Context: an optimization exercise on an open-source flow, tuned for small area. The choices shown serve that exercise and are no tape-out recipe.
RTL that was checked went through simulation tests only; none was proved equivalent to the original.
Some runs may be left out. An edit can pass the tests and still lose a function that they never use.
Function not checked in runs 5 and 6: the RTL went through the layout flow alone.

run_1/ff_map.png
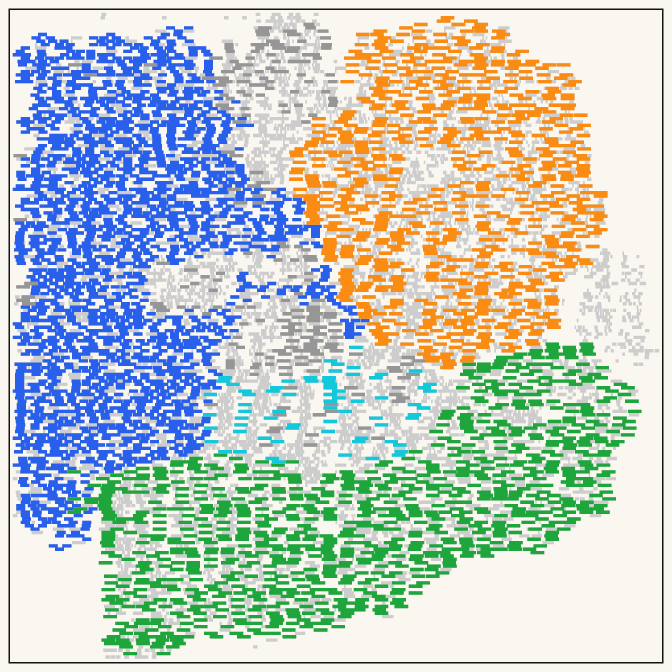
run_1/floorplan.png
Bar = 200 um. Pins as bars on the die edge.
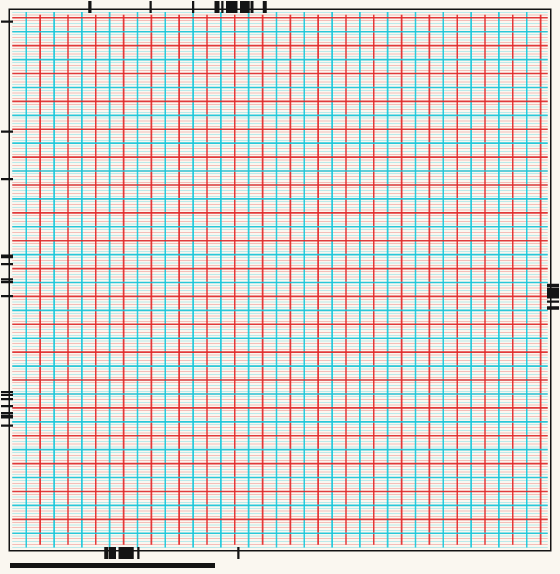
run_1/class_map.png
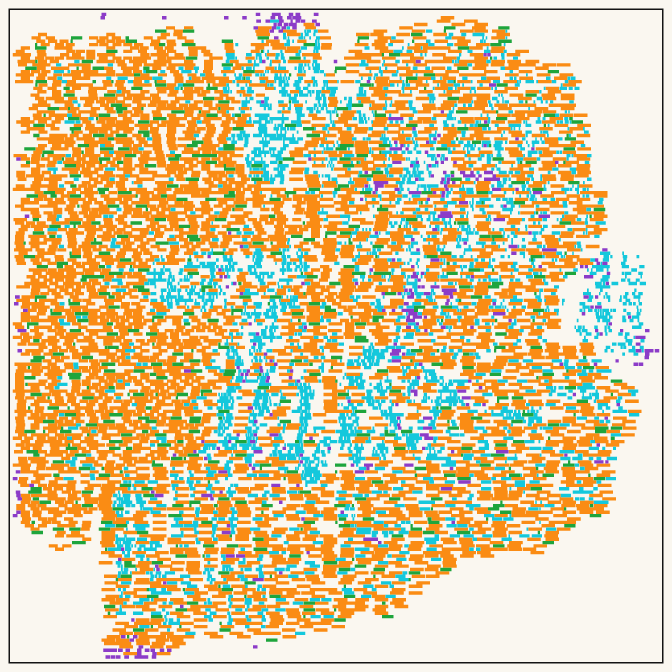
run_1/clock_nets.png
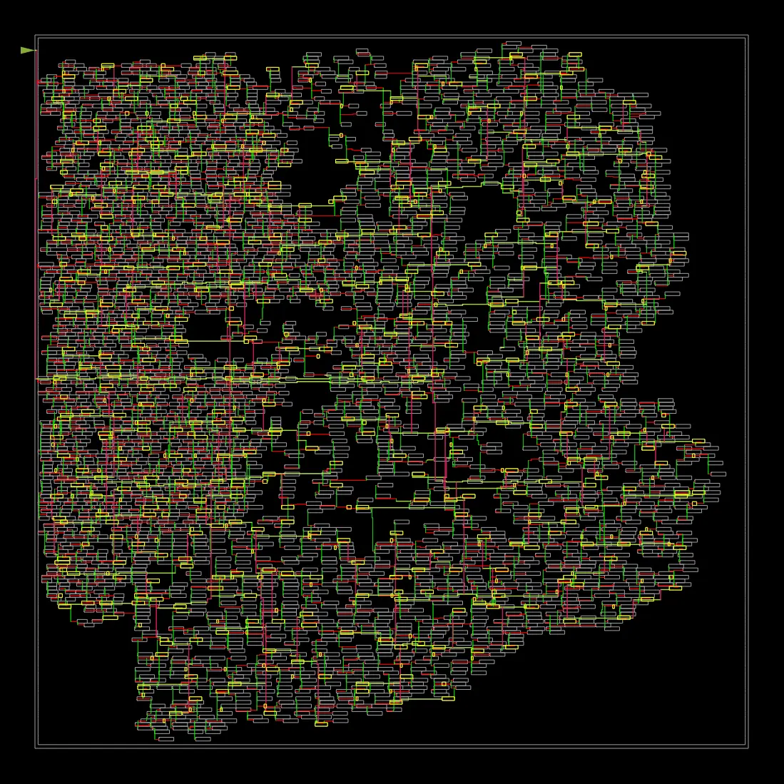
File: flow/run.sh
#!/bin/bash
# synth_recipe.tcl (not shown) runs the flow's synth.tcl, then flattens the netlist and writes it again
# the make line also repeats each setting of config.mk as NAME=value (left out here)
make -C /OpenROAD-flow-scripts/flow DESIGN_CONFIG=/design/flow/config.mk WORK_HOME=/design/flow/orfs CLKGATE_MAP_FILE= SYNTH_SCRIPT=/design/flow/synth_recipe.tcl finish
File: flow/design.v
module color_decoder( color , vga_color );
input wire [5:0] color ;
output reg [11:0] vga_color ;  
always @(*)
begin
    case (color)
        6'h00: vga_color = { 4'h5 , 4'h5 , 4'h5  } ;
        6'h01: vga_color = { 4'h0 , 4'h1 , 4'h7 } ;
        6'h02: vga_color = { 4'h0 , 4'h1 , 4'h9  } ; 
        6'h03: vga_color = { 4'h3 , 4'h0 , 4'h8 } ;
        6'h04: vga_color = { 4'h4 , 4'h0 , 4'h6  } ; 
        6'h05: vga_color = { 4'h5 , 4'h0 , 4'h3 } ;
        6'h06: vga_color = { 4'h5 , 4'h0 , 4'h0  } ; 
        6'h07: vga_color = { 4'h3 , 4'h1 , 4'h0 } ;
        6'h08: vga_color = { 4'h2 , 4'h2 , 4'h0  } ; 
        6'h09: vga_color = { 4'h0 , 4'h3 , 4'h0 } ;
        6'h0a: vga_color = { 4'h0 , 4'h4 , 4'h0  } ; 
        6'h0b: vga_color = { 4'h0 , 4'h4 , 4'h0 } ;
        6'h0c: vga_color = { 4'h0 , 4'h3 , 4'h3  } ;
        6'h0d: vga_color = { 4'h0 , 4'h0 , 4'h0 } ;
        6'h0e: vga_color = { 4'h0 , 4'h0 , 4'h0  } ;
        6'h0f: vga_color = { 4'h0 , 4'h0 , 4'h0 } ;
        6'h10: vga_color = { 4'h9 , 4'h9 , 4'h9  } ; 
        6'h11: vga_color = { 4'h0 , 4'h4 , 4'hC } ;
        6'h12: vga_color = { 4'h3 , 4'h3 , 4'hE  } ; 
        6'h13: vga_color = { 4'h5 , 4'h1 , 4'hE } ; 
        6'h14: vga_color = { 4'h8 , 4'h1 , 4'hB  } ; 
        6'h15: vga_color = { 4'hA , 4'h1 , 4'h6 } ; 
        6'h16: vga_color = { 4'h9 , 4'h2 , 4'h2  } ; 
        6'h17: vga_color = { 4'h7 , 4'h3 , 4'h0 } ; 
        6'h18: vga_color = { 4'h5 , 4'h5 , 4'h0  } ;  
        6'h19: vga_color = { 4'h2 , 4'h7 , 4'h0 } ; 
        6'h1a: vga_color = { 4'h0 , 4'h7 , 4'h0  } ;  
        6'h1b: vga_color = { 4'h0 , 4'h7 , 4'h2 } ;
        6'h1c: vga_color = { 4'h0 , 4'h6 , 4'h7 } ;
        6'h1d: vga_color = { 4'h0 , 4'h0 , 4'h0 } ;
        6'h1e: vga_color = { 4'h0 , 4'h0 , 4'h0 } ;
        6'h1f: vga_color = { 4'h0 , 4'h0 , 4'h0 } ;
        6'h20: vga_color = { 4'hE , 4'hE , 4'hE } ;
        6'h21: vga_color = { 4'h4 , 4'h9 , 4'hE } ;
        6'h22: vga_color = { 4'h7 , 4'h7 , 4'hE } ;
        6'h23: vga_color = { 4'hB , 4'h6 , 4'hE } ;
        6'h24: vga_color = { 4'hE , 4'h5 , 4'hE } ;
        6'h25: vga_color = { 4'hE , 4'h5 , 4'hB } ;
        6'h26: vga_color = { 4'hE , 4'h6 , 4'h6 } ;
        6'h27: vga_color = { 4'hD , 4'h8 , 4'h2 } ;
        6'h28: vga_color = { 4'hA , 4'hA , 4'h0 } ;
        6'h29: vga_color = { 4'h7 , 4'hC , 4'h0 } ;
        6'h2a: vga_color = { 4'h4 , 4'hD , 4'h2 } ;
        6'h2b: vga_color = { 4'h3 , 4'hC , 4'h6 } ;
        6'h2c: vga_color = { 4'h3 , 4'hB , 4'hC } ;
        6'h2d: vga_color = { 4'h3 , 4'h3 , 4'h3 } ;
        6'h2e: vga_color = { 4'h0 , 4'h0 , 4'h0 } ;
        6'h2f: vga_color = { 4'h0 , 4'h0 , 4'h0 } ;
        6'h30: vga_color = { 4'hE , 4'hE , 4'hE } ;
        6'h31: vga_color = { 4'hA , 4'hC , 4'hE } ;
        6'h32: vga_color = { 4'hB , 4'hB , 4'hE } ;
        6'h33: vga_color = { 4'hD , 4'hB , 4'hE } ;
        6'h34: vga_color = { 4'hE , 4'hA , 4'hE } ;
        6'h35: vga_color = { 4'hE , 4'hA , 4'hD } ;
        6'h36: vga_color = { 4'hE , 4'hB , 4'hB } ;
        6'h37: vga_color = { 4'hE , 4'hC , 4'h9 } ;
        6'h38: vga_color = { 4'hC , 4'hD , 4'h7 } ;
        6'h39: vga_color = { 4'hB , 4'hD , 4'h7 } ;
        6'h3a: vga_color = { 4'hA , 4'hE , 4'h9 } ;
        6'h3b: vga_color = { 4'h9 , 4'hE , 4'hB } ;
        6'h3c: vga_color = { 4'hA , 4'hD , 4'hE } ;
        6'h3d: vga_color = { 4'hA , 4'hA , 4'hA } ;
        6'h3e: vga_color = { 4'h0 , 4'h0 , 4'h0 } ;
        6'h3f: vga_color = { 4'h0 , 4'h0 , 4'h0 } ;
        default: vga_color = { 4'h0 , 4'h0 , 4'h0 } ; 
    endcase
end
endmodule
module vga_sync(clk , pix_en , reset_n , Hsync , Vsync , video_on , v_count , h_count , v_blank , h_blank );
  input clk , pix_en , reset_n;  
  output wire Hsync , Vsync;
	output wire video_on; 
	output reg  [9:0] v_count;
	output reg  [9:0] h_count;
  output wire v_blank , h_blank ;
    wire h_countmaxed = (h_count == 799);  
    wire v_countmaxed = (v_count == 524);  
    always @(posedge clk )
    begin
      if ( !reset_n )
        h_count <= 0 ;
      else if ( pix_en )
      begin
        if (h_countmaxed)
          h_count <= 0;
        else
          h_count <= h_count + 1;
      end
    end
    always @(posedge clk )
    begin
      if ( !reset_n )
        v_count <= 480 ;  
      else if ( pix_en )
      begin
        if (h_countmaxed)
        begin
          if(v_countmaxed)
            v_count <= 0;
          else
            v_count <= v_count + 1;
        end
      end
    end
    assign Hsync = ~(h_count >= (640 + 16) && (h_count < (640 + 16 + 96)));    
    assign Vsync = ~(v_count >= (480 + 10) && (v_count < (480 + 10 + 2)));    
    assign video_on = (h_count < 640) && (v_count < 480);
    assign v_blank = (v_count >= 480) ;
    assign h_blank = ( h_count >= 640 ) ;  
endmodule
module oam_ram ( clk , reset , cyc , st , st_addr , st_data , y , tsel , ty , tx , tt ) ;
input wire clk , reset ;
input wire [5:0] cyc ;
input wire st ;
input wire [7:0] st_addr ;
input wire [15:0] st_data ;
output wire [8:0] y ;       
input wire [1:0] tsel ;     
output reg [4:0] ty ;
output reg [9:0] tx ;
output reg [9:0] tt ;
wire [16:0] prod = st_addr * 9'd171 ;
wire [5:0] st_spr = prod[14:9] ;
wire [1:0] st_fld = st_addr - { st_spr , 1'b0 } - st_spr ;
reg pv ;
reg [5:0] ps ;
reg [1:0] pf ;
reg [9:0] pd ;
wire sat9 = |st_data[15:9] ;
wire sat10 = |st_data[15:10] ;
wire [5:0] pdiff = cyc + 6'd1 - ps ;
wire tap_hit = pv && ( pdiff[3:0] == 4'd0 ) ;
always @( posedge clk )
begin
    if ( reset )
        pv <= 0 ;
    else if ( st && st_addr < 8'd192 )
    begin
        pv <= 1 ;
        ps <= st_spr ;
        pf <= st_fld ;
        if ( st_fld == 2'd0 )
            pd <= { 1'b0 , sat9 ? 9'h1FF : st_data[8:0] } ;
        else if ( st_fld == 2'd1 )
            pd <= sat10 ? 10'h3FF : st_data[9:0] ;
        else
            pd <= st_data[9:0] ;
    end
    else if ( tap_hit )
        pv <= 0 ;
end
reg [64*29-1:0] r ;
genvar j ;
generate
    for ( j = 0 ; j < 64 ; j = j + 1 )
    begin : stage
        wire [28:0] prev = r[((j + 63) % 64)*29 +: 29] ;
        if ( j % 16 == 0 )
        begin : tap
            wire hit = tap_hit && ( pdiff[5:4] == j / 16 ) ;
            always @( posedge clk )
            begin
                r[j*29 +: 9]      <= ( hit && pf == 2'd0 ) ? pd[8:0] : prev[8:0] ;
                r[j*29 + 9 +: 10] <= ( hit && pf == 2'd1 ) ? pd : prev[18:9] ;
                r[j*29 + 19 +: 10] <= ( hit && pf == 2'd2 ) ? pd : prev[28:19] ;
            end
        end
        else
        begin : sh
            always @( posedge clk )
                r[j*29 +: 29] <= prev ;
        end
    end
endgenerate
assign y = r[8:0] ;
always @(*)
begin
    case ( tsel )
        2'd0 : { tt , tx , ty } = { r[0*29+9 +: 20] , r[0*29 +: 5] } ;
        2'd1 : { tt , tx , ty } = { r[16*29+9 +: 20] , r[16*29 +: 5] } ;
        2'd2 : { tt , tx , ty } = { r[32*29+9 +: 20] , r[32*29 +: 5] } ;
        default : { tt , tx , ty } = { r[48*29+9 +: 20] , r[48*29 +: 5] } ;
    endcase
end
endmodule
module cpu_interface( clk , reset_n , data_in , data_out , data_oe , cs , we_b , reg_select ,
      oam_addr , oam_dout , oam_we , oam_en ,
      mem_addr , mem_dout , mem_en , mem_we , v_blank , cpu_nmi );
input clk , v_blank , reset_n;
input wire cs , we_b ;
input wire [2:0] reg_select ;
input wire [7:0] data_in ;
output wire [7:0] data_out ;
output wire data_oe ;
output reg cpu_nmi;
output reg [7:0] oam_addr ; 
output reg [15:0] oam_dout;
output reg oam_we , oam_en;
output reg [15:0] mem_addr ;
output reg [7:0] mem_dout;
output reg mem_en , mem_we ;
wire our_time_input = (!we_b && cs);
reg [7:0] ppu_ctrl ;
wire oam_addr_inc = ppu_ctrl[0] ;  
wire mem_addr_inc = ppu_ctrl[1] ;  
wire enable_nmi = ppu_ctrl[2] ;
wire rendering = ppu_ctrl[3] ;  
reg oam_data_second ;  
reg[1:0] state;
reg oam_write;
reg [7:0] save_data ;
reg [2:0] reg_sel_save ;
reg pipeline ;
reg pipeline2 ;
reg pipeline3 ; 
always@( posedge clk )
begin
    if ( our_time_input )
    begin
        save_data <= data_in ;
        reg_sel_save <= reg_select ;
    end
end
always @( posedge clk )
begin
    pipeline <= our_time_input ;
    pipeline2 <= pipeline ;
    pipeline3 <= pipeline2 ; 
end
always@( posedge clk )  
begin
    if ( !reset_n )
    begin
        oam_addr <= 0;
        oam_dout <= 0;
        mem_addr <= 0;
        mem_dout <= 0;
        ppu_ctrl <= 0;
        oam_write <= 0;
        state <= 2 ;
        oam_data_second <= 0 ;
    end
    else
    begin
        if ( !pipeline2 && pipeline3 && !state )
        begin
            case (reg_sel_save)
                0:  
                    ppu_ctrl <= save_data ;
                1:  
                begin
                    mem_addr <= { mem_addr[7:0] , save_data };
                end
                2:  
                begin
                    mem_dout <= save_data ;  
                    oam_write <= 0 ; 
                    state <= 1;
                end
                3:  
                begin
                    oam_addr <= save_data ; 
                end
                4:  
                begin
                    oam_data_second <= oam_data_second + 1;
                    if ( oam_data_second )  
                    begin
                        oam_write <= 1 ;  
                        state <= 1 ; 
                    end
                    oam_dout <= { oam_dout[7:0] , save_data }; 
                end
            endcase
        end
        else 
        begin
            case (state)
                1:
                begin
                    state <= 2;
                    if ( oam_write && oam_addr_inc )
                        oam_addr <= oam_addr + 1;
                    else if ( mem_addr_inc )
                        mem_addr <= mem_addr + 1;
                end
                2:
                begin
                    state <= 0;  
                end 
            endcase   
        end
    end
end
reg[7:0] driver;
assign data_out = driver ;
assign data_oe = cs && we_b ;
always @(*)
begin
    if ( cs && we_b )
    begin
        case (reg_select)
            0:
                driver = { 7'b0 , v_blank }  ;  
            1:
                driver = mem_addr[7:0] ;
            2:
                driver = mem_dout ;
            3:
                driver = oam_addr ;
            4:
                driver = oam_dout[7:0] ;
            default:
                driver = 8'hFF ;
        endcase
    end
    else begin
        driver = 8'h00 ;
    end
end
always @(*)
begin
    oam_we = 0;
    oam_en = 0;
    mem_we = 0;
    mem_en = 0;
    case(state)
        1:
        begin
            if ( oam_write )
            begin
                oam_we = 1 ;
                oam_en = 1 ;
            end
            else
            begin
                mem_we = 1;
                mem_en = 1;
            end
        end
    endcase
end
reg nmi_done;
reg [3:0] nmi_counter;
always @( posedge clk )
begin
    if ( !reset_n )
    begin
        nmi_done <= 0;
        nmi_counter <= 0;
        cpu_nmi <= 1;  
    end
    else if ( v_blank )
    begin
        if ( !nmi_done && ppu_ctrl[2] )  
        begin
            nmi_counter <= nmi_counter + 1;
            cpu_nmi <= 0;
            if ( nmi_counter == 4'b1111 )
            begin
                nmi_done <= 1 ;
                cpu_nmi <= 1 ;
            end
        end
    end
    else
    begin
        nmi_done <= 0 ;
        nmi_counter <= 0 ;
    end
end
endmodule
module sprite_engine ( clk , reset , divider , h_count , v_count , h_blank , v_blank ,
        oam_y , tsel , oam_ty , oam_tx , oam_tt ,
        pat_addr , pat_en , pat_data ,
        pal_we , pal_addr , pal_din , color_out ) ;
input wire clk , reset ;
input wire [1:0] divider ;
input wire [9:0] h_count , v_count ;
input wire h_blank , v_blank ;
input wire [8:0] oam_y ;
output wire [1:0] tsel ;
input wire [4:0] oam_ty ;
input wire [9:0] oam_tx ;
input wire [9:0] oam_tt ;
output wire [13:0] pat_addr ;
output wire pat_en ;
input wire [31:0] pat_data ;
input wire pal_we ;
input wire [6:0] pal_addr ;
input wire [5:0] pal_din ;
output wire [5:0] color_out ;
integer i ;
genvar g ;
wire [9:0] vp1 = v_count + 10'd1 ;
wire eval_win = !v_blank && ( h_count[9:4] == 6'd1 ) ;
wire [10:0] ydiff = { 1'b0 , vp1 } - { 2'b0 , oam_y } ;
wire match = ( ydiff[10:5] == 6'd0 ) ;
wire take = eval_win && match ;
reg [3:0] count ;
always @( posedge clk )
begin
    if ( h_count[9:4] == 6'd0 )
        count <= 0 ;
    else if ( take && !count[3] )
        count <= count + 1 ;
end
wire [5:0] cyc = { h_count[3:0] , ~divider[1] , divider[0] } ;
reg [5:0] s_idx [0:6] ;
reg [4:0] s_row7 ;
generate
    for ( g = 0 ; g < 7 ; g = g + 1 )
    begin : slot
        always @( posedge clk )
            if ( take && count == g )
                s_idx[g] <= cyc ;
    end
endgenerate
always @( posedge clk )
    if ( take && count == 4'd7 )
        s_row7 <= ydiff[4:0] ;
localparam S_WAIT = 3'd0 , S_F0 = 3'd1 , S_F1 = 3'd2 , S_F2 = 3'd3 , S_ADDR = 3'd4 , S_READ = 3'd5 , S_IDLE = 3'd6 ;
reg [2:0] st ;
reg [1:0] fi , bp , wc ;
reg [2:0] ui ;
wire eng_rst = reset || ( h_count == 10'd799 ) ;
wire step = !v_blank && divider[1] && h_blank ;
wire u_valid = ( count > { 1'b0 , ui } ) ;
wire [4:0] vp2 = vp1[4:0] + 5'd1 ;
wire [5:0] rd = cyc - s_idx[ui] ;
assign tsel = rd[5:4] ;
wire rd_hit = ( rd[3:0] == 4'd0 ) ;
wire win = !v_blank && h_blank && ( st == S_WAIT || st == S_F0 || st == S_F1 || st == S_F2 || st == S_ADDR ) ;
wire cap = win && ( ui == 3'd7 || !u_valid || rd_hit ) ;
reg [6:0] pa_tile ;
reg [1:0] pa_plane ;
reg [4:0] pa_row ;
assign pat_addr = { pa_tile , pa_plane , pa_row } ;
always @( posedge clk )
    if ( cap )
    begin
        pa_tile <= ( u_valid && ui != 3'd7 ) ? oam_tt[6:0] : 7'h7F ;
        if ( !u_valid )
            pa_row <= vp2 ;
        else if ( ui == 3'd7 )
            pa_row <= s_row7 ;
        else
            pa_row <= vp1[4:0] - oam_ty ;
    end
assign pat_en = ( st == S_READ ) ;
wire pat_take = step && st == S_READ && wc == 2'd3 && ui != 3'd7 ;
always @( posedge clk )
begin
    if ( eng_rst )
    begin
        st <= S_WAIT ;
        fi <= 0 ;
        ui <= 0 ;
        bp <= 0 ;
        wc <= 0 ;
    end
    else if ( step )
    begin
        case ( st )
            S_WAIT : st <= S_F0 ;
            S_F0 : st <= S_F1 ;
            S_F1 : st <= S_F2 ;
            S_F2 :
            begin
                if ( fi == 2'd2 )
                begin
                    st <= S_ADDR ;
                    fi <= 0 ;
                    bp <= 0 ;
                    wc <= 0 ;
                end
                else
                begin
                    fi <= fi + 1 ;
                    st <= S_F0 ;
                end
            end
            S_ADDR :
            begin
                pa_plane <= bp ;
                st <= S_READ ;
            end
            S_READ :
            begin
                if ( wc == 2'd3 )
                begin
                    if ( bp == 2'd3 )
                    begin
                        if ( ui == 3'd7 )
                            st <= S_IDLE ;
                        else
                        begin
                            st <= S_F0 ;
                            ui <= ui + 1 ;
                        end
                    end
                    else
                        st <= S_ADDR ;
                    bp <= bp + 1 ;
                end
                wc <= wc + 1 ;
            end
            default : ;
        endcase
    end
end
reg [32*28-1:0] w ;
wire [31:0] pat_word = { pat_data[7:0] , pat_data[15:8] , pat_data[23:16] , pat_data[31:24] } ;
always @( posedge clk )
    if ( pat_take )
        w <= { w[32*27-1:0] , pat_word } ;
reg [9:0] u_x [0:6] ;
reg [2:0] u_pal [0:6] ;
reg [6:0] u_v ;
generate
    for ( g = 0 ; g < 7 ; g = g + 1 )
    begin : unit
        always @( posedge clk )
            if ( cap && ui == g )
            begin
                u_x[g] <= oam_tx ;
                u_pal[g] <= oam_tt[9:7] ;
                u_v[g] <= u_valid ;
            end
    end
endgenerate
wire [9:0] s_cnt = h_count + { 9'd0 , ( divider != 2'd2 ) } ;
reg [3:0] u_col [0:6] ;
reg [10:0] kd ;
reg [3:0] color_number ;
reg [2:0] palette_number ;
always @(*)
begin
    for ( i = 0 ; i < 7 ; i = i + 1 )
    begin
        kd = { 1'b0 , s_cnt } - { 1'b0 , u_x[i] } ;
        if ( u_v[i] && kd[10:5] == 6'd0 )
            u_col[i] = { w[32*(27-4*i-3) + 31 - kd[4:0]] , w[32*(27-4*i-2) + 31 - kd[4:0]] ,
                         w[32*(27-4*i-1) + 31 - kd[4:0]] , w[32*(27-4*i) + 31 - kd[4:0]] } ;
        else
            u_col[i] = 4'd0 ;
    end
    color_number = 0 ;
    palette_number = 0 ;
    for ( i = 6 ; i >= 0 ; i = i - 1 )
        if ( u_col[i] != 4'd0 )
        begin
            color_number = u_col[i] ;
            palette_number = u_pal[i] ;
        end
end
wire [128*6-1:0] pm ;
generate
    for ( g = 0 ; g < 128 ; g = g + 1 )
    begin : pal
        if ( g >= 16 && g % 16 == 0 )
        begin : unused
            assign pm[g*6 +: 6] = 6'd0 ;
        end
        else
        begin : used
            reg [5:0] e ;
            always @( posedge clk )
                if ( pal_we && pal_addr == g )
                    e <= pal_din ;
            assign pm[g*6 +: 6] = e ;
        end
    end
endgenerate
assign color_out = pm[ { palette_number , color_number } * 6 +: 6 ] ;
endmodule
module picoPPU( clk , btnC , JC , NMI , JB_i , JB_o , JB_oe , vgaRed , vgaGreen , vgaBlue , Hsync , Vsync ,
                  pat_addr , pat_en , pat_data ) ;
input clk , btnC ;
output [3:0] vgaRed ;
output [3:0] vgaGreen ;
output [3:0] vgaBlue ;
output wire Hsync , Vsync ;
input wire [7:0] JB_i ; 
output wire [7:0] JB_o ;
output wire JB_oe ;
output wire [13:0] pat_addr ;
output wire pat_en ;
input wire [31:0] pat_data ;
input wire [6:0] JC ; 
output wire NMI ;
wire video_enable ;
wire [9:0] v_count ;
wire [9:0] h_count ;
wire v_blank , h_blank ;
reg [1:0] divider ;
always @( posedge clk )
begin
    if ( btnC )
        divider <= 0 ;
    else
        divider <= divider + 1 ;
end
wire pix_en = ( divider == 2'd1 ) ;
wire reset_n = !btnC ;
wire chip_select = !JC[1] && JC[2] && JC[3] ;  
wire [7:0] inter_oam_addr ;
wire [15:0] inter_oam_dout ;
wire inter_oam_we , inter_oam_en ;
wire [15:0] inter_mem_addr ;
wire [7:0] inter_mem_dout ;
wire inter_mem_we , inter_mem_en ;
cpu_interface pico_ppu_interface (.clk(clk) , .reset_n(reset_n) , .data_in(JB_i) , .data_out(JB_o) , .data_oe(JB_oe) , .cs(chip_select) ,
         .we_b(JC[0]) , .reg_select(JC[6:4]) ,
         .oam_addr(inter_oam_addr) , .oam_dout(inter_oam_dout) , .oam_we(inter_oam_we) ,
         .oam_en(inter_oam_en) ,
         .mem_addr(inter_mem_addr) , .mem_dout(inter_mem_dout) , .mem_en(inter_mem_en) ,
         .mem_we(inter_mem_we) , .v_blank(v_blank) , .cpu_nmi(NMI) ) ;
wire [5:0] cyc = { h_count[3:0] , ~divider[1] , divider[0] } ;
wire [8:0] oam_y ;
wire [1:0] tsel ;
wire [4:0] oam_ty ;
wire [9:0] oam_tx , oam_tt ;
oam_ram prim_oam ( .clk(clk) , .reset(btnC) , .cyc(cyc) , .st(inter_oam_we && v_blank) , .st_addr(inter_oam_addr) ,
         .st_data(inter_oam_dout) , .y(oam_y) , .tsel(tsel) , .ty(oam_ty) , .tx(oam_tx) , .tt(oam_tt) ) ;
wire [5:0] pix_out ;
sprite_engine engine ( .clk(clk) , .reset(btnC) , .divider(divider) , .h_count(h_count) , .v_count(v_count) ,
         .h_blank(h_blank) , .v_blank(v_blank) , .oam_y(oam_y) , .tsel(tsel) , .oam_ty(oam_ty) , .oam_tx(oam_tx) , .oam_tt(oam_tt) ,
         .pat_addr(pat_addr) , .pat_en(pat_en) , .pat_data(pat_data) ,
         .pal_we(inter_mem_we) , .pal_addr(inter_mem_addr[6:0]) , .pal_din(inter_mem_dout[5:0]) , .color_out(pix_out) ) ;
wire [11:0] decoder_out ;
color_decoder ppu_color_decoder ( .color(pix_out) , .vga_color(decoder_out) ) ;
vga_sync ppu_vga_sync ( .clk(clk) , .pix_en(pix_en) , .reset_n(reset_n) , .Hsync(Hsync) , .Vsync(Vsync) , .video_on(video_enable) , .v_count(v_count) , .h_count(h_count) , .v_blank(v_blank) , .h_blank(h_blank) ) ;
assign { vgaRed , vgaGreen , vgaBlue } = video_enable ? decoder_out : 12'd0 ;
endmodule
File: flow/config.mk
export PLATFORM = sky130hd
export DESIGN_NAME = picoPPU
export DESIGN_NICKNAME = picoPPU
export VERILOG_FILES = /design/flow/design.v
export SDC_FILE = /design/flow/constraint.sdc
export NUM_CORES = 4
export LEC_CHECK = 0
export CAP_MARGIN = 20
export CORE_MARGIN = 2
export CORE_UTILIZATION = 45
export PLACE_DENSITY = 0.6
export SLEW_MARGIN = 20
File: flow/constraint.sdc
create_clock -name core_clock -period 12.0 [get_ports {clk}]
set_input_delay 2.4000 -clock core_clock [delete_from_list [all_inputs] [get_ports {clk}]]
set_output_delay 2.4000 -clock core_clock [all_outputs]
set_load 0.01 [all_outputs]
==> metrics.md, run 1 <==
| Metric | Value |
|---|---|
| Met2 Use GR | `0.315` |
| Post-Synth Adder-Cell Area | `0.0224` |
| Critical path data required time | `9600 ps` |
| Final period util | `0.982` |
| Met1 usage | `0.262` |
| Uppermost layer routed | `met5` |
| Synth Net Count | `7957` |
| Vias | `64200` |
| Post-synthesis mux area share | `0.0831` |
| Initial antenna violation count | `6` |
| Syn avg cell area | `16.0 sq um` |
| Gr usage total | `0.195` |
| Commonest non-fill, non-tap cell in the layout | `dfxtp_1` |
| 1st-iter DRT viols | `5869` |
| GRT Residual Overflow | `0` |
| Sequential-to-total area share from yosys stat | `0.759` |
| Status | `finished clean` |
| Hold Vio Cnt, Final | `0` |
| Clock-pin slew on the worst setup and hold paths | `60 ps` |
| First-pass GRT wire length | `412000 um` |
| Max frequency | `0.0848 GHz` |
| CP arrival | `9390 ps` |
| Io pins | `88` |
| Compound-Gate Fraction of Synth Area | `0.0526` |
| Post-DP HPWL | `176000 um` |
| Min Hold Slack | `238 ps` |
| Setup CP Type | `flop to primary output` |
Back to the opening pictures, ff_map.png:
name in the netlist	colour	flops
engine.pal.used.e	orange	726
engine.u_x	cyan	70
engine.w	green	896
prim_oam.r	blue	1856
not coloured	213
Final Util: 0.524
register area: 0.0934 sq mm
fraction of area in registers: 0.654

Back to the opening pictures, floorplan.png:
net	colour
VDD	red
VSS	cyan
signal pins	88
rows	192
met5 straps	38
met4 straps	38
die height: 527 um
Core ar.: 0.273 sq mm

Back to the opening pictures, class_map.png:
class	colour	cells
clock drivers and dummy loads	green	660
registers	orange	3761
remaining logic cells	cyan	3639
remaining buffers and delay cells	purple	366
fin area: 0.143 sq mm
# rows: 192

Back to the opening pictures, clock_nets.png:
num sequential: 3761
Layout clock buffers: 519

==> run 1: area by class of cell <==
class | instances | area [sq um] | share of cell area
Timing Repair Buffer | 366 | 3870 | 0.0271
Inverter | 226 | 848 | 0.00594
Antenna cell | 2 | 5.00 | 0.0000350
Tap cell | 3589 | 4490 | 0.0314
Sequential cell | 3761 | 93400 | 0.654
Multi-Input combinational cell | 3413 | 28300 | 0.198
Clock buffer | 519 | 10600 | 0.0743
Clock inverter | 141 | 1310 | 0.00913
==> run 1: critical path: cells and delay by family (launching register included) <==
kind,cells,cell delay (ps)
mux,4,760
compound gates,10,2590
fa+ha+maj,5,1730
buf+inv,12,2170
simple gates,3,790
flops,1,320
==> run 1: worst paths after layout <==
path,start,to,slack (ps),cells past startpoint
setup / recovery,divider[0]$_SDFF_PP0_,vgaRed[0],210,34
hold / removal,prim_oam.r[1707]$_DFF_P_,prim_oam.r[1736]$_DFF_P_,240,0
setup reg to reg,engine.ui[2]$_SDFFE_PP0P_,engine.pa_row[4]$_DFFE_PP_,4980,24
hold reg to reg,prim_oam.r[1707]$_DFF_P_,prim_oam.r[1736]$_DFF_P_,240,0
==> run 1: synth_stat cells, drive strengths merged (41+ instances only) <==
cell / count / area share
dfxtp: 1951 / 0.32
edfxtp: 1810 / 0.44
nand2: 495 / 0.015
mux2i: 358 / 0.029
nor2: 339 / 0.010
inv: 225 / 0.0069
a21oi: 208 / 0.0086
mux4: 207 / 0.038
ha: 185 / 0.019
mux2: 176 / 0.016
buf: 153 / 0.0083
nand3: 149 / 0.0061
clkbuf: 148 / 0.0045
o21ai: 113 / 0.0047
nor2b: 70 / 0.0036
and3: 64 / 0.0033
nor4: 58 / 0.0030
nor3: 57 / 0.0023
a211oi: 56 / 0.0035
xnor2: 54 / 0.0040
o211ai: 52 / 0.0033
a2111oi: 48 / 0.0034
and2: 45 / 0.0023
nand2b: 44 / 0.0022
nand4: 44 / 0.0024
a31oi: 43 / 0.0022
xor2: 41 / 0.0031
==> run 1: repair_timing <==
action,in CTS,in global routing
cloned,8,6
pin swaps,13,18
buffers inserted,27,26
resized for setup,77,138
setup endpoints to repair,12,12
hold endpoints to repair,0,0
==> run 2, diff against run 1 <==
--- a/flow/config.mk
+++ b/flow/config.mk
@@ -10,2 +10,4 @@
 export CORE_UTILIZATION = 45
+export CTS_CLUSTER_DIAMETER = 80
+export CTS_CLUSTER_SIZE = 30
 export PLACE_DENSITY = 0.6
==> metrics.md, run 2 <==
| Metric | Value |
|---|---|
| Status | `finished clean` |
| 1st-iter DRT viols | `6181` |
| Critical Path Sink | `vgaRed[0]` |
| Max frequency | `0.0850 GHz` |
| CP Launch Point | `divider[0]$_SDFF_PP0_` |
| Io pins | `88` |
| Critical path data required time | `9600 ps` |
| Top cell type's share of synthesized area | `0.441` |
| First-pass GRT wire length | `402000 um` |
| CP arrival | `9360 ps` |
| Synth Net Count | `7957` |
| Gr usage total | `0.190` |
| Uppermost layer routed | `met4` |
| Sequential-to-total area share from yosys stat | `0.759` |
| Synth cell count leaders | `1951 x dfxtp_1, 1810 x edfxtp_1, 494 x nand2_1` |
| Flop2flop setup slack | `5010 ps` |
| Met1 usage | `0.260` |
| Hold Vio Cnt, Final | `0` |
| Commonest non-fill, non-tap cell in the layout | `dfxtp_1` |
| Initial antenna violation count | `2` |
| R2R Path Start | `engine.ui[2]$_SDFFE_PP0P_` |
| Vias | `62800` |
| Setup CP Type | `flop to primary output` |
| Die height | `527 um` |
| Post-DP HPWL | `176000 um` |
| Synth top area cells | `edfxtp_1 44%, dfxtp_1 32%, mux4_2 3.8%, mux2i_1 2.9%, ha_1 1.9%` |
[run 2: cell counts after synthesis]
No cell type changed its count.
[run 2: per-stage QoR]
stage	hold slack, ps	utilization	std cells
after CTS	291	0.496	11600
after floorplan	310	-	7701
after global routing	304	0.501	11600
after global placement	310	0.473	11300
after detailed placement	312	0.473	11300
final	300	0.501	11600
[run 2: critical path, delay by kind of cell (launching register included)]
kind,cells,cell delay [ps]
flip-flops,1,340
multiplexers,4,800
adder cells (fa/ha/maj),5,1680
AO/OA/AOI/OAI,9,2370
AND/OR/NAND/NOR,5,960
buffers and inverters,13,2240
[run 2: how the worst min path moves through the flow]
stage	start	endpoint	slack [ps]	cells after the start
detailed placement	prim_oam.r[1472]$_DFF_P_	prim_oam.r[1501]$_DFF_P_	310	0
CTS	prim_oam.r[1600]$_DFF_P_	prim_oam.r[1629]$_DFF_P_	290	0
floorplan	pico_ppu_interface.pipeline$_DFF_P_	pico_ppu_interface.pipeline2$_DFF_P_	310	0
finish	prim_oam.r[729]$_DFF_P_	prim_oam.r[758]$_DFF_P_	300	0
global placement	prim_oam.r[202]$_DFF_P_	prim_oam.r[231]$_DFF_P_	310	0
global route	prim_oam.r[1600]$_DFF_P_	prim_oam.r[1629]$_DFF_P_	300	0
[run 2: cells by family (layout without fill, tap and decap cells)]
family                     Yosys count  count (layout)  share of synthesized area
other                                0               2                          0
adders and majority gates          207             207                     0.0224
DFF                               3761            3761                      0.759
and+or+nand+nor                   1463            1463                     0.0567
buffers and inverters              527             868                     0.0197
xor gates and xnor gates            95              95                    0.00709
muxes                              741             741                     0.0831
AOI/OAI and AO/OA                  907             907                     0.0526
[run 2: layout make-up]
cell class,count,area (sq um),share of cell area
clock buffers,189,4200,0.0307
flip-flops and latches,3761,93400,0.684
repair buffers,383,4050,0.0296
multi-input cells,3413,28500,0.208
diodes,2,5.00,0.0000366
inverters,226,848,0.00621
well taps,3589,4490,0.0329
clock inverters,70,1180,0.00860
[run 2: what timing repair did]
action,4_1_cts,5_1_grt
gates cloned,7,11
pin swaps,15,23
endpoints found under the setup margin,12,12
buffers inserted,26,39
resized for setup,78,165
run_2/closeup.png
Bar = 5 um. Window x 122 to 142, y 122 to 142 um. Cells in grey, sequential cells in the stronger grey; small squares are vias.
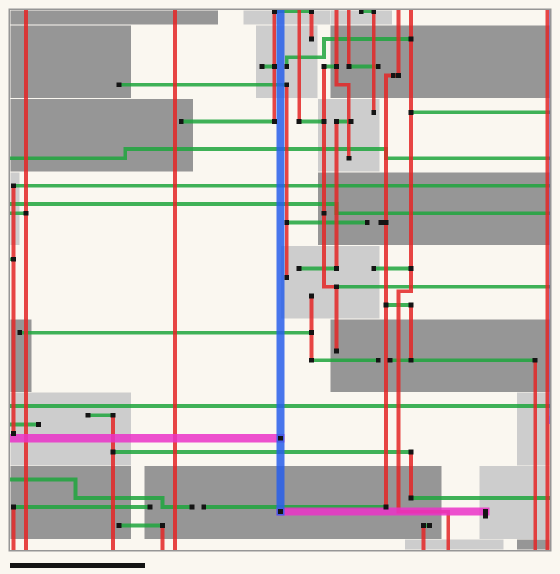
layer	colour
M4	blue
M2	red
M3	magenta
M1	green
cells with their middle in the window	9
netlist names of flops here include	engine.w (5)
sequential cells in the window	5
most frequent	edfxtp_1 (5)

run_2/class_map.png
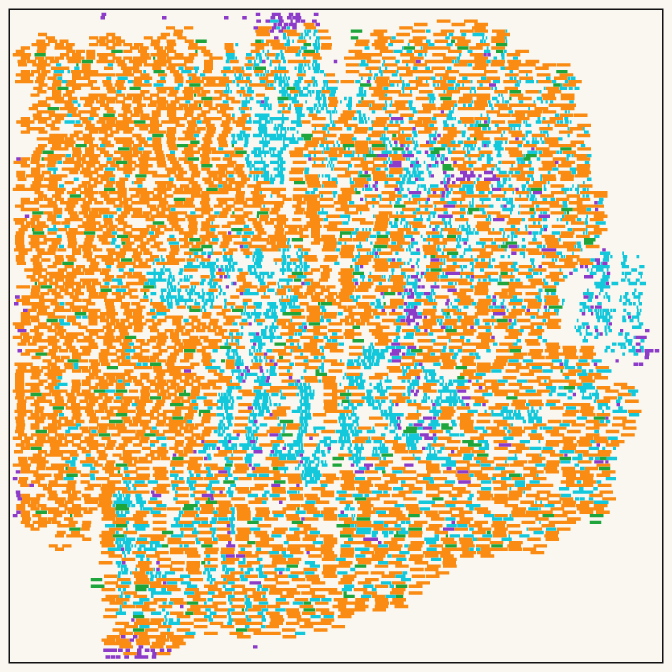
Final Util: 0.501
fraction of area in registers: 0.684
fin area: 0.137 sq mm

run_2/clock_nets.png
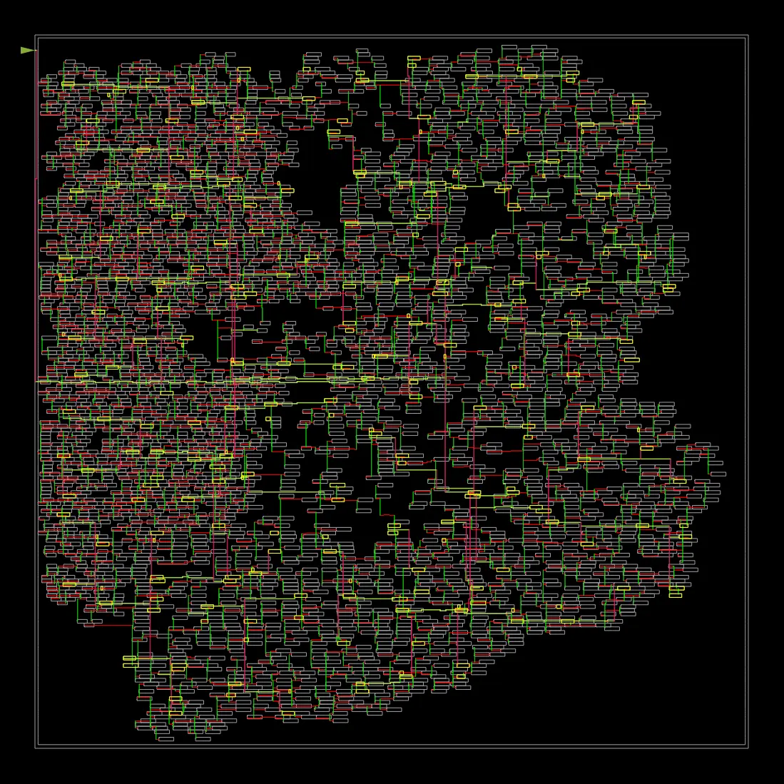
Num CTS Buffers: 161
Layout clock buffers: 189
Skew-Pair Late Insertion Delay: 880 ps

run_2/ff_map.png
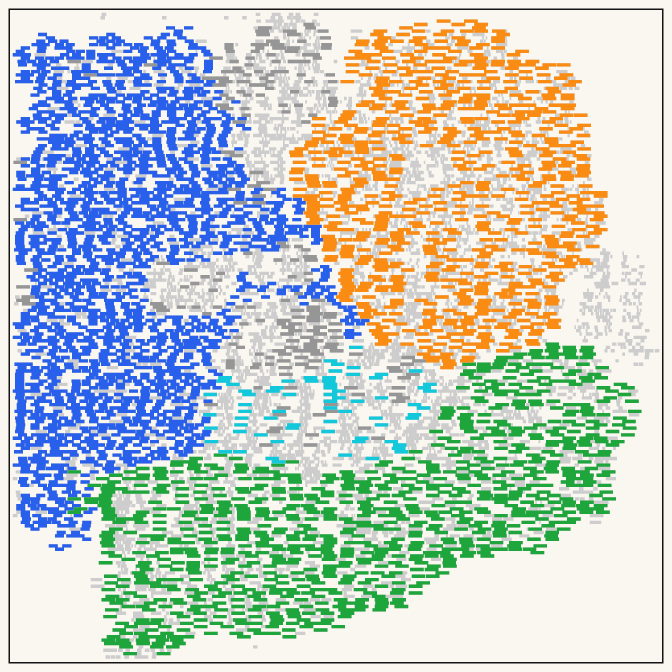

==> run 3, diff against run 2 <==
--- a/flow/design.v
+++ b/flow/design.v
@@ -74,3 +74,3 @@
 endmodule
-module vga_sync(clk , pix_en , reset_n , Hsync , Vsync , video_on , v_count , h_count , v_blank , h_blank );
+module vga_sync(clk , pix_en , reset_n , Hsync , Vsync , video_on , v_count , h_count , v_blank , h_blank , video_on_next );
   input clk , pix_en , reset_n;  
@@ -81,4 +81,8 @@
   output wire v_blank , h_blank ;
+  output wire video_on_next ;  
     wire h_countmaxed = (h_count == 799);  
     wire v_countmaxed = (v_count == 524);  
+    wire [9:0] h_next = !reset_n ? 10'd0 : !pix_en ? h_count : h_countmaxed ? 10'd0 : h_count + 10'd1 ;
+    wire [9:0] v_next = !reset_n ? 10'd480 : !( pix_en && h_countmaxed ) ? v_count : v_countmaxed ? 10'd0 : v_count + 10'd1 ;
+    assign video_on_next = (h_next < 640) && (v_next < 480);
     always @(posedge clk )
@@ -121,3 +125,3 @@
 input wire [7:0] st_addr ;
-input wire [15:0] st_data ;
+input wire [10:0] st_data ;    
 output wire [8:0] y ;       
@@ -134,4 +138,4 @@
 reg [9:0] pd ;
-wire sat9 = |st_data[15:9] ;
-wire sat10 = |st_data[15:10] ;
+wire sat10 = st_data[10] ;
+wire sat9 = st_data[10] | st_data[9] ;
 wire [5:0] pdiff = cyc + 6'd1 - ps ;
@@ -202,3 +206,3 @@
 output reg [7:0] oam_addr ; 
-output reg [15:0] oam_dout;
+output reg [10:0] oam_dout;  
 output reg oam_we , oam_en;
@@ -277,3 +281,3 @@
                     end
-                    oam_dout <= { oam_dout[7:0] , save_data }; 
+                    oam_dout <= { |oam_dout[7:2] , oam_dout[1:0] , save_data }; 
                 end
@@ -397,3 +401,3 @@
 input wire [5:0] pal_din ;
-output wire [5:0] color_out ;
+output wire [5:0] color_out ;  
 integer i ;
@@ -438,3 +442,3 @@
 wire rd_hit = ( rd[3:0] == 4'd0 ) ;
-wire win = !v_blank && h_blank && ( st == S_WAIT || st == S_F0 || st == S_F1 || st == S_F2 || st == S_ADDR ) ;
+wire win = !v_blank && h_blank && !eng_rst && ( st == S_WAIT || st == S_F0 || st == S_F1 || st == S_F2 || st == S_ADDR ) ;
 wire cap = win && ( ui == 3'd7 || !u_valid || rd_hit ) ;
@@ -537,3 +541,3 @@
 endgenerate
-wire [9:0] s_cnt = h_count + { 9'd0 , ( divider != 2'd2 ) } ;
+wire [9:0] s_cnt = ( h_count == 10'd799 ) ? 10'd0 : h_count + 10'd1 ;
 reg [3:0] u_col [0:6] ;
@@ -580,3 +584,4 @@
 endgenerate
-assign color_out = pm[ { palette_number , color_number } * 6 +: 6 ] ;
+wire [6:0] pal_sel = { palette_number , color_number } ;
+assign color_out = ( pal_we && pal_addr == pal_sel ) ? pal_din : pm[ pal_sel * 6 +: 6 ] ;
 endmodule
@@ -598,2 +603,3 @@
 wire video_enable ;
+wire video_on_next ;
 wire [9:0] v_count ;
@@ -613,3 +619,3 @@
 wire [7:0] inter_oam_addr ;
-wire [15:0] inter_oam_dout ;
+wire [10:0] inter_oam_dout ;
 wire inter_oam_we , inter_oam_en ;
@@ -638,4 +644,7 @@
 color_decoder ppu_color_decoder ( .color(pix_out) , .vga_color(decoder_out) ) ;
-vga_sync ppu_vga_sync ( .clk(clk) , .pix_en(pix_en) , .reset_n(reset_n) , .Hsync(Hsync) , .Vsync(Vsync) , .video_on(video_enable) , .v_count(v_count) , .h_count(h_count) , .v_blank(v_blank) , .h_blank(h_blank) ) ;
-assign { vgaRed , vgaGreen , vgaBlue } = video_enable ? decoder_out : 12'd0 ;
+vga_sync ppu_vga_sync ( .clk(clk) , .pix_en(pix_en) , .reset_n(reset_n) , .Hsync(Hsync) , .Vsync(Vsync) , .video_on(video_enable) , .v_count(v_count) , .h_count(h_count) , .v_blank(v_blank) , .h_blank(h_blank) , .video_on_next(video_on_next) ) ;
+reg [11:0] rgb ;
+always @( posedge clk )
+    rgb <= video_on_next ? decoder_out : 12'd0 ;
+assign { vgaRed , vgaGreen , vgaBlue } = rgb ;
 endmodule
--- a/flow/config.mk
+++ b/flow/config.mk
@@ -9,6 +9,6 @@
 export CORE_MARGIN = 2
-export CORE_UTILIZATION = 45
+export CORE_UTILIZATION = 60
 export CTS_CLUSTER_DIAMETER = 80
 export CTS_CLUSTER_SIZE = 30
-export PLACE_DENSITY = 0.6
+export PLACE_DENSITY = 0.7
 export SLEW_MARGIN = 20
run_3/ff_map.png
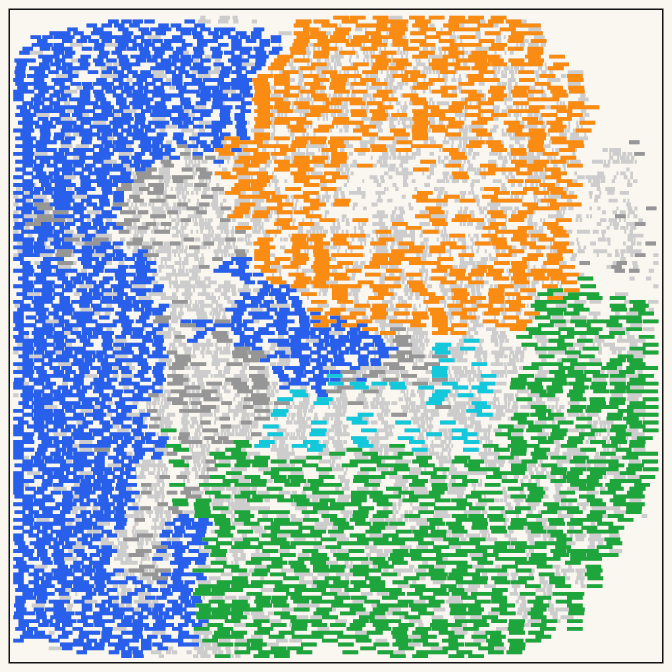
name in the netlist	colour	flops
engine.w	green	896
engine.u_x	cyan	70
engine.pal.used.e	orange	726
prim_oam.r	blue	1856
fraction of area in registers: 0.711
register area: 0.0936 sq mm
Final Util: 0.651

run_3/closeup.png
Bar = 5 um. Window x 104 to 124, y 104 to 124 um. Cells in grey, sequential cells in the stronger grey; small squares are vias.
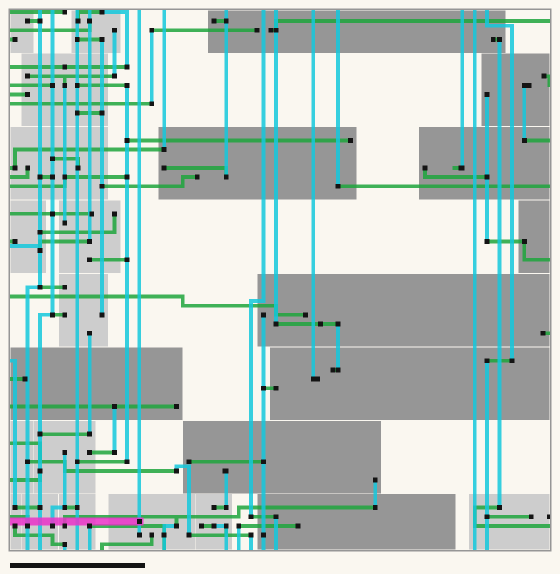
layer	colour
M2	cyan
M3	magenta
M1	green
sequential cells in the window	8
most frequent	dfxtp_1 (5), nor2_1 (3), edfxtp_1 (3)
cells with their middle in the window	20
netlist names of flops here include	ppu_vga_sync.v_count (4), engine.w (3)

run_3/floorplan.png
Bar = 100 um. Pins as bars on the die edge.
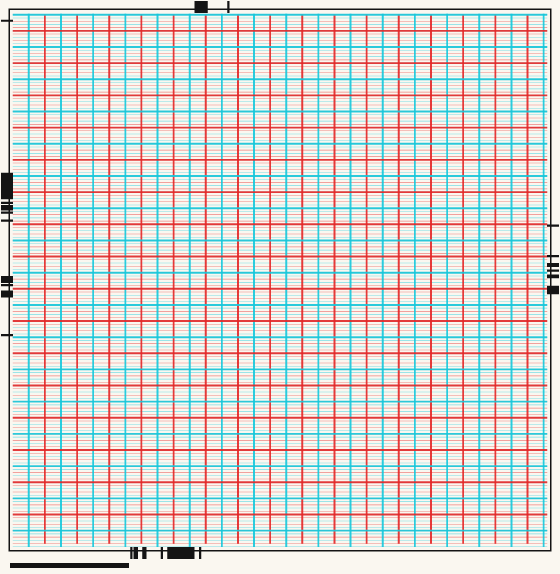
die height: 456 um
Core ar.: 0.202 sq mm

==> metrics.md, run 3 <==
| Metric | Value |
|---|---|
| Top cell type's share of synthesized area | `0.444` |
| Post-CTS Resized | `0` |
| Min Hold Slack | `318 ps` |
| Post-synthesis mux area share | `0.0797` |
| Synth top area cells | `edfxtp_1 44%, dfxtp_1 32%, mux4_2 4.2%, mux2i_1 2.3%, ha_1 1.8%` |
| FF-to-FF path depth | `27` |
| Met1 usage | `0.348` |
| Sequential-to-total area share from yosys stat | `0.765` |
| Gr usage total | `0.253` |
| Final period util | `0.921` |
| Post-DP HPWL | `175000 um` |
| Most frequent cell after synthesis | `dfxtp_1` |
| Critical R2R Capture | `rgb[6]$_SDFF_PN0_` |
| Synth Net Count | `7847` |
| # rows | `165` |
| Status | `finished clean` |
| CP arrival | `11780 ps` |
| Post-CTS Setup Bufs | `0` |
| Post-Synth Adder-Cell Area | `0.0220` |
| Simple-Gate Fraction of Synth Area | `0.0565` |
| Hold Crit Depth | `0` |
| Final Non-Filler Cells | `10500` |
| Syn avg cell area | `16.1 sq um` |
| Vias | `62300` |
| XOR/XNOR Fraction of Synth Area | `0.00706` |
| Placed insts | `10200` |
| Fin area | `0.132 sq mm` |
| CP Launch Point | `ppu_vga_sync.h_count[0]$_SDFFE_PP0P_` |
| Synth cell count leaders | `1958 x dfxtp_1, 1810 x edfxtp_1, 509 x nand2_1` |
| Biggest area consumer among synthesized cells | `edfxtp_1` |
| R2R Path Start | `ppu_vga_sync.h_count[0]$_SDFFE_PP0P_` |
| Worst hold path startpoint | `prim_oam.r[423]$_DFF_P_` |
| Largest family of logic cells by synthesized area | `multiplexers` |
| Num CTS Buffers | `159` |
| Initial antenna violation count | `11` |
| 1st-iter DRT viols | `6549` |
| Clock-pin slew on the worst setup and hold paths | `110 ps` |
| Skew-Pair Late Insertion Delay | `870 ps` |
| Max frequency | `0.0905 GHz` |
| Io pins | `88` |
| Endpoint of the worst hold path | `prim_oam.r[452]$_DFF_P_` |
| Flop2flop setup slack | `950 ps` |
| Post-synthesis instance area | `0.122 sq mm` |
-- run 3: changes by cell type in the layout (fill, tap and decap cells not counted), moves of 25 or more --
cell | previous run | this run
buf_4 | 222 | 115
nand3_1 | 147 | 212
mux2i_1 | 338 | 277
a2111oi_0 | 10 | 57
buf_12 | 38 | 8
o21ai_0 | 91 | 116
-- run 3: kinds of logic (layout without fill, tap and decap cells) --
logic type                 count (synthesis)  count (layout)
adders and majority gates                202             202
buffers and inverters                    494             678
other                                      0               8
DFF                                     3768            3768
and+or+nand+nor                         1473            1473
xor gates and xnor gates                  96              96
AOI/OAI and AO/OA                        896             896
muxes                                    667             667
-- run 3: area by class of cell --
type                            count  area (sq um)
Antenna cell                        8          20.0
Clock buffer                      197          4200
Clock inverter                     62           946
Fill cell                       14100         70700
Inverter                          206           774
Multi-Input combinational cell   3334         26900
Sequential cell                  3768         93600
Tap cell                         2672          3340
Timing Repair Buffer              213          1920
-- run 3: worst max-delay path by stage --
stage | endpoint | slack (ps)
2_1_floorplan | engine.ui[0]$_SDFFE_PP0P_ | 2940
3_3_place_gp | rgb[10]$_SDFF_PN0_ | 1570
3_5_place_dp | rgb[2]$_SDFF_PN0_ | 1370
4_1_cts | rgb[2]$_SDFF_PN0_ | 1310
5_1_grt | rgb[2]$_SDFF_PN0_ | 490
6_report | rgb[6]$_SDFF_PN0_ | 950
-- run 3: layer usage --
| metal | vias up | share of wire |
|---|---|---|
| li1 | 28100 | - |
| met3 | 530 | 0.079 |
| met4 | 8 | 0.036 |
| met2 | 2565 | 0.48 |
| met1 | 31100 | 0.41 |
| met5 | - | 0.00020 |
-- run 3: critical path: stages (launching register included) --
cell and delay (ps):
dfxtp_1 640, ha_1 290, and3_1 250, nand2_1 90, nor3_1 290, or2_2 390, ha_2 260, inv_1 50
fa_1 1170, mux4_2 420, nor3b_1 150, a2111oi_0 660, a22oi_1 370, o41a_1 660, a31oi_1 280, a41oi_2 520
nor2_1 920, nand2_1 450, o311ai_0 640, nor4bb_1 220, a221o_1 340, buf_4 220, inv_1 170, ha_1 420
o21ai_1 290, o211a_1 240, o32a_1 300, o32ai_1 150
==> run 4, diff against run 3 <==
--- a/flow/config.mk
+++ b/flow/config.mk
@@ -9,6 +9,6 @@
 export CORE_MARGIN = 2
-export CORE_UTILIZATION = 60
+export CORE_UTILIZATION = 45
 export CTS_CLUSTER_DIAMETER = 80
 export CTS_CLUSTER_SIZE = 30
-export PLACE_DENSITY = 0.7
+export PLACE_DENSITY = 0.6
 export SLEW_MARGIN = 20
run_4/clock_nets.png
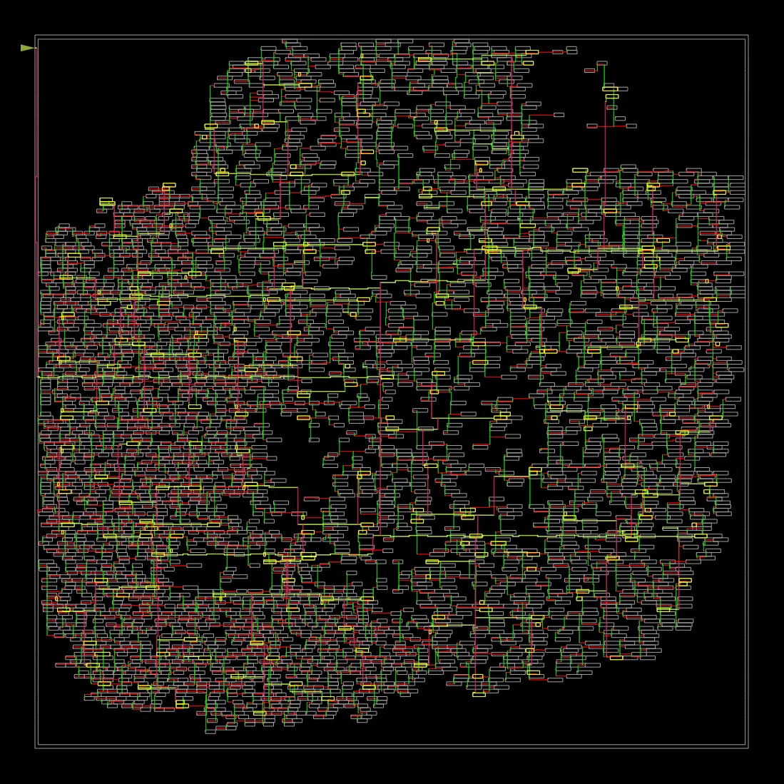
clock sink count: 3768
Layout clock buffers: 196
Num CTS Buffers: 163
num sequential: 3768

run_4/class_map.png
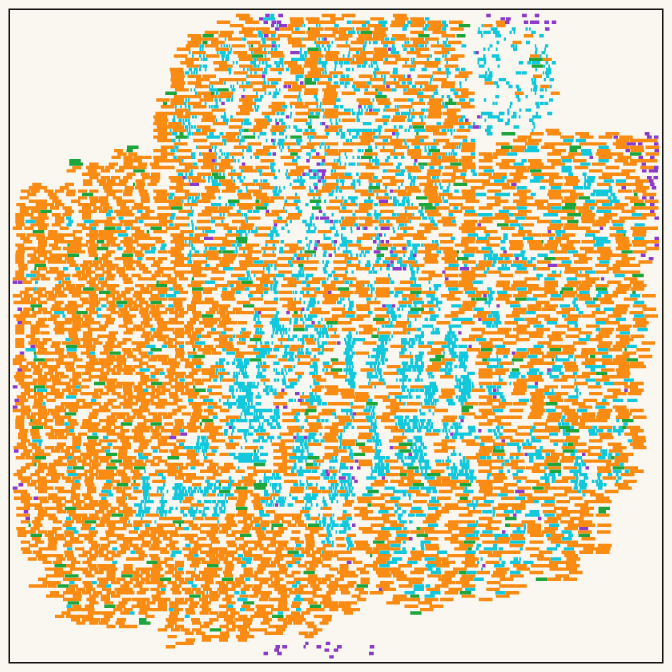
class	colour	cells
remaining buffers and delay cells	purple	233
remaining logic cells	cyan	3540
clock drivers and dummy loads	green	266
registers	orange	3768
# rows: 191
Final Util: 0.492
Core ar.: 0.271 sq mm

run_4/closeup.png
Bar = 5 um. Window x 121 to 141, y 121 to 141 um. Cells in grey, sequential cells in the stronger grey; small squares are vias.
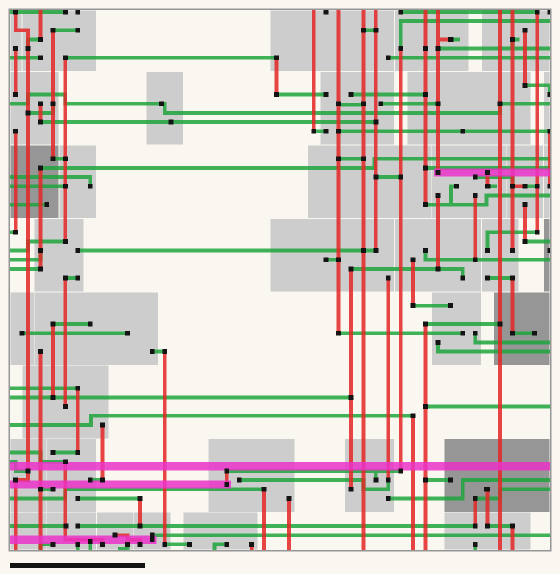

==> metrics.md, run 4 <==
| Metric | Value |
|---|---|
| Status | `finished clean` |
| Placed insts | `11100` |
| Worst hold path startpoint | `prim_oam.r[1507]$_DFF_P_` |
| R2R Path Start | `ppu_vga_sync.h_count[1]$_SDFFE_PP0P_` |
| Critical Path Max Stage Delay | `1070 ps` |
| Final Non-Filler Cells | `11400` |
| Synth cell count leaders | `1958 x dfxtp_1, 1810 x edfxtp_1, 509 x nand2_1` |
| Critical R2R Capture | `rgb[2]$_SDFF_PN0_` |
| Commonest non-fill, non-tap cell in the layout | `dfxtp_1` |
| Simple-Gate Fraction of Synth Area | `0.0565` |
| Post-Synth Adder-Cell Area | `0.0220` |
| Gr usage total | `0.200` |
| 1st-iter DRT viols | `7023` |
| Max frequency | `0.0890 GHz` |
| Sequential-to-total area share from yosys stat | `0.765` |
| Post-CTS Setup Bufs | `0` |
| Setup CP Type | `flop to flop` |
| Top cell type's share of synthesized area | `0.444` |
| Compound-Gate Fraction of Synth Area | `0.0521` |
| CP Launch Point | `ppu_vga_sync.h_count[1]$_SDFFE_PP0P_` |
| Hold Vio Cnt, Final | `0` |
| First-pass GRT wire length | `414000 um` |
| Post-DP HPWL | `184000 um` |
| Synth Net Count | `7847` |
| Critical path data required time | `12780 ps` |
| Flop2flop setup slack | `770 ps` |
| Skew-Pair Late Insertion Delay | `930 ps` |
| Post-synthesis mux area share | `0.0797` |
[run 4: cell counts after synthesis]
No cell type changed its count.
[run 4: stage by stage]
stage / util / hold WS, ps / instance area, sq um
CTS: 0.492 / 290 / 133000
global route: 0.492 / 300 / 133000
global placement: 0.472 / 310 / 128000
finish: 0.492 / 282 / 133000
detailed placement: 0.472 / 312 / 128000
floorplan: - / 310 / 122000
[run 4: area by class of cell]
type	instances	area [sq um]
Fill cell	22700	137000
Sequential cell	3768	93600
Multi-Input combinational cell	3334	26800
Tap cell	3570	4470
Clock buffer	196	4310
Timing Repair Buffer	233	2120
Clock inverter	70	1100
Inverter	206	774
Antenna cell	7	17.5
[run 4: routing by layer]
layer / vias to the layer above / global-route usage / wire length (um)
met3: 441 / 0.0323 / 17600
met2: 2069 / 0.298 / 124000
met1: 32000 / 0.296 / 129000
li1: 28200 / - / -
met5: - / 0 / 0
met4: 0 / 0.0732 / 10600
[run 4: logic make-up (layout without fill, tap and decap cells)]
logic type / Yosys count / in the layout
AO/OA/AOI/OAI: 896 / 896
XOR/XNOR: 96 / 96
adder cells (fa/ha/maj): 202 / 202
buffers and inverters: 494 / 705
flip-flops: 3768 / 3768
multiplexers: 667 / 667
other: 0 / 7
AND/OR/NAND/NOR: 1473 / 1473
[run 4: worst min path at each step]
stage                                                       to  cells after the start
after CTS                             prim_oam.r[1536]$_DFF_P_                      0
after global routing                   prim_oam.r[687]$_DFF_P_                      0
final                                 prim_oam.r[1536]$_DFF_P_                      0
after detailed placement              prim_oam.r[1080]$_DFF_P_                      0
after floorplan           pico_ppu_interface.pipeline2$_DFF_P_                      0
after global placement                prim_oam.r[1763]$_DFF_P_                      0
[run 4: critical path, delay by kind of cell, from the launching register on]
family | cells | cell delay (ps)
buf+inv | 7 | 1650
flops | 1 | 630
simple gates | 10 | 2730
mux | 1 | 300
compound gates | 11 | 3750
fa+ha+maj | 4 | 2010
==> run 5, diff against run 4 <==
--- a/flow/design.v
+++ b/flow/design.v
@@ -74,3 +74,3 @@
 endmodule
-module vga_sync(clk , pix_en , reset_n , Hsync , Vsync , video_on , v_count , h_count , v_blank , h_blank , video_on_next );
+module vga_sync(clk , pix_en , reset_n , Hsync , Vsync , video_on , v_count , h_count , v_blank , h_blank );
   input clk , pix_en , reset_n;  
@@ -81,8 +81,4 @@
   output wire v_blank , h_blank ;
-  output wire video_on_next ;  
     wire h_countmaxed = (h_count == 799);  
     wire v_countmaxed = (v_count == 524);  
-    wire [9:0] h_next = !reset_n ? 10'd0 : !pix_en ? h_count : h_countmaxed ? 10'd0 : h_count + 10'd1 ;
-    wire [9:0] v_next = !reset_n ? 10'd480 : !( pix_en && h_countmaxed ) ? v_count : v_countmaxed ? 10'd0 : v_count + 10'd1 ;
-    assign video_on_next = (h_next < 640) && (v_next < 480);
     always @(posedge clk )
@@ -120,3 +116,3 @@
 endmodule
-module oam_ram ( clk , reset , cyc , st , st_addr , st_data , y , tsel , ty , tx , tt ) ;
+module oam_ram ( clk , reset , cyc , st , st_addr , st_data , y , x , t ) ;
 input wire clk , reset ;
@@ -125,8 +121,6 @@
 input wire [7:0] st_addr ;
-input wire [10:0] st_data ;    
-output wire [8:0] y ;       
-input wire [1:0] tsel ;     
-output reg [4:0] ty ;
-output reg [9:0] tx ;
-output reg [9:0] tt ;
+input wire [15:0] st_data ;
+output wire [8:0] y ;
+output wire [9:0] x ;
+output wire [9:0] t ;
 wire [16:0] prod = st_addr * 9'd171 ;
@@ -138,4 +132,4 @@
 reg [9:0] pd ;
-wire sat10 = st_data[10] ;
-wire sat9 = st_data[10] | st_data[9] ;
+wire sat9 = |st_data[15:9] ;
+wire sat10 = |st_data[15:10] ;
 wire [5:0] pdiff = cyc + 6'd1 - ps ;
@@ -185,11 +179,4 @@
 assign y = r[8:0] ;
-always @(*)
-begin
-    case ( tsel )
-        2'd0 : { tt , tx , ty } = { r[0*29+9 +: 20] , r[0*29 +: 5] } ;
-        2'd1 : { tt , tx , ty } = { r[16*29+9 +: 20] , r[16*29 +: 5] } ;
-        2'd2 : { tt , tx , ty } = { r[32*29+9 +: 20] , r[32*29 +: 5] } ;
-        default : { tt , tx , ty } = { r[48*29+9 +: 20] , r[48*29 +: 5] } ;
-    endcase
-end
+assign x = r[18:9] ;
+assign t = r[28:19] ;
 endmodule
@@ -206,3 +193,3 @@
 output reg [7:0] oam_addr ; 
-output reg [10:0] oam_dout;  
+output reg [15:0] oam_dout;
 output reg oam_we , oam_en;
@@ -281,3 +268,3 @@
                     end
-                    oam_dout <= { |oam_dout[7:2] , oam_dout[1:0] , save_data }; 
+                    oam_dout <= { oam_dout[7:0] , save_data }; 
                 end
@@ -383,3 +370,3 @@
 module sprite_engine ( clk , reset , divider , h_count , v_count , h_blank , v_blank ,
-        oam_y , tsel , oam_ty , oam_tx , oam_tt ,
+        oam_y , oam_x , oam_t ,
         pat_addr , pat_en , pat_data ,
@@ -391,7 +378,5 @@
 input wire [8:0] oam_y ;
-output wire [1:0] tsel ;
-input wire [4:0] oam_ty ;
-input wire [9:0] oam_tx ;
-input wire [9:0] oam_tt ;
-output wire [13:0] pat_addr ;
+input wire [9:0] oam_x ;
+input wire [9:0] oam_t ;
+output reg [13:0] pat_addr ;
 output wire pat_en ;
@@ -401,3 +386,3 @@
 input wire [5:0] pal_din ;
-output wire [5:0] color_out ;  
+output wire [5:0] color_out ;
 integer i ;
@@ -417,7 +402,7 @@
 end
-wire [5:0] cyc = { h_count[3:0] , ~divider[1] , divider[0] } ;
-reg [5:0] s_idx [0:6] ;
-reg [4:0] s_row7 ;
+reg [4:0] s_row [0:7] ;
+reg [9:0] s_x [0:6] ;
+reg [9:0] s_t [0:6] ;
 generate
-    for ( g = 0 ; g < 7 ; g = g + 1 )
+    for ( g = 0 ; g < 8 ; g = g + 1 )
     begin : slot
@@ -425,8 +410,14 @@
             if ( take && count == g )
-                s_idx[g] <= cyc ;
+                s_row[g] <= ydiff[4:0] ;
+        if ( g < 7 )
+        begin : xt
+            always @( posedge clk )
+                if ( take && count == g )
+                begin
+                    s_x[g] <= oam_x ;
+                    s_t[g] <= oam_t ;
+                end
+        end
     end
 endgenerate
-always @( posedge clk )
-    if ( take && count == 4'd7 )
-        s_row7 <= ydiff[4:0] ;
 localparam S_WAIT = 3'd0 , S_F0 = 3'd1 , S_F1 = 3'd2 , S_F2 = 3'd3 , S_ADDR = 3'd4 , S_READ = 3'd5 , S_IDLE = 3'd6 ;
@@ -439,22 +430,4 @@
 wire [4:0] vp2 = vp1[4:0] + 5'd1 ;
-wire [5:0] rd = cyc - s_idx[ui] ;
-assign tsel = rd[5:4] ;
-wire rd_hit = ( rd[3:0] == 4'd0 ) ;
-wire win = !v_blank && h_blank && !eng_rst && ( st == S_WAIT || st == S_F0 || st == S_F1 || st == S_F2 || st == S_ADDR ) ;
-wire cap = win && ( ui == 3'd7 || !u_valid || rd_hit ) ;
-reg [6:0] pa_tile ;
-reg [1:0] pa_plane ;
-reg [4:0] pa_row ;
-assign pat_addr = { pa_tile , pa_plane , pa_row } ;
-always @( posedge clk )
-    if ( cap )
-    begin
-        pa_tile <= ( u_valid && ui != 3'd7 ) ? oam_tt[6:0] : 7'h7F ;
-        if ( !u_valid )
-            pa_row <= vp2 ;
-        else if ( ui == 3'd7 )
-            pa_row <= s_row7 ;
-        else
-            pa_row <= vp1[4:0] - oam_ty ;
-    end
+wire [6:0] f_tile = ( u_valid && ui != 3'd7 ) ? s_t[ui][6:0] : 7'h7F ;
+wire [4:0] f_row = u_valid ? s_row[ui] : vp2 ;
 assign pat_en = ( st == S_READ ) ;
@@ -494,3 +467,3 @@
             begin
-                pa_plane <= bp ;
+                pat_addr <= { f_tile , bp , f_row } ;
                 st <= S_READ ;
@@ -526,2 +499,3 @@
         w <= { w[32*27-1:0] , pat_word } ;
+wire unit_load = !v_blank && h_count == 10'd640 && divider == 2'd2 ;
 reg [9:0] u_x [0:6] ;
@@ -533,7 +507,7 @@
         always @( posedge clk )
-            if ( cap && ui == g )
+            if ( unit_load )
             begin
-                u_x[g] <= oam_tx ;
-                u_pal[g] <= oam_tt[9:7] ;
-                u_v[g] <= u_valid ;
+                u_x[g] <= s_x[g] ;
+                u_pal[g] <= s_t[g][9:7] ;
+                u_v[g] <= ( count > g ) ;
             end
@@ -541,3 +515,3 @@
 endgenerate
-wire [9:0] s_cnt = ( h_count == 10'd799 ) ? 10'd0 : h_count + 10'd1 ;
+wire [9:0] s_cnt = h_count + { 9'd0 , ( divider != 2'd2 ) } ;
 reg [3:0] u_col [0:6] ;
@@ -584,4 +558,3 @@
 endgenerate
-wire [6:0] pal_sel = { palette_number , color_number } ;
-assign color_out = ( pal_we && pal_addr == pal_sel ) ? pal_din : pm[ pal_sel * 6 +: 6 ] ;
+assign color_out = pm[ { palette_number , color_number } * 6 +: 6 ] ;
 endmodule
@@ -603,3 +576,2 @@
 wire video_enable ;
-wire video_on_next ;
 wire [9:0] v_count ;
@@ -619,3 +591,3 @@
 wire [7:0] inter_oam_addr ;
-wire [10:0] inter_oam_dout ;
+wire [15:0] inter_oam_dout ;
 wire inter_oam_we , inter_oam_en ;
@@ -632,10 +604,8 @@
 wire [8:0] oam_y ;
-wire [1:0] tsel ;
-wire [4:0] oam_ty ;
-wire [9:0] oam_tx , oam_tt ;
+wire [9:0] oam_x , oam_t ;
 oam_ram prim_oam ( .clk(clk) , .reset(btnC) , .cyc(cyc) , .st(inter_oam_we && v_blank) , .st_addr(inter_oam_addr) ,
-         .st_data(inter_oam_dout) , .y(oam_y) , .tsel(tsel) , .ty(oam_ty) , .tx(oam_tx) , .tt(oam_tt) ) ;
+         .st_data(inter_oam_dout) , .y(oam_y) , .x(oam_x) , .t(oam_t) ) ;
 wire [5:0] pix_out ;
 sprite_engine engine ( .clk(clk) , .reset(btnC) , .divider(divider) , .h_count(h_count) , .v_count(v_count) ,
-         .h_blank(h_blank) , .v_blank(v_blank) , .oam_y(oam_y) , .tsel(tsel) , .oam_ty(oam_ty) , .oam_tx(oam_tx) , .oam_tt(oam_tt) ,
+         .h_blank(h_blank) , .v_blank(v_blank) , .oam_y(oam_y) , .oam_x(oam_x) , .oam_t(oam_t) ,
          .pat_addr(pat_addr) , .pat_en(pat_en) , .pat_data(pat_data) ,
@@ -644,7 +614,4 @@
 color_decoder ppu_color_decoder ( .color(pix_out) , .vga_color(decoder_out) ) ;
-vga_sync ppu_vga_sync ( .clk(clk) , .pix_en(pix_en) , .reset_n(reset_n) , .Hsync(Hsync) , .Vsync(Vsync) , .video_on(video_enable) , .v_count(v_count) , .h_count(h_count) , .v_blank(v_blank) , .h_blank(h_blank) , .video_on_next(video_on_next) ) ;
-reg [11:0] rgb ;
-always @( posedge clk )
-    rgb <= video_on_next ? decoder_out : 12'd0 ;
-assign { vgaRed , vgaGreen , vgaBlue } = rgb ;
+vga_sync ppu_vga_sync ( .clk(clk) , .pix_en(pix_en) , .reset_n(reset_n) , .Hsync(Hsync) , .Vsync(Vsync) , .video_on(video_enable) , .v_count(v_count) , .h_count(h_count) , .v_blank(v_blank) , .h_blank(h_blank) ) ;
+assign { vgaRed , vgaGreen , vgaBlue } = video_enable ? decoder_out : 12'd0 ;
 endmodule
--- a/flow/config.mk
+++ b/flow/config.mk
@@ -10,4 +10,2 @@
 export CORE_UTILIZATION = 45
-export CTS_CLUSTER_DIAMETER = 80
-export CTS_CLUSTER_SIZE = 30
 export PLACE_DENSITY = 0.6
run_5/closeup.png
Bar = 5 um. Window x 123 to 143, y 123 to 143 um. Cells in grey, sequential cells in the stronger grey; small squares are vias.
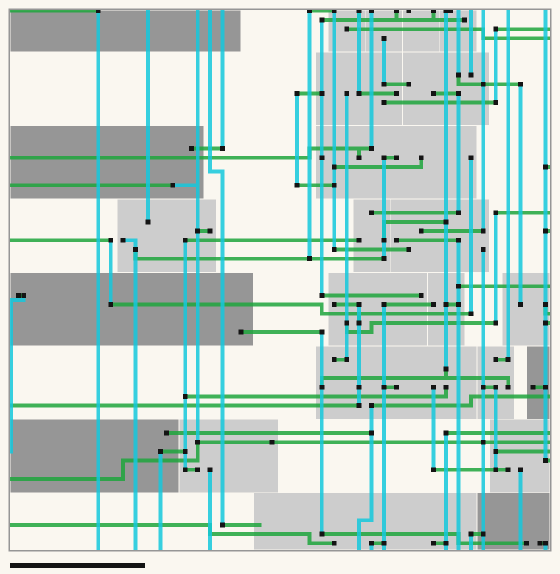
layer	colour
M1	green
M2	cyan
cells with their middle in the window	21
netlist names of flops here include	engine.w (4)
sequential cells in the window	4
most frequent	nand2_1 (6), mux2i_1 (5), edfxtp_1 (4)

run_5/floorplan.png
Bar = 200 um. Pins as bars on the die edge.
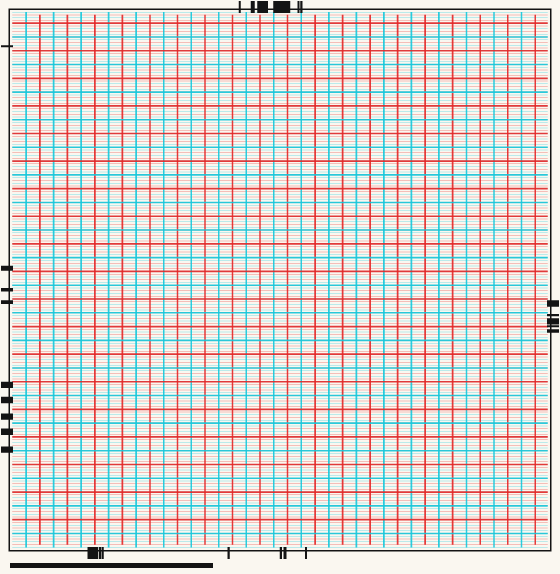
net	colour
VDD	red
VSS	cyan
met1 rails	195
met5 straps	38
Core ar.: 0.279 sq mm
Die Wd: 533 um

==> metrics.md, run 5 <==
| Metric | Value |
|---|---|
| Status | `finished clean` |
| # rows | `194` |
| Final Util | `0.522` |
| Vias | `63100` |
| XOR/XNOR Fraction of Synth Area | `0.00584` |
| Simple-Gate Fraction of Synth Area | `0.0480` |
| Gr usage total | `0.183` |
| Crit-path slowest cell | `fa_2` |
| Initial antenna violation count | `8` |
| Total die area | `0.284 sq mm` |
| Clock buffer depth | `4` |
| Nets | `8243` |
| Sequential-to-total area share from yosys stat | `0.775` |
| Syn avg cell area | `16.7 sq um` |
| Critical path data required time | `9600 ps` |
| Compound-Gate Fraction of Synth Area | `0.0475` |
| 1st-iter DRT viols | `5678` |
| Synth Net Count | `7779` |
| Final Non-Filler Cells | `12000` |
| Synth cell count leaders | `1951 x dfxtp_1, 1943 x edfxtp_1, 467 x nand2_1` |
| Post-synthesis instance area | `0.126 sq mm` |
| Placed Area | `0.132 sq mm` |
| Post-synthesis mux area share | `0.0854` |
| CP arrival | `9400 ps` |
| Largest family of logic cells by synthesized area | `multiplexers` |
| Hold Vio Cnt, Final | `0` |
| Commonest non-fill, non-tap cell in the layout | `dfxtp_1` |
| Post-DRT Antenna Nets | `0` |
| GRT Residual Overflow | `0` |
| IO Port Bufs | `87` |
| Top cell type's share of synthesized area | `0.464` |
| Most frequent cell after synthesis | `dfxtp_1` |
| Io pins | `88` |
| Via density | `5.24` |
| First-pass GRT wire length | `399000 um` |
| Clock-pin slew on the worst setup and hold paths | `70 ps` |
| Final period util | `0.983` |
| Setup CP Type | `flop to primary output` |
| Cell mode on critical path | `buf_4` |
| Post-DP HPWL | `169000 um` |
| Placed insts | `11300` |
| Biggest area consumer among synthesized cells | `edfxtp_1` |
| Min Hold Slack | `263 ps` |
| Max_slew headroom | `0.224` |
| Max FFs per register | `1856` |
| Largest net degree at the start of global routing | `233` |
| Post-Synth Adder-Cell Area | `0.0206` |
| Max frequency | `0.0848 GHz` |
| Synth top area cells | `edfxtp_1 46%, dfxtp_1 31%, mux4_2 4.2%, mux2i_1 2.8%, ha_1 1.7%` |
| Fin area | `0.146 sq mm` |
| Critical Path Max Stage Delay | `670 ps` |
run_5/clock_nets.png
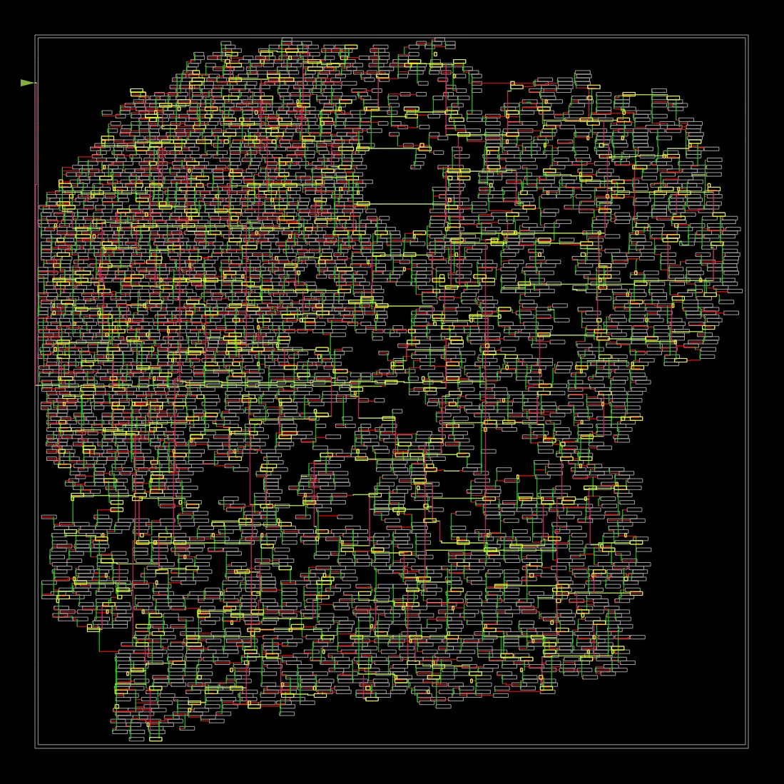
Num CTS Buffers: 372
num sequential: 3894
clock sink count: 3894
Skew-Pair Late Insertion Delay: 970 ps
clk_skew: 110 ps

==> run 5: cell count changes after synthesis, sizes merged, moves of 29 or more <==
| cell | delta |
|---|---|
| and3 | -39 |
| clkbuf | -32 |
| edfxtp | +133 |
| a2111oi | -49 |
| mux2i | +69 |
| nor2b | -29 |
| nand2 | -42 |
| nand3 | -48 |
==> run 5: layout make-up <==
class / count / area (sq um)
antenna: 2 / 5.00
clock buffer: 490 / 10400
clock inverter: 193 / 1970
fill: 22500 / 133000
inverter: 201 / 754
multi-input combinational: 3177 / 26800
sequential: 3894 / 97400
tap: 3724 / 4660
timing repair buffer: 354 / 3580
==> run 5: worst max-delay path, delay by kind of cell (launching register included) <==
kind / cells / cell delay [ps]
compound gates: 7 / 1880
mux: 2 / 680
flops: 1 / 380
simple gates: 6 / 1600
fa+ha+maj: 4 / 1340
buf+inv: 12 / 2540
==> run 5: logic make-up (layout without fill, tap and decap cells) <==
group           Yosys count  after routing
compound gates          839            839
xor+xnor                 80             80
fa+ha+maj               195            195
buf+inv                 465           1238
flops                  3894           3894
mux                     756            756
other cells               0              2
simple gates           1307           1307
==> run 5: repair_timing <==
action	in CTS	in global routing
resized for setup	53	90
endpoints found under the setup margin	12	12
cloned	3	6
buffers inserted	16	12
pin swaps	8	16
==> run 5: final timing paths <==
check                                  startpoint                         end  slack, ps  cells after the start
min reg2reg               prim_oam.r[878]$_DFF_P_     prim_oam.r[907]$_DFF_P_        260                      0
min                       prim_oam.r[878]$_DFF_P_     prim_oam.r[907]$_DFF_P_        260                      0
max reg2reg  ppu_vga_sync.v_count[0]$_SDFFE_PP0P_  engine.s_t[3][9]$_DFFE_PP_       6990                     14
max                         divider[1]$_SDFF_PP0_                  vgaBlue[1]        200                     31
==> run 5: layer usage <==
metal,global-route usage,up-vias,wire [um]
met5,0,-,18
met4,0.0605,2,8170
met3,0.0279,481,16400
met2,0.299,2030,128000
met1,0.253,31600,115000
li1,-,28900,-
run_5/ff_map.png
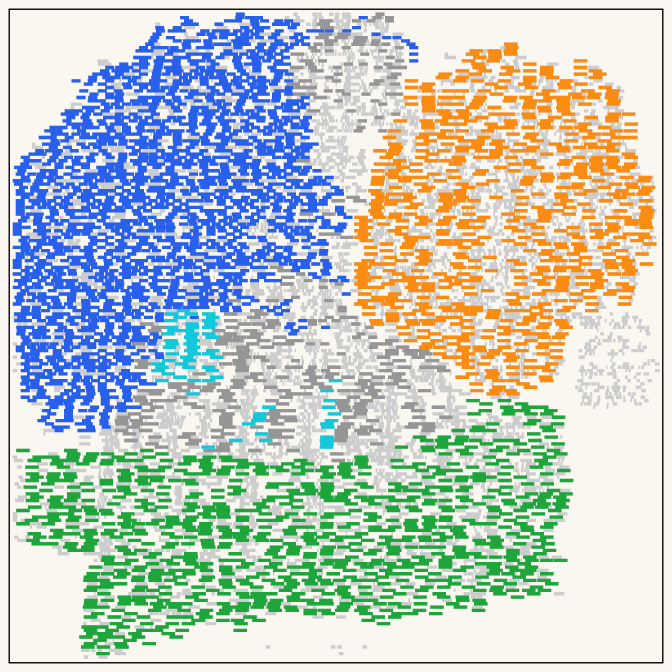

## Run 6: files that changed since run 5, shown whole
==> flow/design.v <==
module color_decoder( color , vga_color );
input wire [5:0] color ;
output reg [11:0] vga_color ;  
always @(*)
begin
    case (color)
        6'h00: vga_color = { 4'h5 , 4'h5 , 4'h5  } ;
        6'h01: vga_color = { 4'h0 , 4'h1 , 4'h7 } ;
        6'h02: vga_color = { 4'h0 , 4'h1 , 4'h9  } ; 
        6'h03: vga_color = { 4'h3 , 4'h0 , 4'h8 } ;
        6'h04: vga_color = { 4'h4 , 4'h0 , 4'h6  } ; 
        6'h05: vga_color = { 4'h5 , 4'h0 , 4'h3 } ;
        6'h06: vga_color = { 4'h5 , 4'h0 , 4'h0  } ; 
        6'h07: vga_color = { 4'h3 , 4'h1 , 4'h0 } ;
        6'h08: vga_color = { 4'h2 , 4'h2 , 4'h0  } ; 
        6'h09: vga_color = { 4'h0 , 4'h3 , 4'h0 } ;
        6'h0a: vga_color = { 4'h0 , 4'h4 , 4'h0  } ; 
        6'h0b: vga_color = { 4'h0 , 4'h4 , 4'h0 } ;
        6'h0c: vga_color = { 4'h0 , 4'h3 , 4'h3  } ;
        6'h0d: vga_color = { 4'h0 , 4'h0 , 4'h0 } ;
        6'h0e: vga_color = { 4'h0 , 4'h0 , 4'h0  } ;
        6'h0f: vga_color = { 4'h0 , 4'h0 , 4'h0 } ;
        6'h10: vga_color = { 4'h9 , 4'h9 , 4'h9  } ; 
        6'h11: vga_color = { 4'h0 , 4'h4 , 4'hC } ;
        6'h12: vga_color = { 4'h3 , 4'h3 , 4'hE  } ; 
        6'h13: vga_color = { 4'h5 , 4'h1 , 4'hE } ; 
        6'h14: vga_color = { 4'h8 , 4'h1 , 4'hB  } ; 
        6'h15: vga_color = { 4'hA , 4'h1 , 4'h6 } ; 
        6'h16: vga_color = { 4'h9 , 4'h2 , 4'h2  } ; 
        6'h17: vga_color = { 4'h7 , 4'h3 , 4'h0 } ; 
        6'h18: vga_color = { 4'h5 , 4'h5 , 4'h0  } ;  
        6'h19: vga_color = { 4'h2 , 4'h7 , 4'h0 } ; 
        6'h1a: vga_color = { 4'h0 , 4'h7 , 4'h0  } ;  
        6'h1b: vga_color = { 4'h0 , 4'h7 , 4'h2 } ;
        6'h1c: vga_color = { 4'h0 , 4'h6 , 4'h7 } ;
        6'h1d: vga_color = { 4'h0 , 4'h0 , 4'h0 } ;
        6'h1e: vga_color = { 4'h0 , 4'h0 , 4'h0 } ;
        6'h1f: vga_color = { 4'h0 , 4'h0 , 4'h0 } ;
        6'h20: vga_color = { 4'hE , 4'hE , 4'hE } ;
        6'h21: vga_color = { 4'h4 , 4'h9 , 4'hE } ;
        6'h22: vga_color = { 4'h7 , 4'h7 , 4'hE } ;
        6'h23: vga_color = { 4'hB , 4'h6 , 4'hE } ;
        6'h24: vga_color = { 4'hE , 4'h5 , 4'hE } ;
        6'h25: vga_color = { 4'hE , 4'h5 , 4'hB } ;
        6'h26: vga_color = { 4'hE , 4'h6 , 4'h6 } ;
        6'h27: vga_color = { 4'hD , 4'h8 , 4'h2 } ;
        6'h28: vga_color = { 4'hA , 4'hA , 4'h0 } ;
        6'h29: vga_color = { 4'h7 , 4'hC , 4'h0 } ;
        6'h2a: vga_color = { 4'h4 , 4'hD , 4'h2 } ;
        6'h2b: vga_color = { 4'h3 , 4'hC , 4'h6 } ;
        6'h2c: vga_color = { 4'h3 , 4'hB , 4'hC } ;
        6'h2d: vga_color = { 4'h3 , 4'h3 , 4'h3 } ;
        6'h2e: vga_color = { 4'h0 , 4'h0 , 4'h0 } ;
        6'h2f: vga_color = { 4'h0 , 4'h0 , 4'h0 } ;
        6'h30: vga_color = { 4'hE , 4'hE , 4'hE } ;
        6'h31: vga_color = { 4'hA , 4'hC , 4'hE } ;
        6'h32: vga_color = { 4'hB , 4'hB , 4'hE } ;
        6'h33: vga_color = { 4'hD , 4'hB , 4'hE } ;
        6'h34: vga_color = { 4'hE , 4'hA , 4'hE } ;
        6'h35: vga_color = { 4'hE , 4'hA , 4'hD } ;
        6'h36: vga_color = { 4'hE , 4'hB , 4'hB } ;
        6'h37: vga_color = { 4'hE , 4'hC , 4'h9 } ;
        6'h38: vga_color = { 4'hC , 4'hD , 4'h7 } ;
        6'h39: vga_color = { 4'hB , 4'hD , 4'h7 } ;
        6'h3a: vga_color = { 4'hA , 4'hE , 4'h9 } ;
        6'h3b: vga_color = { 4'h9 , 4'hE , 4'hB } ;
        6'h3c: vga_color = { 4'hA , 4'hD , 4'hE } ;
        6'h3d: vga_color = { 4'hA , 4'hA , 4'hA } ;
        6'h3e: vga_color = { 4'h0 , 4'h0 , 4'h0 } ;
        6'h3f: vga_color = { 4'h0 , 4'h0 , 4'h0 } ;
        default: vga_color = { 4'h0 , 4'h0 , 4'h0 } ; 
    endcase
end
endmodule
module vga_sync(clk , pix_en , reset_n , Hsync , Vsync , video_on , v_count , h_count , v_blank , h_blank );
  input clk , pix_en , reset_n;  
  output wire Hsync , Vsync;
	output wire video_on; 
	output reg  [9:0] v_count;
	output reg  [9:0] h_count;
  output wire v_blank , h_blank ;
    wire h_countmaxed = (h_count == 799);  
    wire v_countmaxed = (v_count == 524);  
    always @(posedge clk )
    begin
      if ( !reset_n )
        h_count <= 0 ;
      else if ( pix_en )
      begin
        if (h_countmaxed)
          h_count <= 0;
        else
          h_count <= h_count + 1;
      end
    end
    always @(posedge clk )
    begin
      if ( !reset_n )
        v_count <= 480 ;  
      else if ( pix_en )
      begin
        if (h_countmaxed)
        begin
          if(v_countmaxed)
            v_count <= 0;
          else
            v_count <= v_count + 1;
        end
      end
    end
    assign Hsync = ~(h_count >= (640 + 16) && (h_count < (640 + 16 + 96)));    
    assign Vsync = ~(v_count >= (480 + 10) && (v_count < (480 + 10 + 2)));    
    assign video_on = (h_count < 640) && (v_count < 480);
    assign v_blank = (v_count >= 480) ;
    assign h_blank = ( h_count >= 640 ) ;  
endmodule
module oam_ram #( parameter AW = 8 , parameter DEPTH = 256 ) ( clk , addr , din , dout , en , we ) ;
input wire clk ;
input wire [AW-1:0] addr ;
input wire [15:0] din ;
output reg [15:0] dout ;
input wire en , we ;
reg [15:0] mem [0:DEPTH-1] ;
always @( posedge clk )
begin
    if ( en )
    begin
        if ( we )
            mem[addr] <= din ;
        dout <= mem[addr] ;
    end
end
endmodule
module cpu_interface( clk , reset_n , data_in , data_out , data_oe , cs , we_b , reg_select ,
      oam_addr , oam_dout , oam_we , oam_en ,
      mem_addr , mem_dout , mem_en , mem_we , v_blank , cpu_nmi );
input clk , v_blank , reset_n;
input wire cs , we_b ;
input wire [2:0] reg_select ;
input wire [7:0] data_in ;
output wire [7:0] data_out ;
output wire data_oe ;
output reg cpu_nmi;
output reg [7:0] oam_addr ; 
output reg [15:0] oam_dout;
output reg oam_we , oam_en;
output reg [15:0] mem_addr ;
output reg [7:0] mem_dout;
output reg mem_en , mem_we ;
wire our_time_input = (!we_b && cs);
reg [7:0] ppu_ctrl ;
wire oam_addr_inc = ppu_ctrl[0] ;  
wire mem_addr_inc = ppu_ctrl[1] ;  
wire enable_nmi = ppu_ctrl[2] ;
wire rendering = ppu_ctrl[3] ;  
reg oam_data_second ;  
reg[1:0] state;
reg oam_write;
reg [7:0] save_data ;
reg [2:0] reg_sel_save ;
reg pipeline ;
reg pipeline2 ;
reg pipeline3 ; 
always@( posedge clk )
begin
    if ( our_time_input )
    begin
        save_data <= data_in ;
        reg_sel_save <= reg_select ;
    end
end
always @( posedge clk )
begin
    pipeline <= our_time_input ;
    pipeline2 <= pipeline ;
    pipeline3 <= pipeline2 ; 
end
always@( posedge clk )  
begin
    if ( !reset_n )
    begin
        oam_addr <= 0;
        oam_dout <= 0;
        mem_addr <= 0;
        mem_dout <= 0;
        ppu_ctrl <= 0;
        oam_write <= 0;
        state <= 2 ;
        oam_data_second <= 0 ;
    end
    else
    begin
        if ( !pipeline2 && pipeline3 && !state )
        begin
            case (reg_sel_save)
                0:  
                    ppu_ctrl <= save_data ;
                1:  
                begin
                    mem_addr <= { mem_addr[7:0] , save_data };
                end
                2:  
                begin
                    mem_dout <= save_data ;  
                    oam_write <= 0 ; 
                    state <= 1;
                end
                3:  
                begin
                    oam_addr <= save_data ; 
                end
                4:  
                begin
                    oam_data_second <= oam_data_second + 1;
                    if ( oam_data_second )  
                    begin
                        oam_write <= 1 ;  
                        state <= 1 ; 
                    end
                    oam_dout <= { oam_dout[7:0] , save_data }; 
                end
            endcase
        end
        else 
        begin
            case (state)
                1:
                begin
                    state <= 2;
                    if ( oam_write && oam_addr_inc )
                        oam_addr <= oam_addr + 1;
                    else if ( mem_addr_inc )
                        mem_addr <= mem_addr + 1;
                end
                2:
                begin
                    state <= 0;  
                end 
            endcase   
        end
    end
end
reg[7:0] driver;
assign data_out = driver ;
assign data_oe = cs && we_b ;
always @(*)
begin
    if ( cs && we_b )
    begin
        case (reg_select)
            0:
                driver = { 7'b0 , v_blank }  ;  
            1:
                driver = mem_addr[7:0] ;
            2:
                driver = mem_dout ;
            3:
                driver = oam_addr ;
            4:
                driver = oam_dout[7:0] ;
            default:
                driver = 8'hFF ;
        endcase
    end
    else begin
        driver = 8'h00 ;
    end
end
always @(*)
begin
    oam_we = 0;
    oam_en = 0;
    mem_we = 0;
    mem_en = 0;
    case(state)
        1:
        begin
            if ( oam_write )
            begin
                oam_we = 1 ;
                oam_en = 1 ;
            end
            else
            begin
                mem_we = 1;
                mem_en = 1;
            end
        end
    endcase
end
reg nmi_done;
reg [3:0] nmi_counter;
always @( posedge clk )
begin
    if ( !reset_n )
    begin
        nmi_done <= 0;
        nmi_counter <= 0;
        cpu_nmi <= 1;  
    end
    else if ( v_blank )
    begin
        if ( !nmi_done && ppu_ctrl[2] )  
        begin
            nmi_counter <= nmi_counter + 1;
            cpu_nmi <= 0;
            if ( nmi_counter == 4'b1111 )
            begin
                nmi_done <= 1 ;
                cpu_nmi <= 1 ;
            end
        end
    end
    else
    begin
        nmi_done <= 0 ;
        nmi_counter <= 0 ;
    end
end
endmodule
module sprite_engine ( clk , vga_clk , reset_n ,
          sec_oam_addr , sec_oam_din , sec_oam_dout , sec_oam_en , sec_oam_we ,
          prim_oam_addr , prim_oam_din , prim_oam_en , prim_oam_we,
          main_mem_b_addr , main_mem_b_din , main_mem_b_en ,
          inter_mem_addr , inter_mem_din , inter_mem_we ,   
                        v_counter , h_blank , v_blank , color_out ) ;
input wire [15:0] inter_mem_addr ;
input wire [7:0] inter_mem_din ;
input wire inter_mem_we ;
output reg [13:0]main_mem_b_addr ;
input wire [31:0]main_mem_b_din ;
output reg main_mem_b_en ;
input clk , vga_clk , reset_n , h_blank , v_blank ;
output reg [5:0] color_out ;
input wire [9:0] v_counter ;  
output reg [4:0] sec_oam_addr ;  
output reg sec_oam_we ;  
input wire [15:0] sec_oam_din ;  
output reg [15:0] sec_oam_dout ;  
output reg sec_oam_en ;  
output reg [7:0] prim_oam_addr ;  
input wire [15:0] prim_oam_din ;
output reg prim_oam_en ;
output reg prim_oam_we ;
reg [4:0] state ;
reg [15:0] read_buffer ;
reg [1:0] entries_to_copy ;
reg[2:0] sprites_left ;
reg[2:0] unit_index ;
reg [1:0] fields_index ;
reg [1:0] wait_counter ;  
reg [15:0] read_buffer2 ;
reg [4:0] sprite_row ;  
always @(*) sprite_row = (v_counter+1) - read_buffer ;
reg [1:0] bit_plane ; 
integer i ;
integer j ;
integer k ;
reg [15:0] x_counter [7:0] ;
reg [4:0] attr_reg[7:0] ;  
reg [31:0] pix_shift_reg [7:0][3:0] ;
reg[5:0] palette_mem[7:0][15:0] ;  
always @( posedge clk )
begin
    if ( inter_mem_we )  
    begin
        palette_mem[inter_mem_addr[6:4]][inter_mem_addr[3:0]] <= inter_mem_din[5:0]; 
    end    
end
reg[3:0] color_number;
reg[3:0] pix_shift_color[7:0] ;  
reg[2:0] palette_number;  
always@( * )
begin
    color_number = 0 ;  
    palette_number = 0 ;
        for ( k = 0 ; k < 8 ; k = k + 1 )
    begin
        pix_shift_color[k] = { pix_shift_reg[k][3][31] , pix_shift_reg[k][2][31] , pix_shift_reg[k][1][31] , pix_shift_reg[k][0][31] } ;
    end
    if ( x_counter[0] == 0 && pix_shift_color[0] )
    begin
        color_number = pix_shift_color[0] ;
        palette_number = attr_reg[0][2:0] ;
    end
    else if ( x_counter[1] == 0 && pix_shift_color[1] )
    begin
        color_number = pix_shift_color[1] ;
        palette_number = attr_reg[1][2:0] ; 
    end
    else if ( x_counter[2] == 0 && pix_shift_color[2] )
    begin
        color_number = pix_shift_color[2] ;
        palette_number = attr_reg[2][2:0] ;
    end
    else if ( x_counter[3] == 0 && pix_shift_color[3] )
    begin
        color_number = pix_shift_color[3] ;
        palette_number = attr_reg[3][2:0] ;
    end
    else if ( x_counter[4] == 0 && pix_shift_color[4] )
    begin
        color_number = pix_shift_color[4] ;
        palette_number = attr_reg[4][2:0] ;
    end
    else if ( x_counter[5] == 0 && pix_shift_color[5] )
    begin
        color_number = pix_shift_color[5] ;
        palette_number = attr_reg[5][2:0] ;
    end
    else if ( x_counter[6] == 0 && pix_shift_color[6] )
    begin
        color_number = pix_shift_color[6] ;
        palette_number = attr_reg[6][2:0] ;
    end
    else if ( x_counter[7] == 0 && pix_shift_color[7] )
    begin
        color_number = pix_shift_color[7] ;
        palette_number = attr_reg[7][2:0] ;
    end
    color_out = palette_mem[palette_number][color_number] ;  
end
reg wait_for_down ;
always@ ( posedge clk )  
begin
    if ( !reset_n )
    begin
        state <= 0 ;  
        sec_oam_addr <= 0;
        sec_oam_dout <= 16'hFFFF ;  
        prim_oam_addr <= 0 ;
        sprites_left <= 8 ;  
        unit_index <= 0 ;
        fields_index <= 0 ;
        main_mem_b_addr <= 0;
        wait_for_down <= 0;
        read_buffer <= 0 ;
        entries_to_copy <= 0 ;
        sprites_left <= 0 ;
        unit_index <= 0 ;
        fields_index <= 0 ;
        wait_counter <= 0 ;
        read_buffer2 <= 0 ;
        bit_plane <= 0 ;
    end
    else if ( !v_blank )
    begin
        if ( !vga_clk )
            wait_for_down <= 0 ;
        else if ( !h_blank && vga_clk && !wait_for_down )  
        begin
            wait_for_down <= 1; 
            for ( i = 0 ; i < 8 ; i = i + 1 )
            begin
                if ( x_counter[i] == 0 )  
                begin
                    for ( j = 0 ; j < 4 ; j = j + 1 )
                        pix_shift_reg[i][j][31:0] <= { pix_shift_reg[i][j][30:0] , 1'b0 } ;
                end
                else
                    x_counter[i] <= x_counter[i] - 1;
            end
        end
        else
        begin
            case (state)
                0:  
                begin
                    sec_oam_addr <= sec_oam_addr + 1 ;
                    if ( sec_oam_addr == 23 )  
                    begin
                        sec_oam_addr <= 0 ;
                        state <= 1 ;                
                    end
                end
                1:  
                begin
                    state <= 2 ;
                end
                2:  
                begin
                    state <= 3 ;
                end
                3:
                begin
                    read_buffer <= prim_oam_din ;  
                    state <= 4 ;
                end
                4:
                begin
                    if ( !(read_buffer > (v_counter+1) || (v_counter+1) > (read_buffer+31)) )  
                    begin
                        state <= 5;
                        entries_to_copy <= 3 ;  
                        sprites_left <= sprites_left - 1 ;
                    end
                    else if ( prim_oam_addr == 189 )  
                    begin
                        state <= 10 ;
                        sec_oam_addr <= 0 ;
                    end
                    else
                    begin
                        prim_oam_addr <= prim_oam_addr + 3 ;  
                        state <= 1 ;  
                    end
                end
                5:
                begin  
                state <= 6 ; 
                end
                6:
                begin
                    state <= 7; 
                end
                7:
                begin
                    sec_oam_dout <= prim_oam_din;  
                    entries_to_copy <= entries_to_copy-1 ; 
                    state <= 9 ;
                end
                9:
                begin
                    if ( prim_oam_addr == 191 || sprites_left == 0 )  
                    begin
                        state <= 10 ;
                        sec_oam_addr <= 0 ;
                    end
                    else 
                    begin
                        sec_oam_addr <= sec_oam_addr + 1;
                        prim_oam_addr <= prim_oam_addr + 1;
                        if ( entries_to_copy == 0 )  
                            state <= 1 ;
                        else
                            state <= 5;  
                    end
                end
                10:
                begin  
                    if ( h_blank ) 
                        state <= 11; 
                    else 
                        state <= 10 ;
                end
                11:
                begin
                    state <= 12 ;
                end
                12:
                begin
                    state <= 13 ;
                end
                13:
                begin
                    if ( fields_index == 0 )  
                    begin
                        fields_index <= fields_index + 1;
                        state <= 11 ;
                        read_buffer <= sec_oam_din ;  
                    end
                    else if ( fields_index == 1 )
                    begin
                        fields_index <= fields_index + 1;
                        state <= 11 ;
                        x_counter[unit_index] <= sec_oam_din ;  
                    end
                    else if ( fields_index == 2 )  
                    begin
                        read_buffer2 <= sec_oam_din[6:0] ;  
                        attr_reg[unit_index] <= sec_oam_din[11:7] ;  
                        state <= 14 ;
                        bit_plane <= 0;
                        wait_counter <= 0 ;  
                        fields_index <= 0 ;  
                    end
                    sec_oam_addr <= sec_oam_addr + 1;
                end
                14:  
                begin
                    main_mem_b_addr <= { read_buffer2[6:0] , bit_plane , sprite_row } ;
                    state <= 15;
                end
                15:
                begin
                    if ( wait_counter == 3 )  
                    begin
                        pix_shift_reg[unit_index][bit_plane][31:0] <= {main_mem_b_din[7:0] , main_mem_b_din[15:8] , main_mem_b_din[23:16] , main_mem_b_din[31:24] } ; 
                        if( bit_plane == 3 )  
                        begin
                            if ( sec_oam_addr == 24 )  
                                state <= 16;  
                            else
                            begin
                                state <= 11 ;  
                                unit_index <= unit_index + 1 ; 
                            end
                        end
                        else
                        begin
                            state <= 14;  
                        end
                        bit_plane <= bit_plane + 1;  
                    end
                    wait_counter <= wait_counter + 1 ;  
                end
            endcase
        end
    end
end
always@ (*)
begin
    prim_oam_en = 0 ;
    prim_oam_we = 0 ;
    sec_oam_en = 0 ;
    sec_oam_we = 0 ;
    main_mem_b_en = 0;
    case (state)
        0:
        begin
            sec_oam_en = 1 ;
            sec_oam_we = 1 ; 
        end 
        1:
        begin
            prim_oam_en = 1 ;
            prim_oam_we = 0 ;
        end
        2:
        begin
            prim_oam_en = 1 ;
            prim_oam_we = 0 ; 
        end
        5:
        begin
            prim_oam_en = 1; 
            prim_oam_we = 0; 
        end
        6:
        begin
            prim_oam_en = 1; 
            prim_oam_we = 0; 
        end
        9:
        begin
            sec_oam_en = 1;
            sec_oam_we = 1; 
        end
        11:
        begin
            sec_oam_en = 1;
            sec_oam_we = 0;
        end
        12:
        begin
            sec_oam_en = 1;
            sec_oam_we = 0;
        end
        15:
        begin
            main_mem_b_en = 1 ;
        end
    endcase
end
endmodule
module picoPPU( clk , btnC , JC , NMI , JB_i , JB_o , JB_oe , vgaRed , vgaGreen , vgaBlue , Hsync , Vsync ,
                  pat_addr , pat_en , pat_data ) ;
input clk , btnC ;
output [3:0] vgaRed ;
output [3:0] vgaGreen ;
output [3:0] vgaBlue ;
output wire Hsync , Vsync ;
input wire [7:0] JB_i ; 
output wire [7:0] JB_o ;
output wire JB_oe ;
output wire [13:0] pat_addr ;
output wire pat_en ;
input wire [31:0] pat_data ;
input wire [6:0] JC ; 
output wire NMI ;
wire video_enable;
wire [9:0] v_count ;
wire [9:0] h_count ;
reg [1:0] divider ;
always@( posedge clk )
begin
    if ( btnC )
        divider <= 0 ;
    else
        divider <= divider + 1 ;
end
wire clk_25Mhz = divider[1] ;  
wire pix_en = ( divider == 2'd1 ) ;  
wire [4:0] spr_sec_oam_addr ;
wire spr_sec_oam_we ;  
wire [15:0] spr_sec_oam_din ;  
wire [15:0] spr_sec_oam_dout ;  
wire spr_sec_oam_en ;  
reg [7:0] prim_oam_addr ;
reg prim_oam_we , prim_oam_en ; 
wire [15:0] prim_oam_din ;
wire [15:0] prim_oam_dout ; 
reg  main_mem_a_we ;
wire v_blank , h_blank ;
wire [5:0] pix_out ;
wire [7:0] spr_prim_oam_addr ;
wire [15:0] spr_prim_oam_din ;
wire  spr_prim_oam_en , spr_prim_oam_we ;
wire [13:0] spr_main_mem_b_addr ;
wire [31:0] spr_main_mem_b_din ;
wire spr_main_mem_b_en ;
wire reset_n = !btnC ;
wire spr_reset_n = !(h_count == 799) && reset_n ;
wire chip_select = !JC[1] && JC[2] && JC[3] ;  
wire [7:0] inter_prim_oam_addr ;
wire [15:0] inter_prim_oam_dout ;
wire inter_prim_oam_en , inter_prim_oam_we ; 
wire [15:0] inter_main_mem_a_addr ;
wire [7:0] inter_main_mem_a_dout ;
wire inter_main_mem_a_en , inter_main_mem_a_we  ;
assign prim_oam_din = inter_prim_oam_dout ; 
assign spr_prim_oam_din = prim_oam_dout ;  
always @(*)
begin
    if ( v_blank )  
    begin
        prim_oam_addr = inter_prim_oam_addr ;
        prim_oam_en = inter_prim_oam_en;
        prim_oam_we = inter_prim_oam_we;
        main_mem_a_we = inter_main_mem_a_we ; 
    end
    else
    begin
        prim_oam_addr = spr_prim_oam_addr ;
        prim_oam_en = spr_prim_oam_en ;
        prim_oam_we = spr_prim_oam_we ; 
        main_mem_a_we = 0 ; 
    end
end
cpu_interface pico_ppu_interface (.clk(clk) , .reset_n(reset_n) , .data_in(JB_i) , .data_out(JB_o) , .data_oe(JB_oe) , .cs(chip_select) ,
         .we_b(JC[0]) , .reg_select(JC[6:4]) ,
         .oam_addr(inter_prim_oam_addr) , .oam_dout(inter_prim_oam_dout) , .oam_we(inter_prim_oam_we) ,
         .oam_en(inter_prim_oam_en) ,
         .mem_addr(inter_main_mem_a_addr) , .mem_dout(inter_main_mem_a_dout) , .mem_en(inter_main_mem_a_en) ,
         .mem_we(inter_main_mem_a_we) , .v_blank(v_blank) , .cpu_nmi(NMI) ) ;
sprite_engine myEngine ( .clk(clk) , .vga_clk(clk_25Mhz) , .reset_n(spr_reset_n) ,
         .sec_oam_addr(spr_sec_oam_addr) , .sec_oam_din(spr_sec_oam_din) , .sec_oam_dout(spr_sec_oam_dout) , .sec_oam_en(spr_sec_oam_en) , .sec_oam_we(spr_sec_oam_we) ,
         .prim_oam_addr(spr_prim_oam_addr) , .prim_oam_din(spr_prim_oam_din) , .prim_oam_en(spr_prim_oam_en) , .prim_oam_we(spr_prim_oam_we) ,
         .main_mem_b_addr(spr_main_mem_b_addr) , .main_mem_b_din(spr_main_mem_b_din) , .main_mem_b_en(spr_main_mem_b_en) ,
         .inter_mem_addr(inter_main_mem_a_addr) , .inter_mem_din(inter_main_mem_a_dout) , .inter_mem_we(inter_main_mem_a_we) ,
         .v_counter(v_count) , .h_blank(h_blank) , .v_blank(v_blank) , .color_out(pix_out) ) ;
assign pat_addr = spr_main_mem_b_addr ;
assign pat_en = spr_main_mem_b_en ;
assign spr_main_mem_b_din = pat_data ;
oam_ram #( .AW(8) , .DEPTH(256) ) my_prim_oam ( .clk(clk) , .addr(prim_oam_addr) ,
             .din(prim_oam_din) , .dout(prim_oam_dout) , .en(prim_oam_en) , .we(prim_oam_we) ) ;
oam_ram #( .AW(5) , .DEPTH(24) ) my_sec_oam ( .clk(clk) , .addr(spr_sec_oam_addr) , .din(spr_sec_oam_dout) ,
             .dout(spr_sec_oam_din) , .en(spr_sec_oam_en) , .we(spr_sec_oam_we) ) ;
wire [11:0] decoder_out ; 
color_decoder ppu_color_decoder ( .color(pix_out) , .vga_color(decoder_out)  ) ;
vga_sync ppu_vga_sync ( .clk(clk) , .pix_en(pix_en) , .reset_n(reset_n) , .Hsync(Hsync) , .Vsync(Vsync) , .video_on(video_enable) , .v_count(v_count) , .h_count(h_count) , .v_blank(v_blank) , .h_blank(h_blank)  ) ;
assign {vgaRed , vgaGreen , vgaBlue } = video_enable ? decoder_out : 12'd0 ;  
endmodule
run_6/ff_map.png
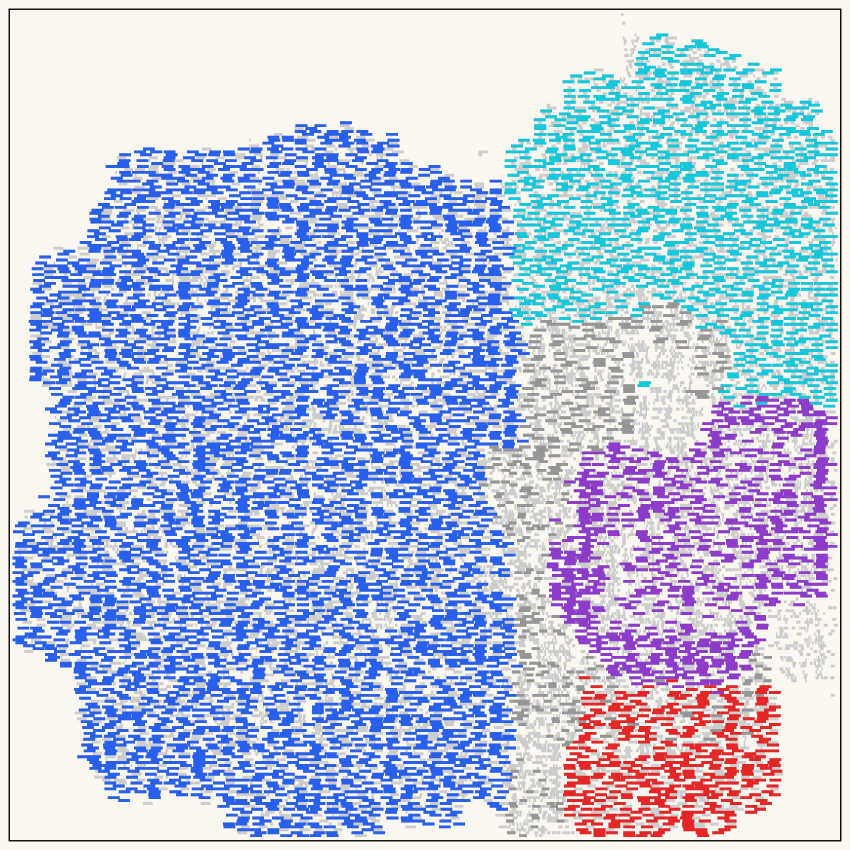
name in the netlist	colour	flops
myEngine.palette_mem	purple	767
myEngine.pix_shift_reg	cyan	1024
my_sec_oam.mem	red	384
my_prim_oam.mem	blue	4096
not coloured	363
fraction of area in registers: 0.657
Final Util: 0.511
register area: 0.198 sq mm

run_6/class_map.png
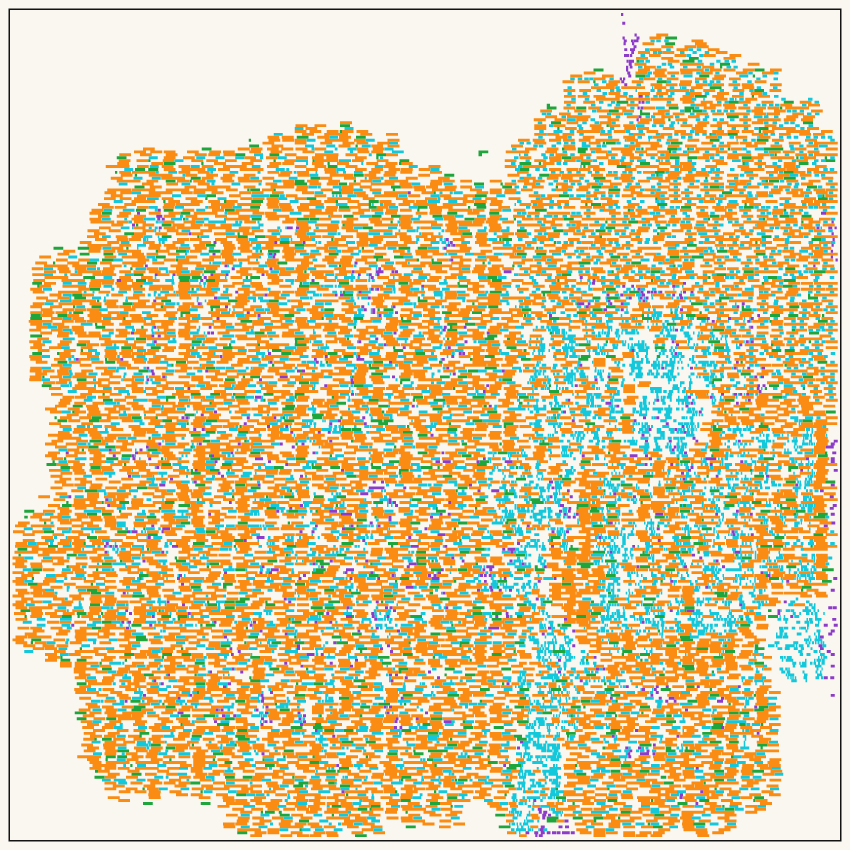
class	colour	cells
clock drivers and dummy loads	green	1238
remaining logic cells	cyan	6928
remaining buffers and delay cells	purple	761
registers	orange	6634
Core ar.: 0.589 sq mm
fin area: 0.301 sq mm
# rows: 282

==> metrics.md, run 6 <==
| Metric | Value |
|---|---|
| Placed Area | `0.279 sq mm` |
| Most frequent cell after synthesis | `edfxtp_1` |
| Placed insts | `22100` |
| Post-DP HPWL | `436000 um` |
| Die Wd | `773 um` |
| Final period util | `0.971` |
| Final Non-Filler Cells | `23400` |
| Commonest non-fill, non-tap cell in the layout | `edfxtp_1` |
| Post-synthesis instance area | `0.266 sq mm` |
| Setup CP Type | `flop to primary output` |
| Initial antenna violation count | `34` |
| Filler cells | `47300` |
| Hold Vio Cnt, Final | `0` |
| Clock sink count | `6634` |
| Status | `finished clean` |
| Clock buffer depth | `4` |
| Sequential-to-total area share from yosys stat | `0.743` |
| Nets | `15100` |
| First-pass GRT wire length | `1040000 um` |
| 1st-iter DRT viols | `16500` |
| Io pins | `88` |
| Max_slew headroom | `0.156` |
| GRT Residual Overflow | `0` |
| Max frequency | `0.0858 GHz` |
| Die height | `773 um` |
| Synth top area cells | `edfxtp_1 73%, mux4_2 9.7%, mux2_2 4.3%, a22oi_1 1.5%, dfxtp_1 1.3%` |
| Largest net degree at the start of global routing | `210` |
| Post-DRT Antenna Nets | `0` |
| Skew-Pair Late Insertion Delay | `1110 ps` |
| Via density | `6.09` |
| Min Hold Slack | `327 ps` |
| Biggest area consumer among synthesized cells | `edfxtp_1` |
| Clk_skew | `63.7 ps` |
| Mapped Cells | `14500` |
| Num CTS Buffers | `676` |
| Synth cell count leaders | `6466 x edfxtp_1, 1142 x mux4_2, 1022 x mux2_2` |
| Syn avg cell area | `18.3 sq um` |
| CP arrival | `9250 ps` |
| Footprint of the multi-input gates | `0.0649 sq mm` |
| Synth Net Count | `14600` |
run_6/closeup.png
Bar = 5 um. Window x 183 to 203, y 183 to 203 um. Cells in grey, sequential cells in the stronger grey; small squares are vias.
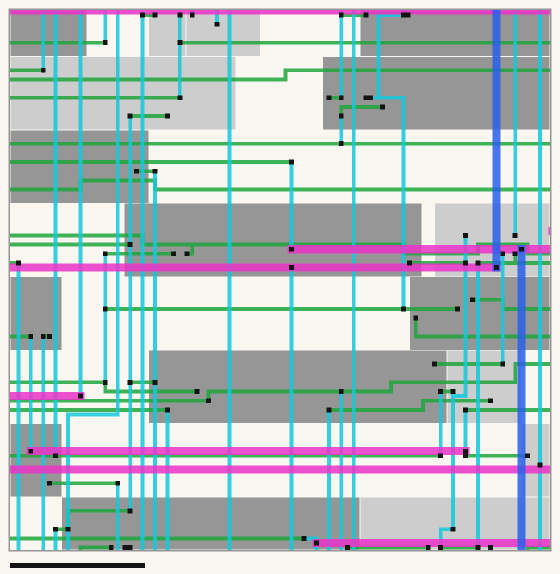
layer	colour
M2	cyan
M3	magenta
M1	green
M4	blue
most frequent	edfxtp_1 (5)
sequential cells in the window	5
netlist names of flops here include	my_prim_oam.mem (5)
cells with their middle in the window	12

==> run 6: cell type report <==
type	instances	share of cell area
Sequential cell	6634	0.657
Multi-Input combinational cell	6842	0.216
Antenna cell	15	0.000125
Clock buffer	846	0.0593
Inverter	86	0.00107
Tap cell	7810	0.0325
Timing Repair Buffer	761	0.0206
Clock inverter	392	0.0137
==> run 6: path summary, 6_finish.rpt <==
check                                       start                              endpoint  slack (ps)  cells past startpoint
min           pico_ppu_interface.pipeline$_DFF_P_  pico_ppu_interface.pipeline2$_DFF_P_         330                      0
max reg2reg  ppu_vga_sync.v_count[6]$_SDFFE_PP1P_        my_prim_oam.dout[13]$_DFFE_PP_        5020                     12
max            myEngine.x_counter[5][9]$_DFFE_PP_                           vgaGreen[0]         350                     22
min reg2reg   pico_ppu_interface.pipeline$_DFF_P_  pico_ppu_interface.pipeline2$_DFF_P_         330                      0
==> run 6: kinds of logic after synthesis <==
| logic type | after synthesis | synth area share |
|---|---|---|
| fa+ha+maj | 81 | 0.00387 |
| mux | 2305 | 0.145 |
| simple gates | 2480 | 0.0422 |
| flops | 6634 | 0.743 |
| compound gates | 1833 | 0.0459 |
| xor+xnor | 143 | 0.00471 |
| buf+inv | 1021 | 0.0151 |
==> run 6: what timing repair did <==
action	in CTS	in global routing
setup endpoints to repair	0	1
buffers inserted	0	0
resized for setup	0	1
endpoints found under the hold margin	0	0
==> run 6: worst max-delay path: stages (launching register included) <==
cell and delay (ps):
edfxtp_1 470, nor4_1 830, nand4_1 550, nand2b_1 430
a311o_1 390, a211o_1 480, nand2_2 480, buf_4 500
mux2i_1 270, mux2i_1 100, a21oi_1 140, nand3_1 120
o21ai_0 760, a21oi_1 60, and3_1 370, inv_1 210
ha_1 410, inv_1 130, nand2_1 270, o21a_1 170
o211ai_1 70, o22ai_1 310, clkdlybuf4s50_1 600
==> run 6: metal layers <==
layer / GRT usage / wire length (um)
met2: 0.380 / 344000
met5: 0 / 137
met4: 0.0880 / 30000
met3: 0.0445 / 62500
met1: 0.335 / 295000

[port drivers added, routing unchanged]
No port has a modelled driver above. Below, the same layouts with a new extraction and two added sets of constraints.
Step 1 (the two cells are an assumption about what drives the block):
set clk [get_ports {clk}]
set_driving_cell -lib_cell sky130_fd_sc_hd__clkbuf_16 $clk
set_driving_cell -lib_cell sky130_fd_sc_hd__buf_2 [delete_from_list [all_inputs] $clk]
Step 2 also shifts input and output timing later by t, the mid clock arrival at the registers, as if the neighbouring blocks saw the same clock.
Three values: no drivers, after step 1, after step 2; two values: the first two.
run	t (ns)	setup slack, ns	clock arrival spread, ns	pins driven straight from the clock port
run 1	1.044	0.210 / 0.121 / 1.165	0.160 / 0.159	1
run 2	0.954	0.241 / 0.155 / 1.109	0.077 / 0.077	1
run 3	0.927	0.947 / 0.947 / 0.947	0.074 / 0.073	1
run 4	0.966	0.767 / 0.767 / 0.767	0.103 / 0.103	1
run 5	0.994	0.204 / 0.115 / 1.109	0.133 / 0.133	1
run 6	1.219	0.350 / 0.225 / 1.444	0.099 / 0.099	1
After both steps every run listed still meets setup and hold.
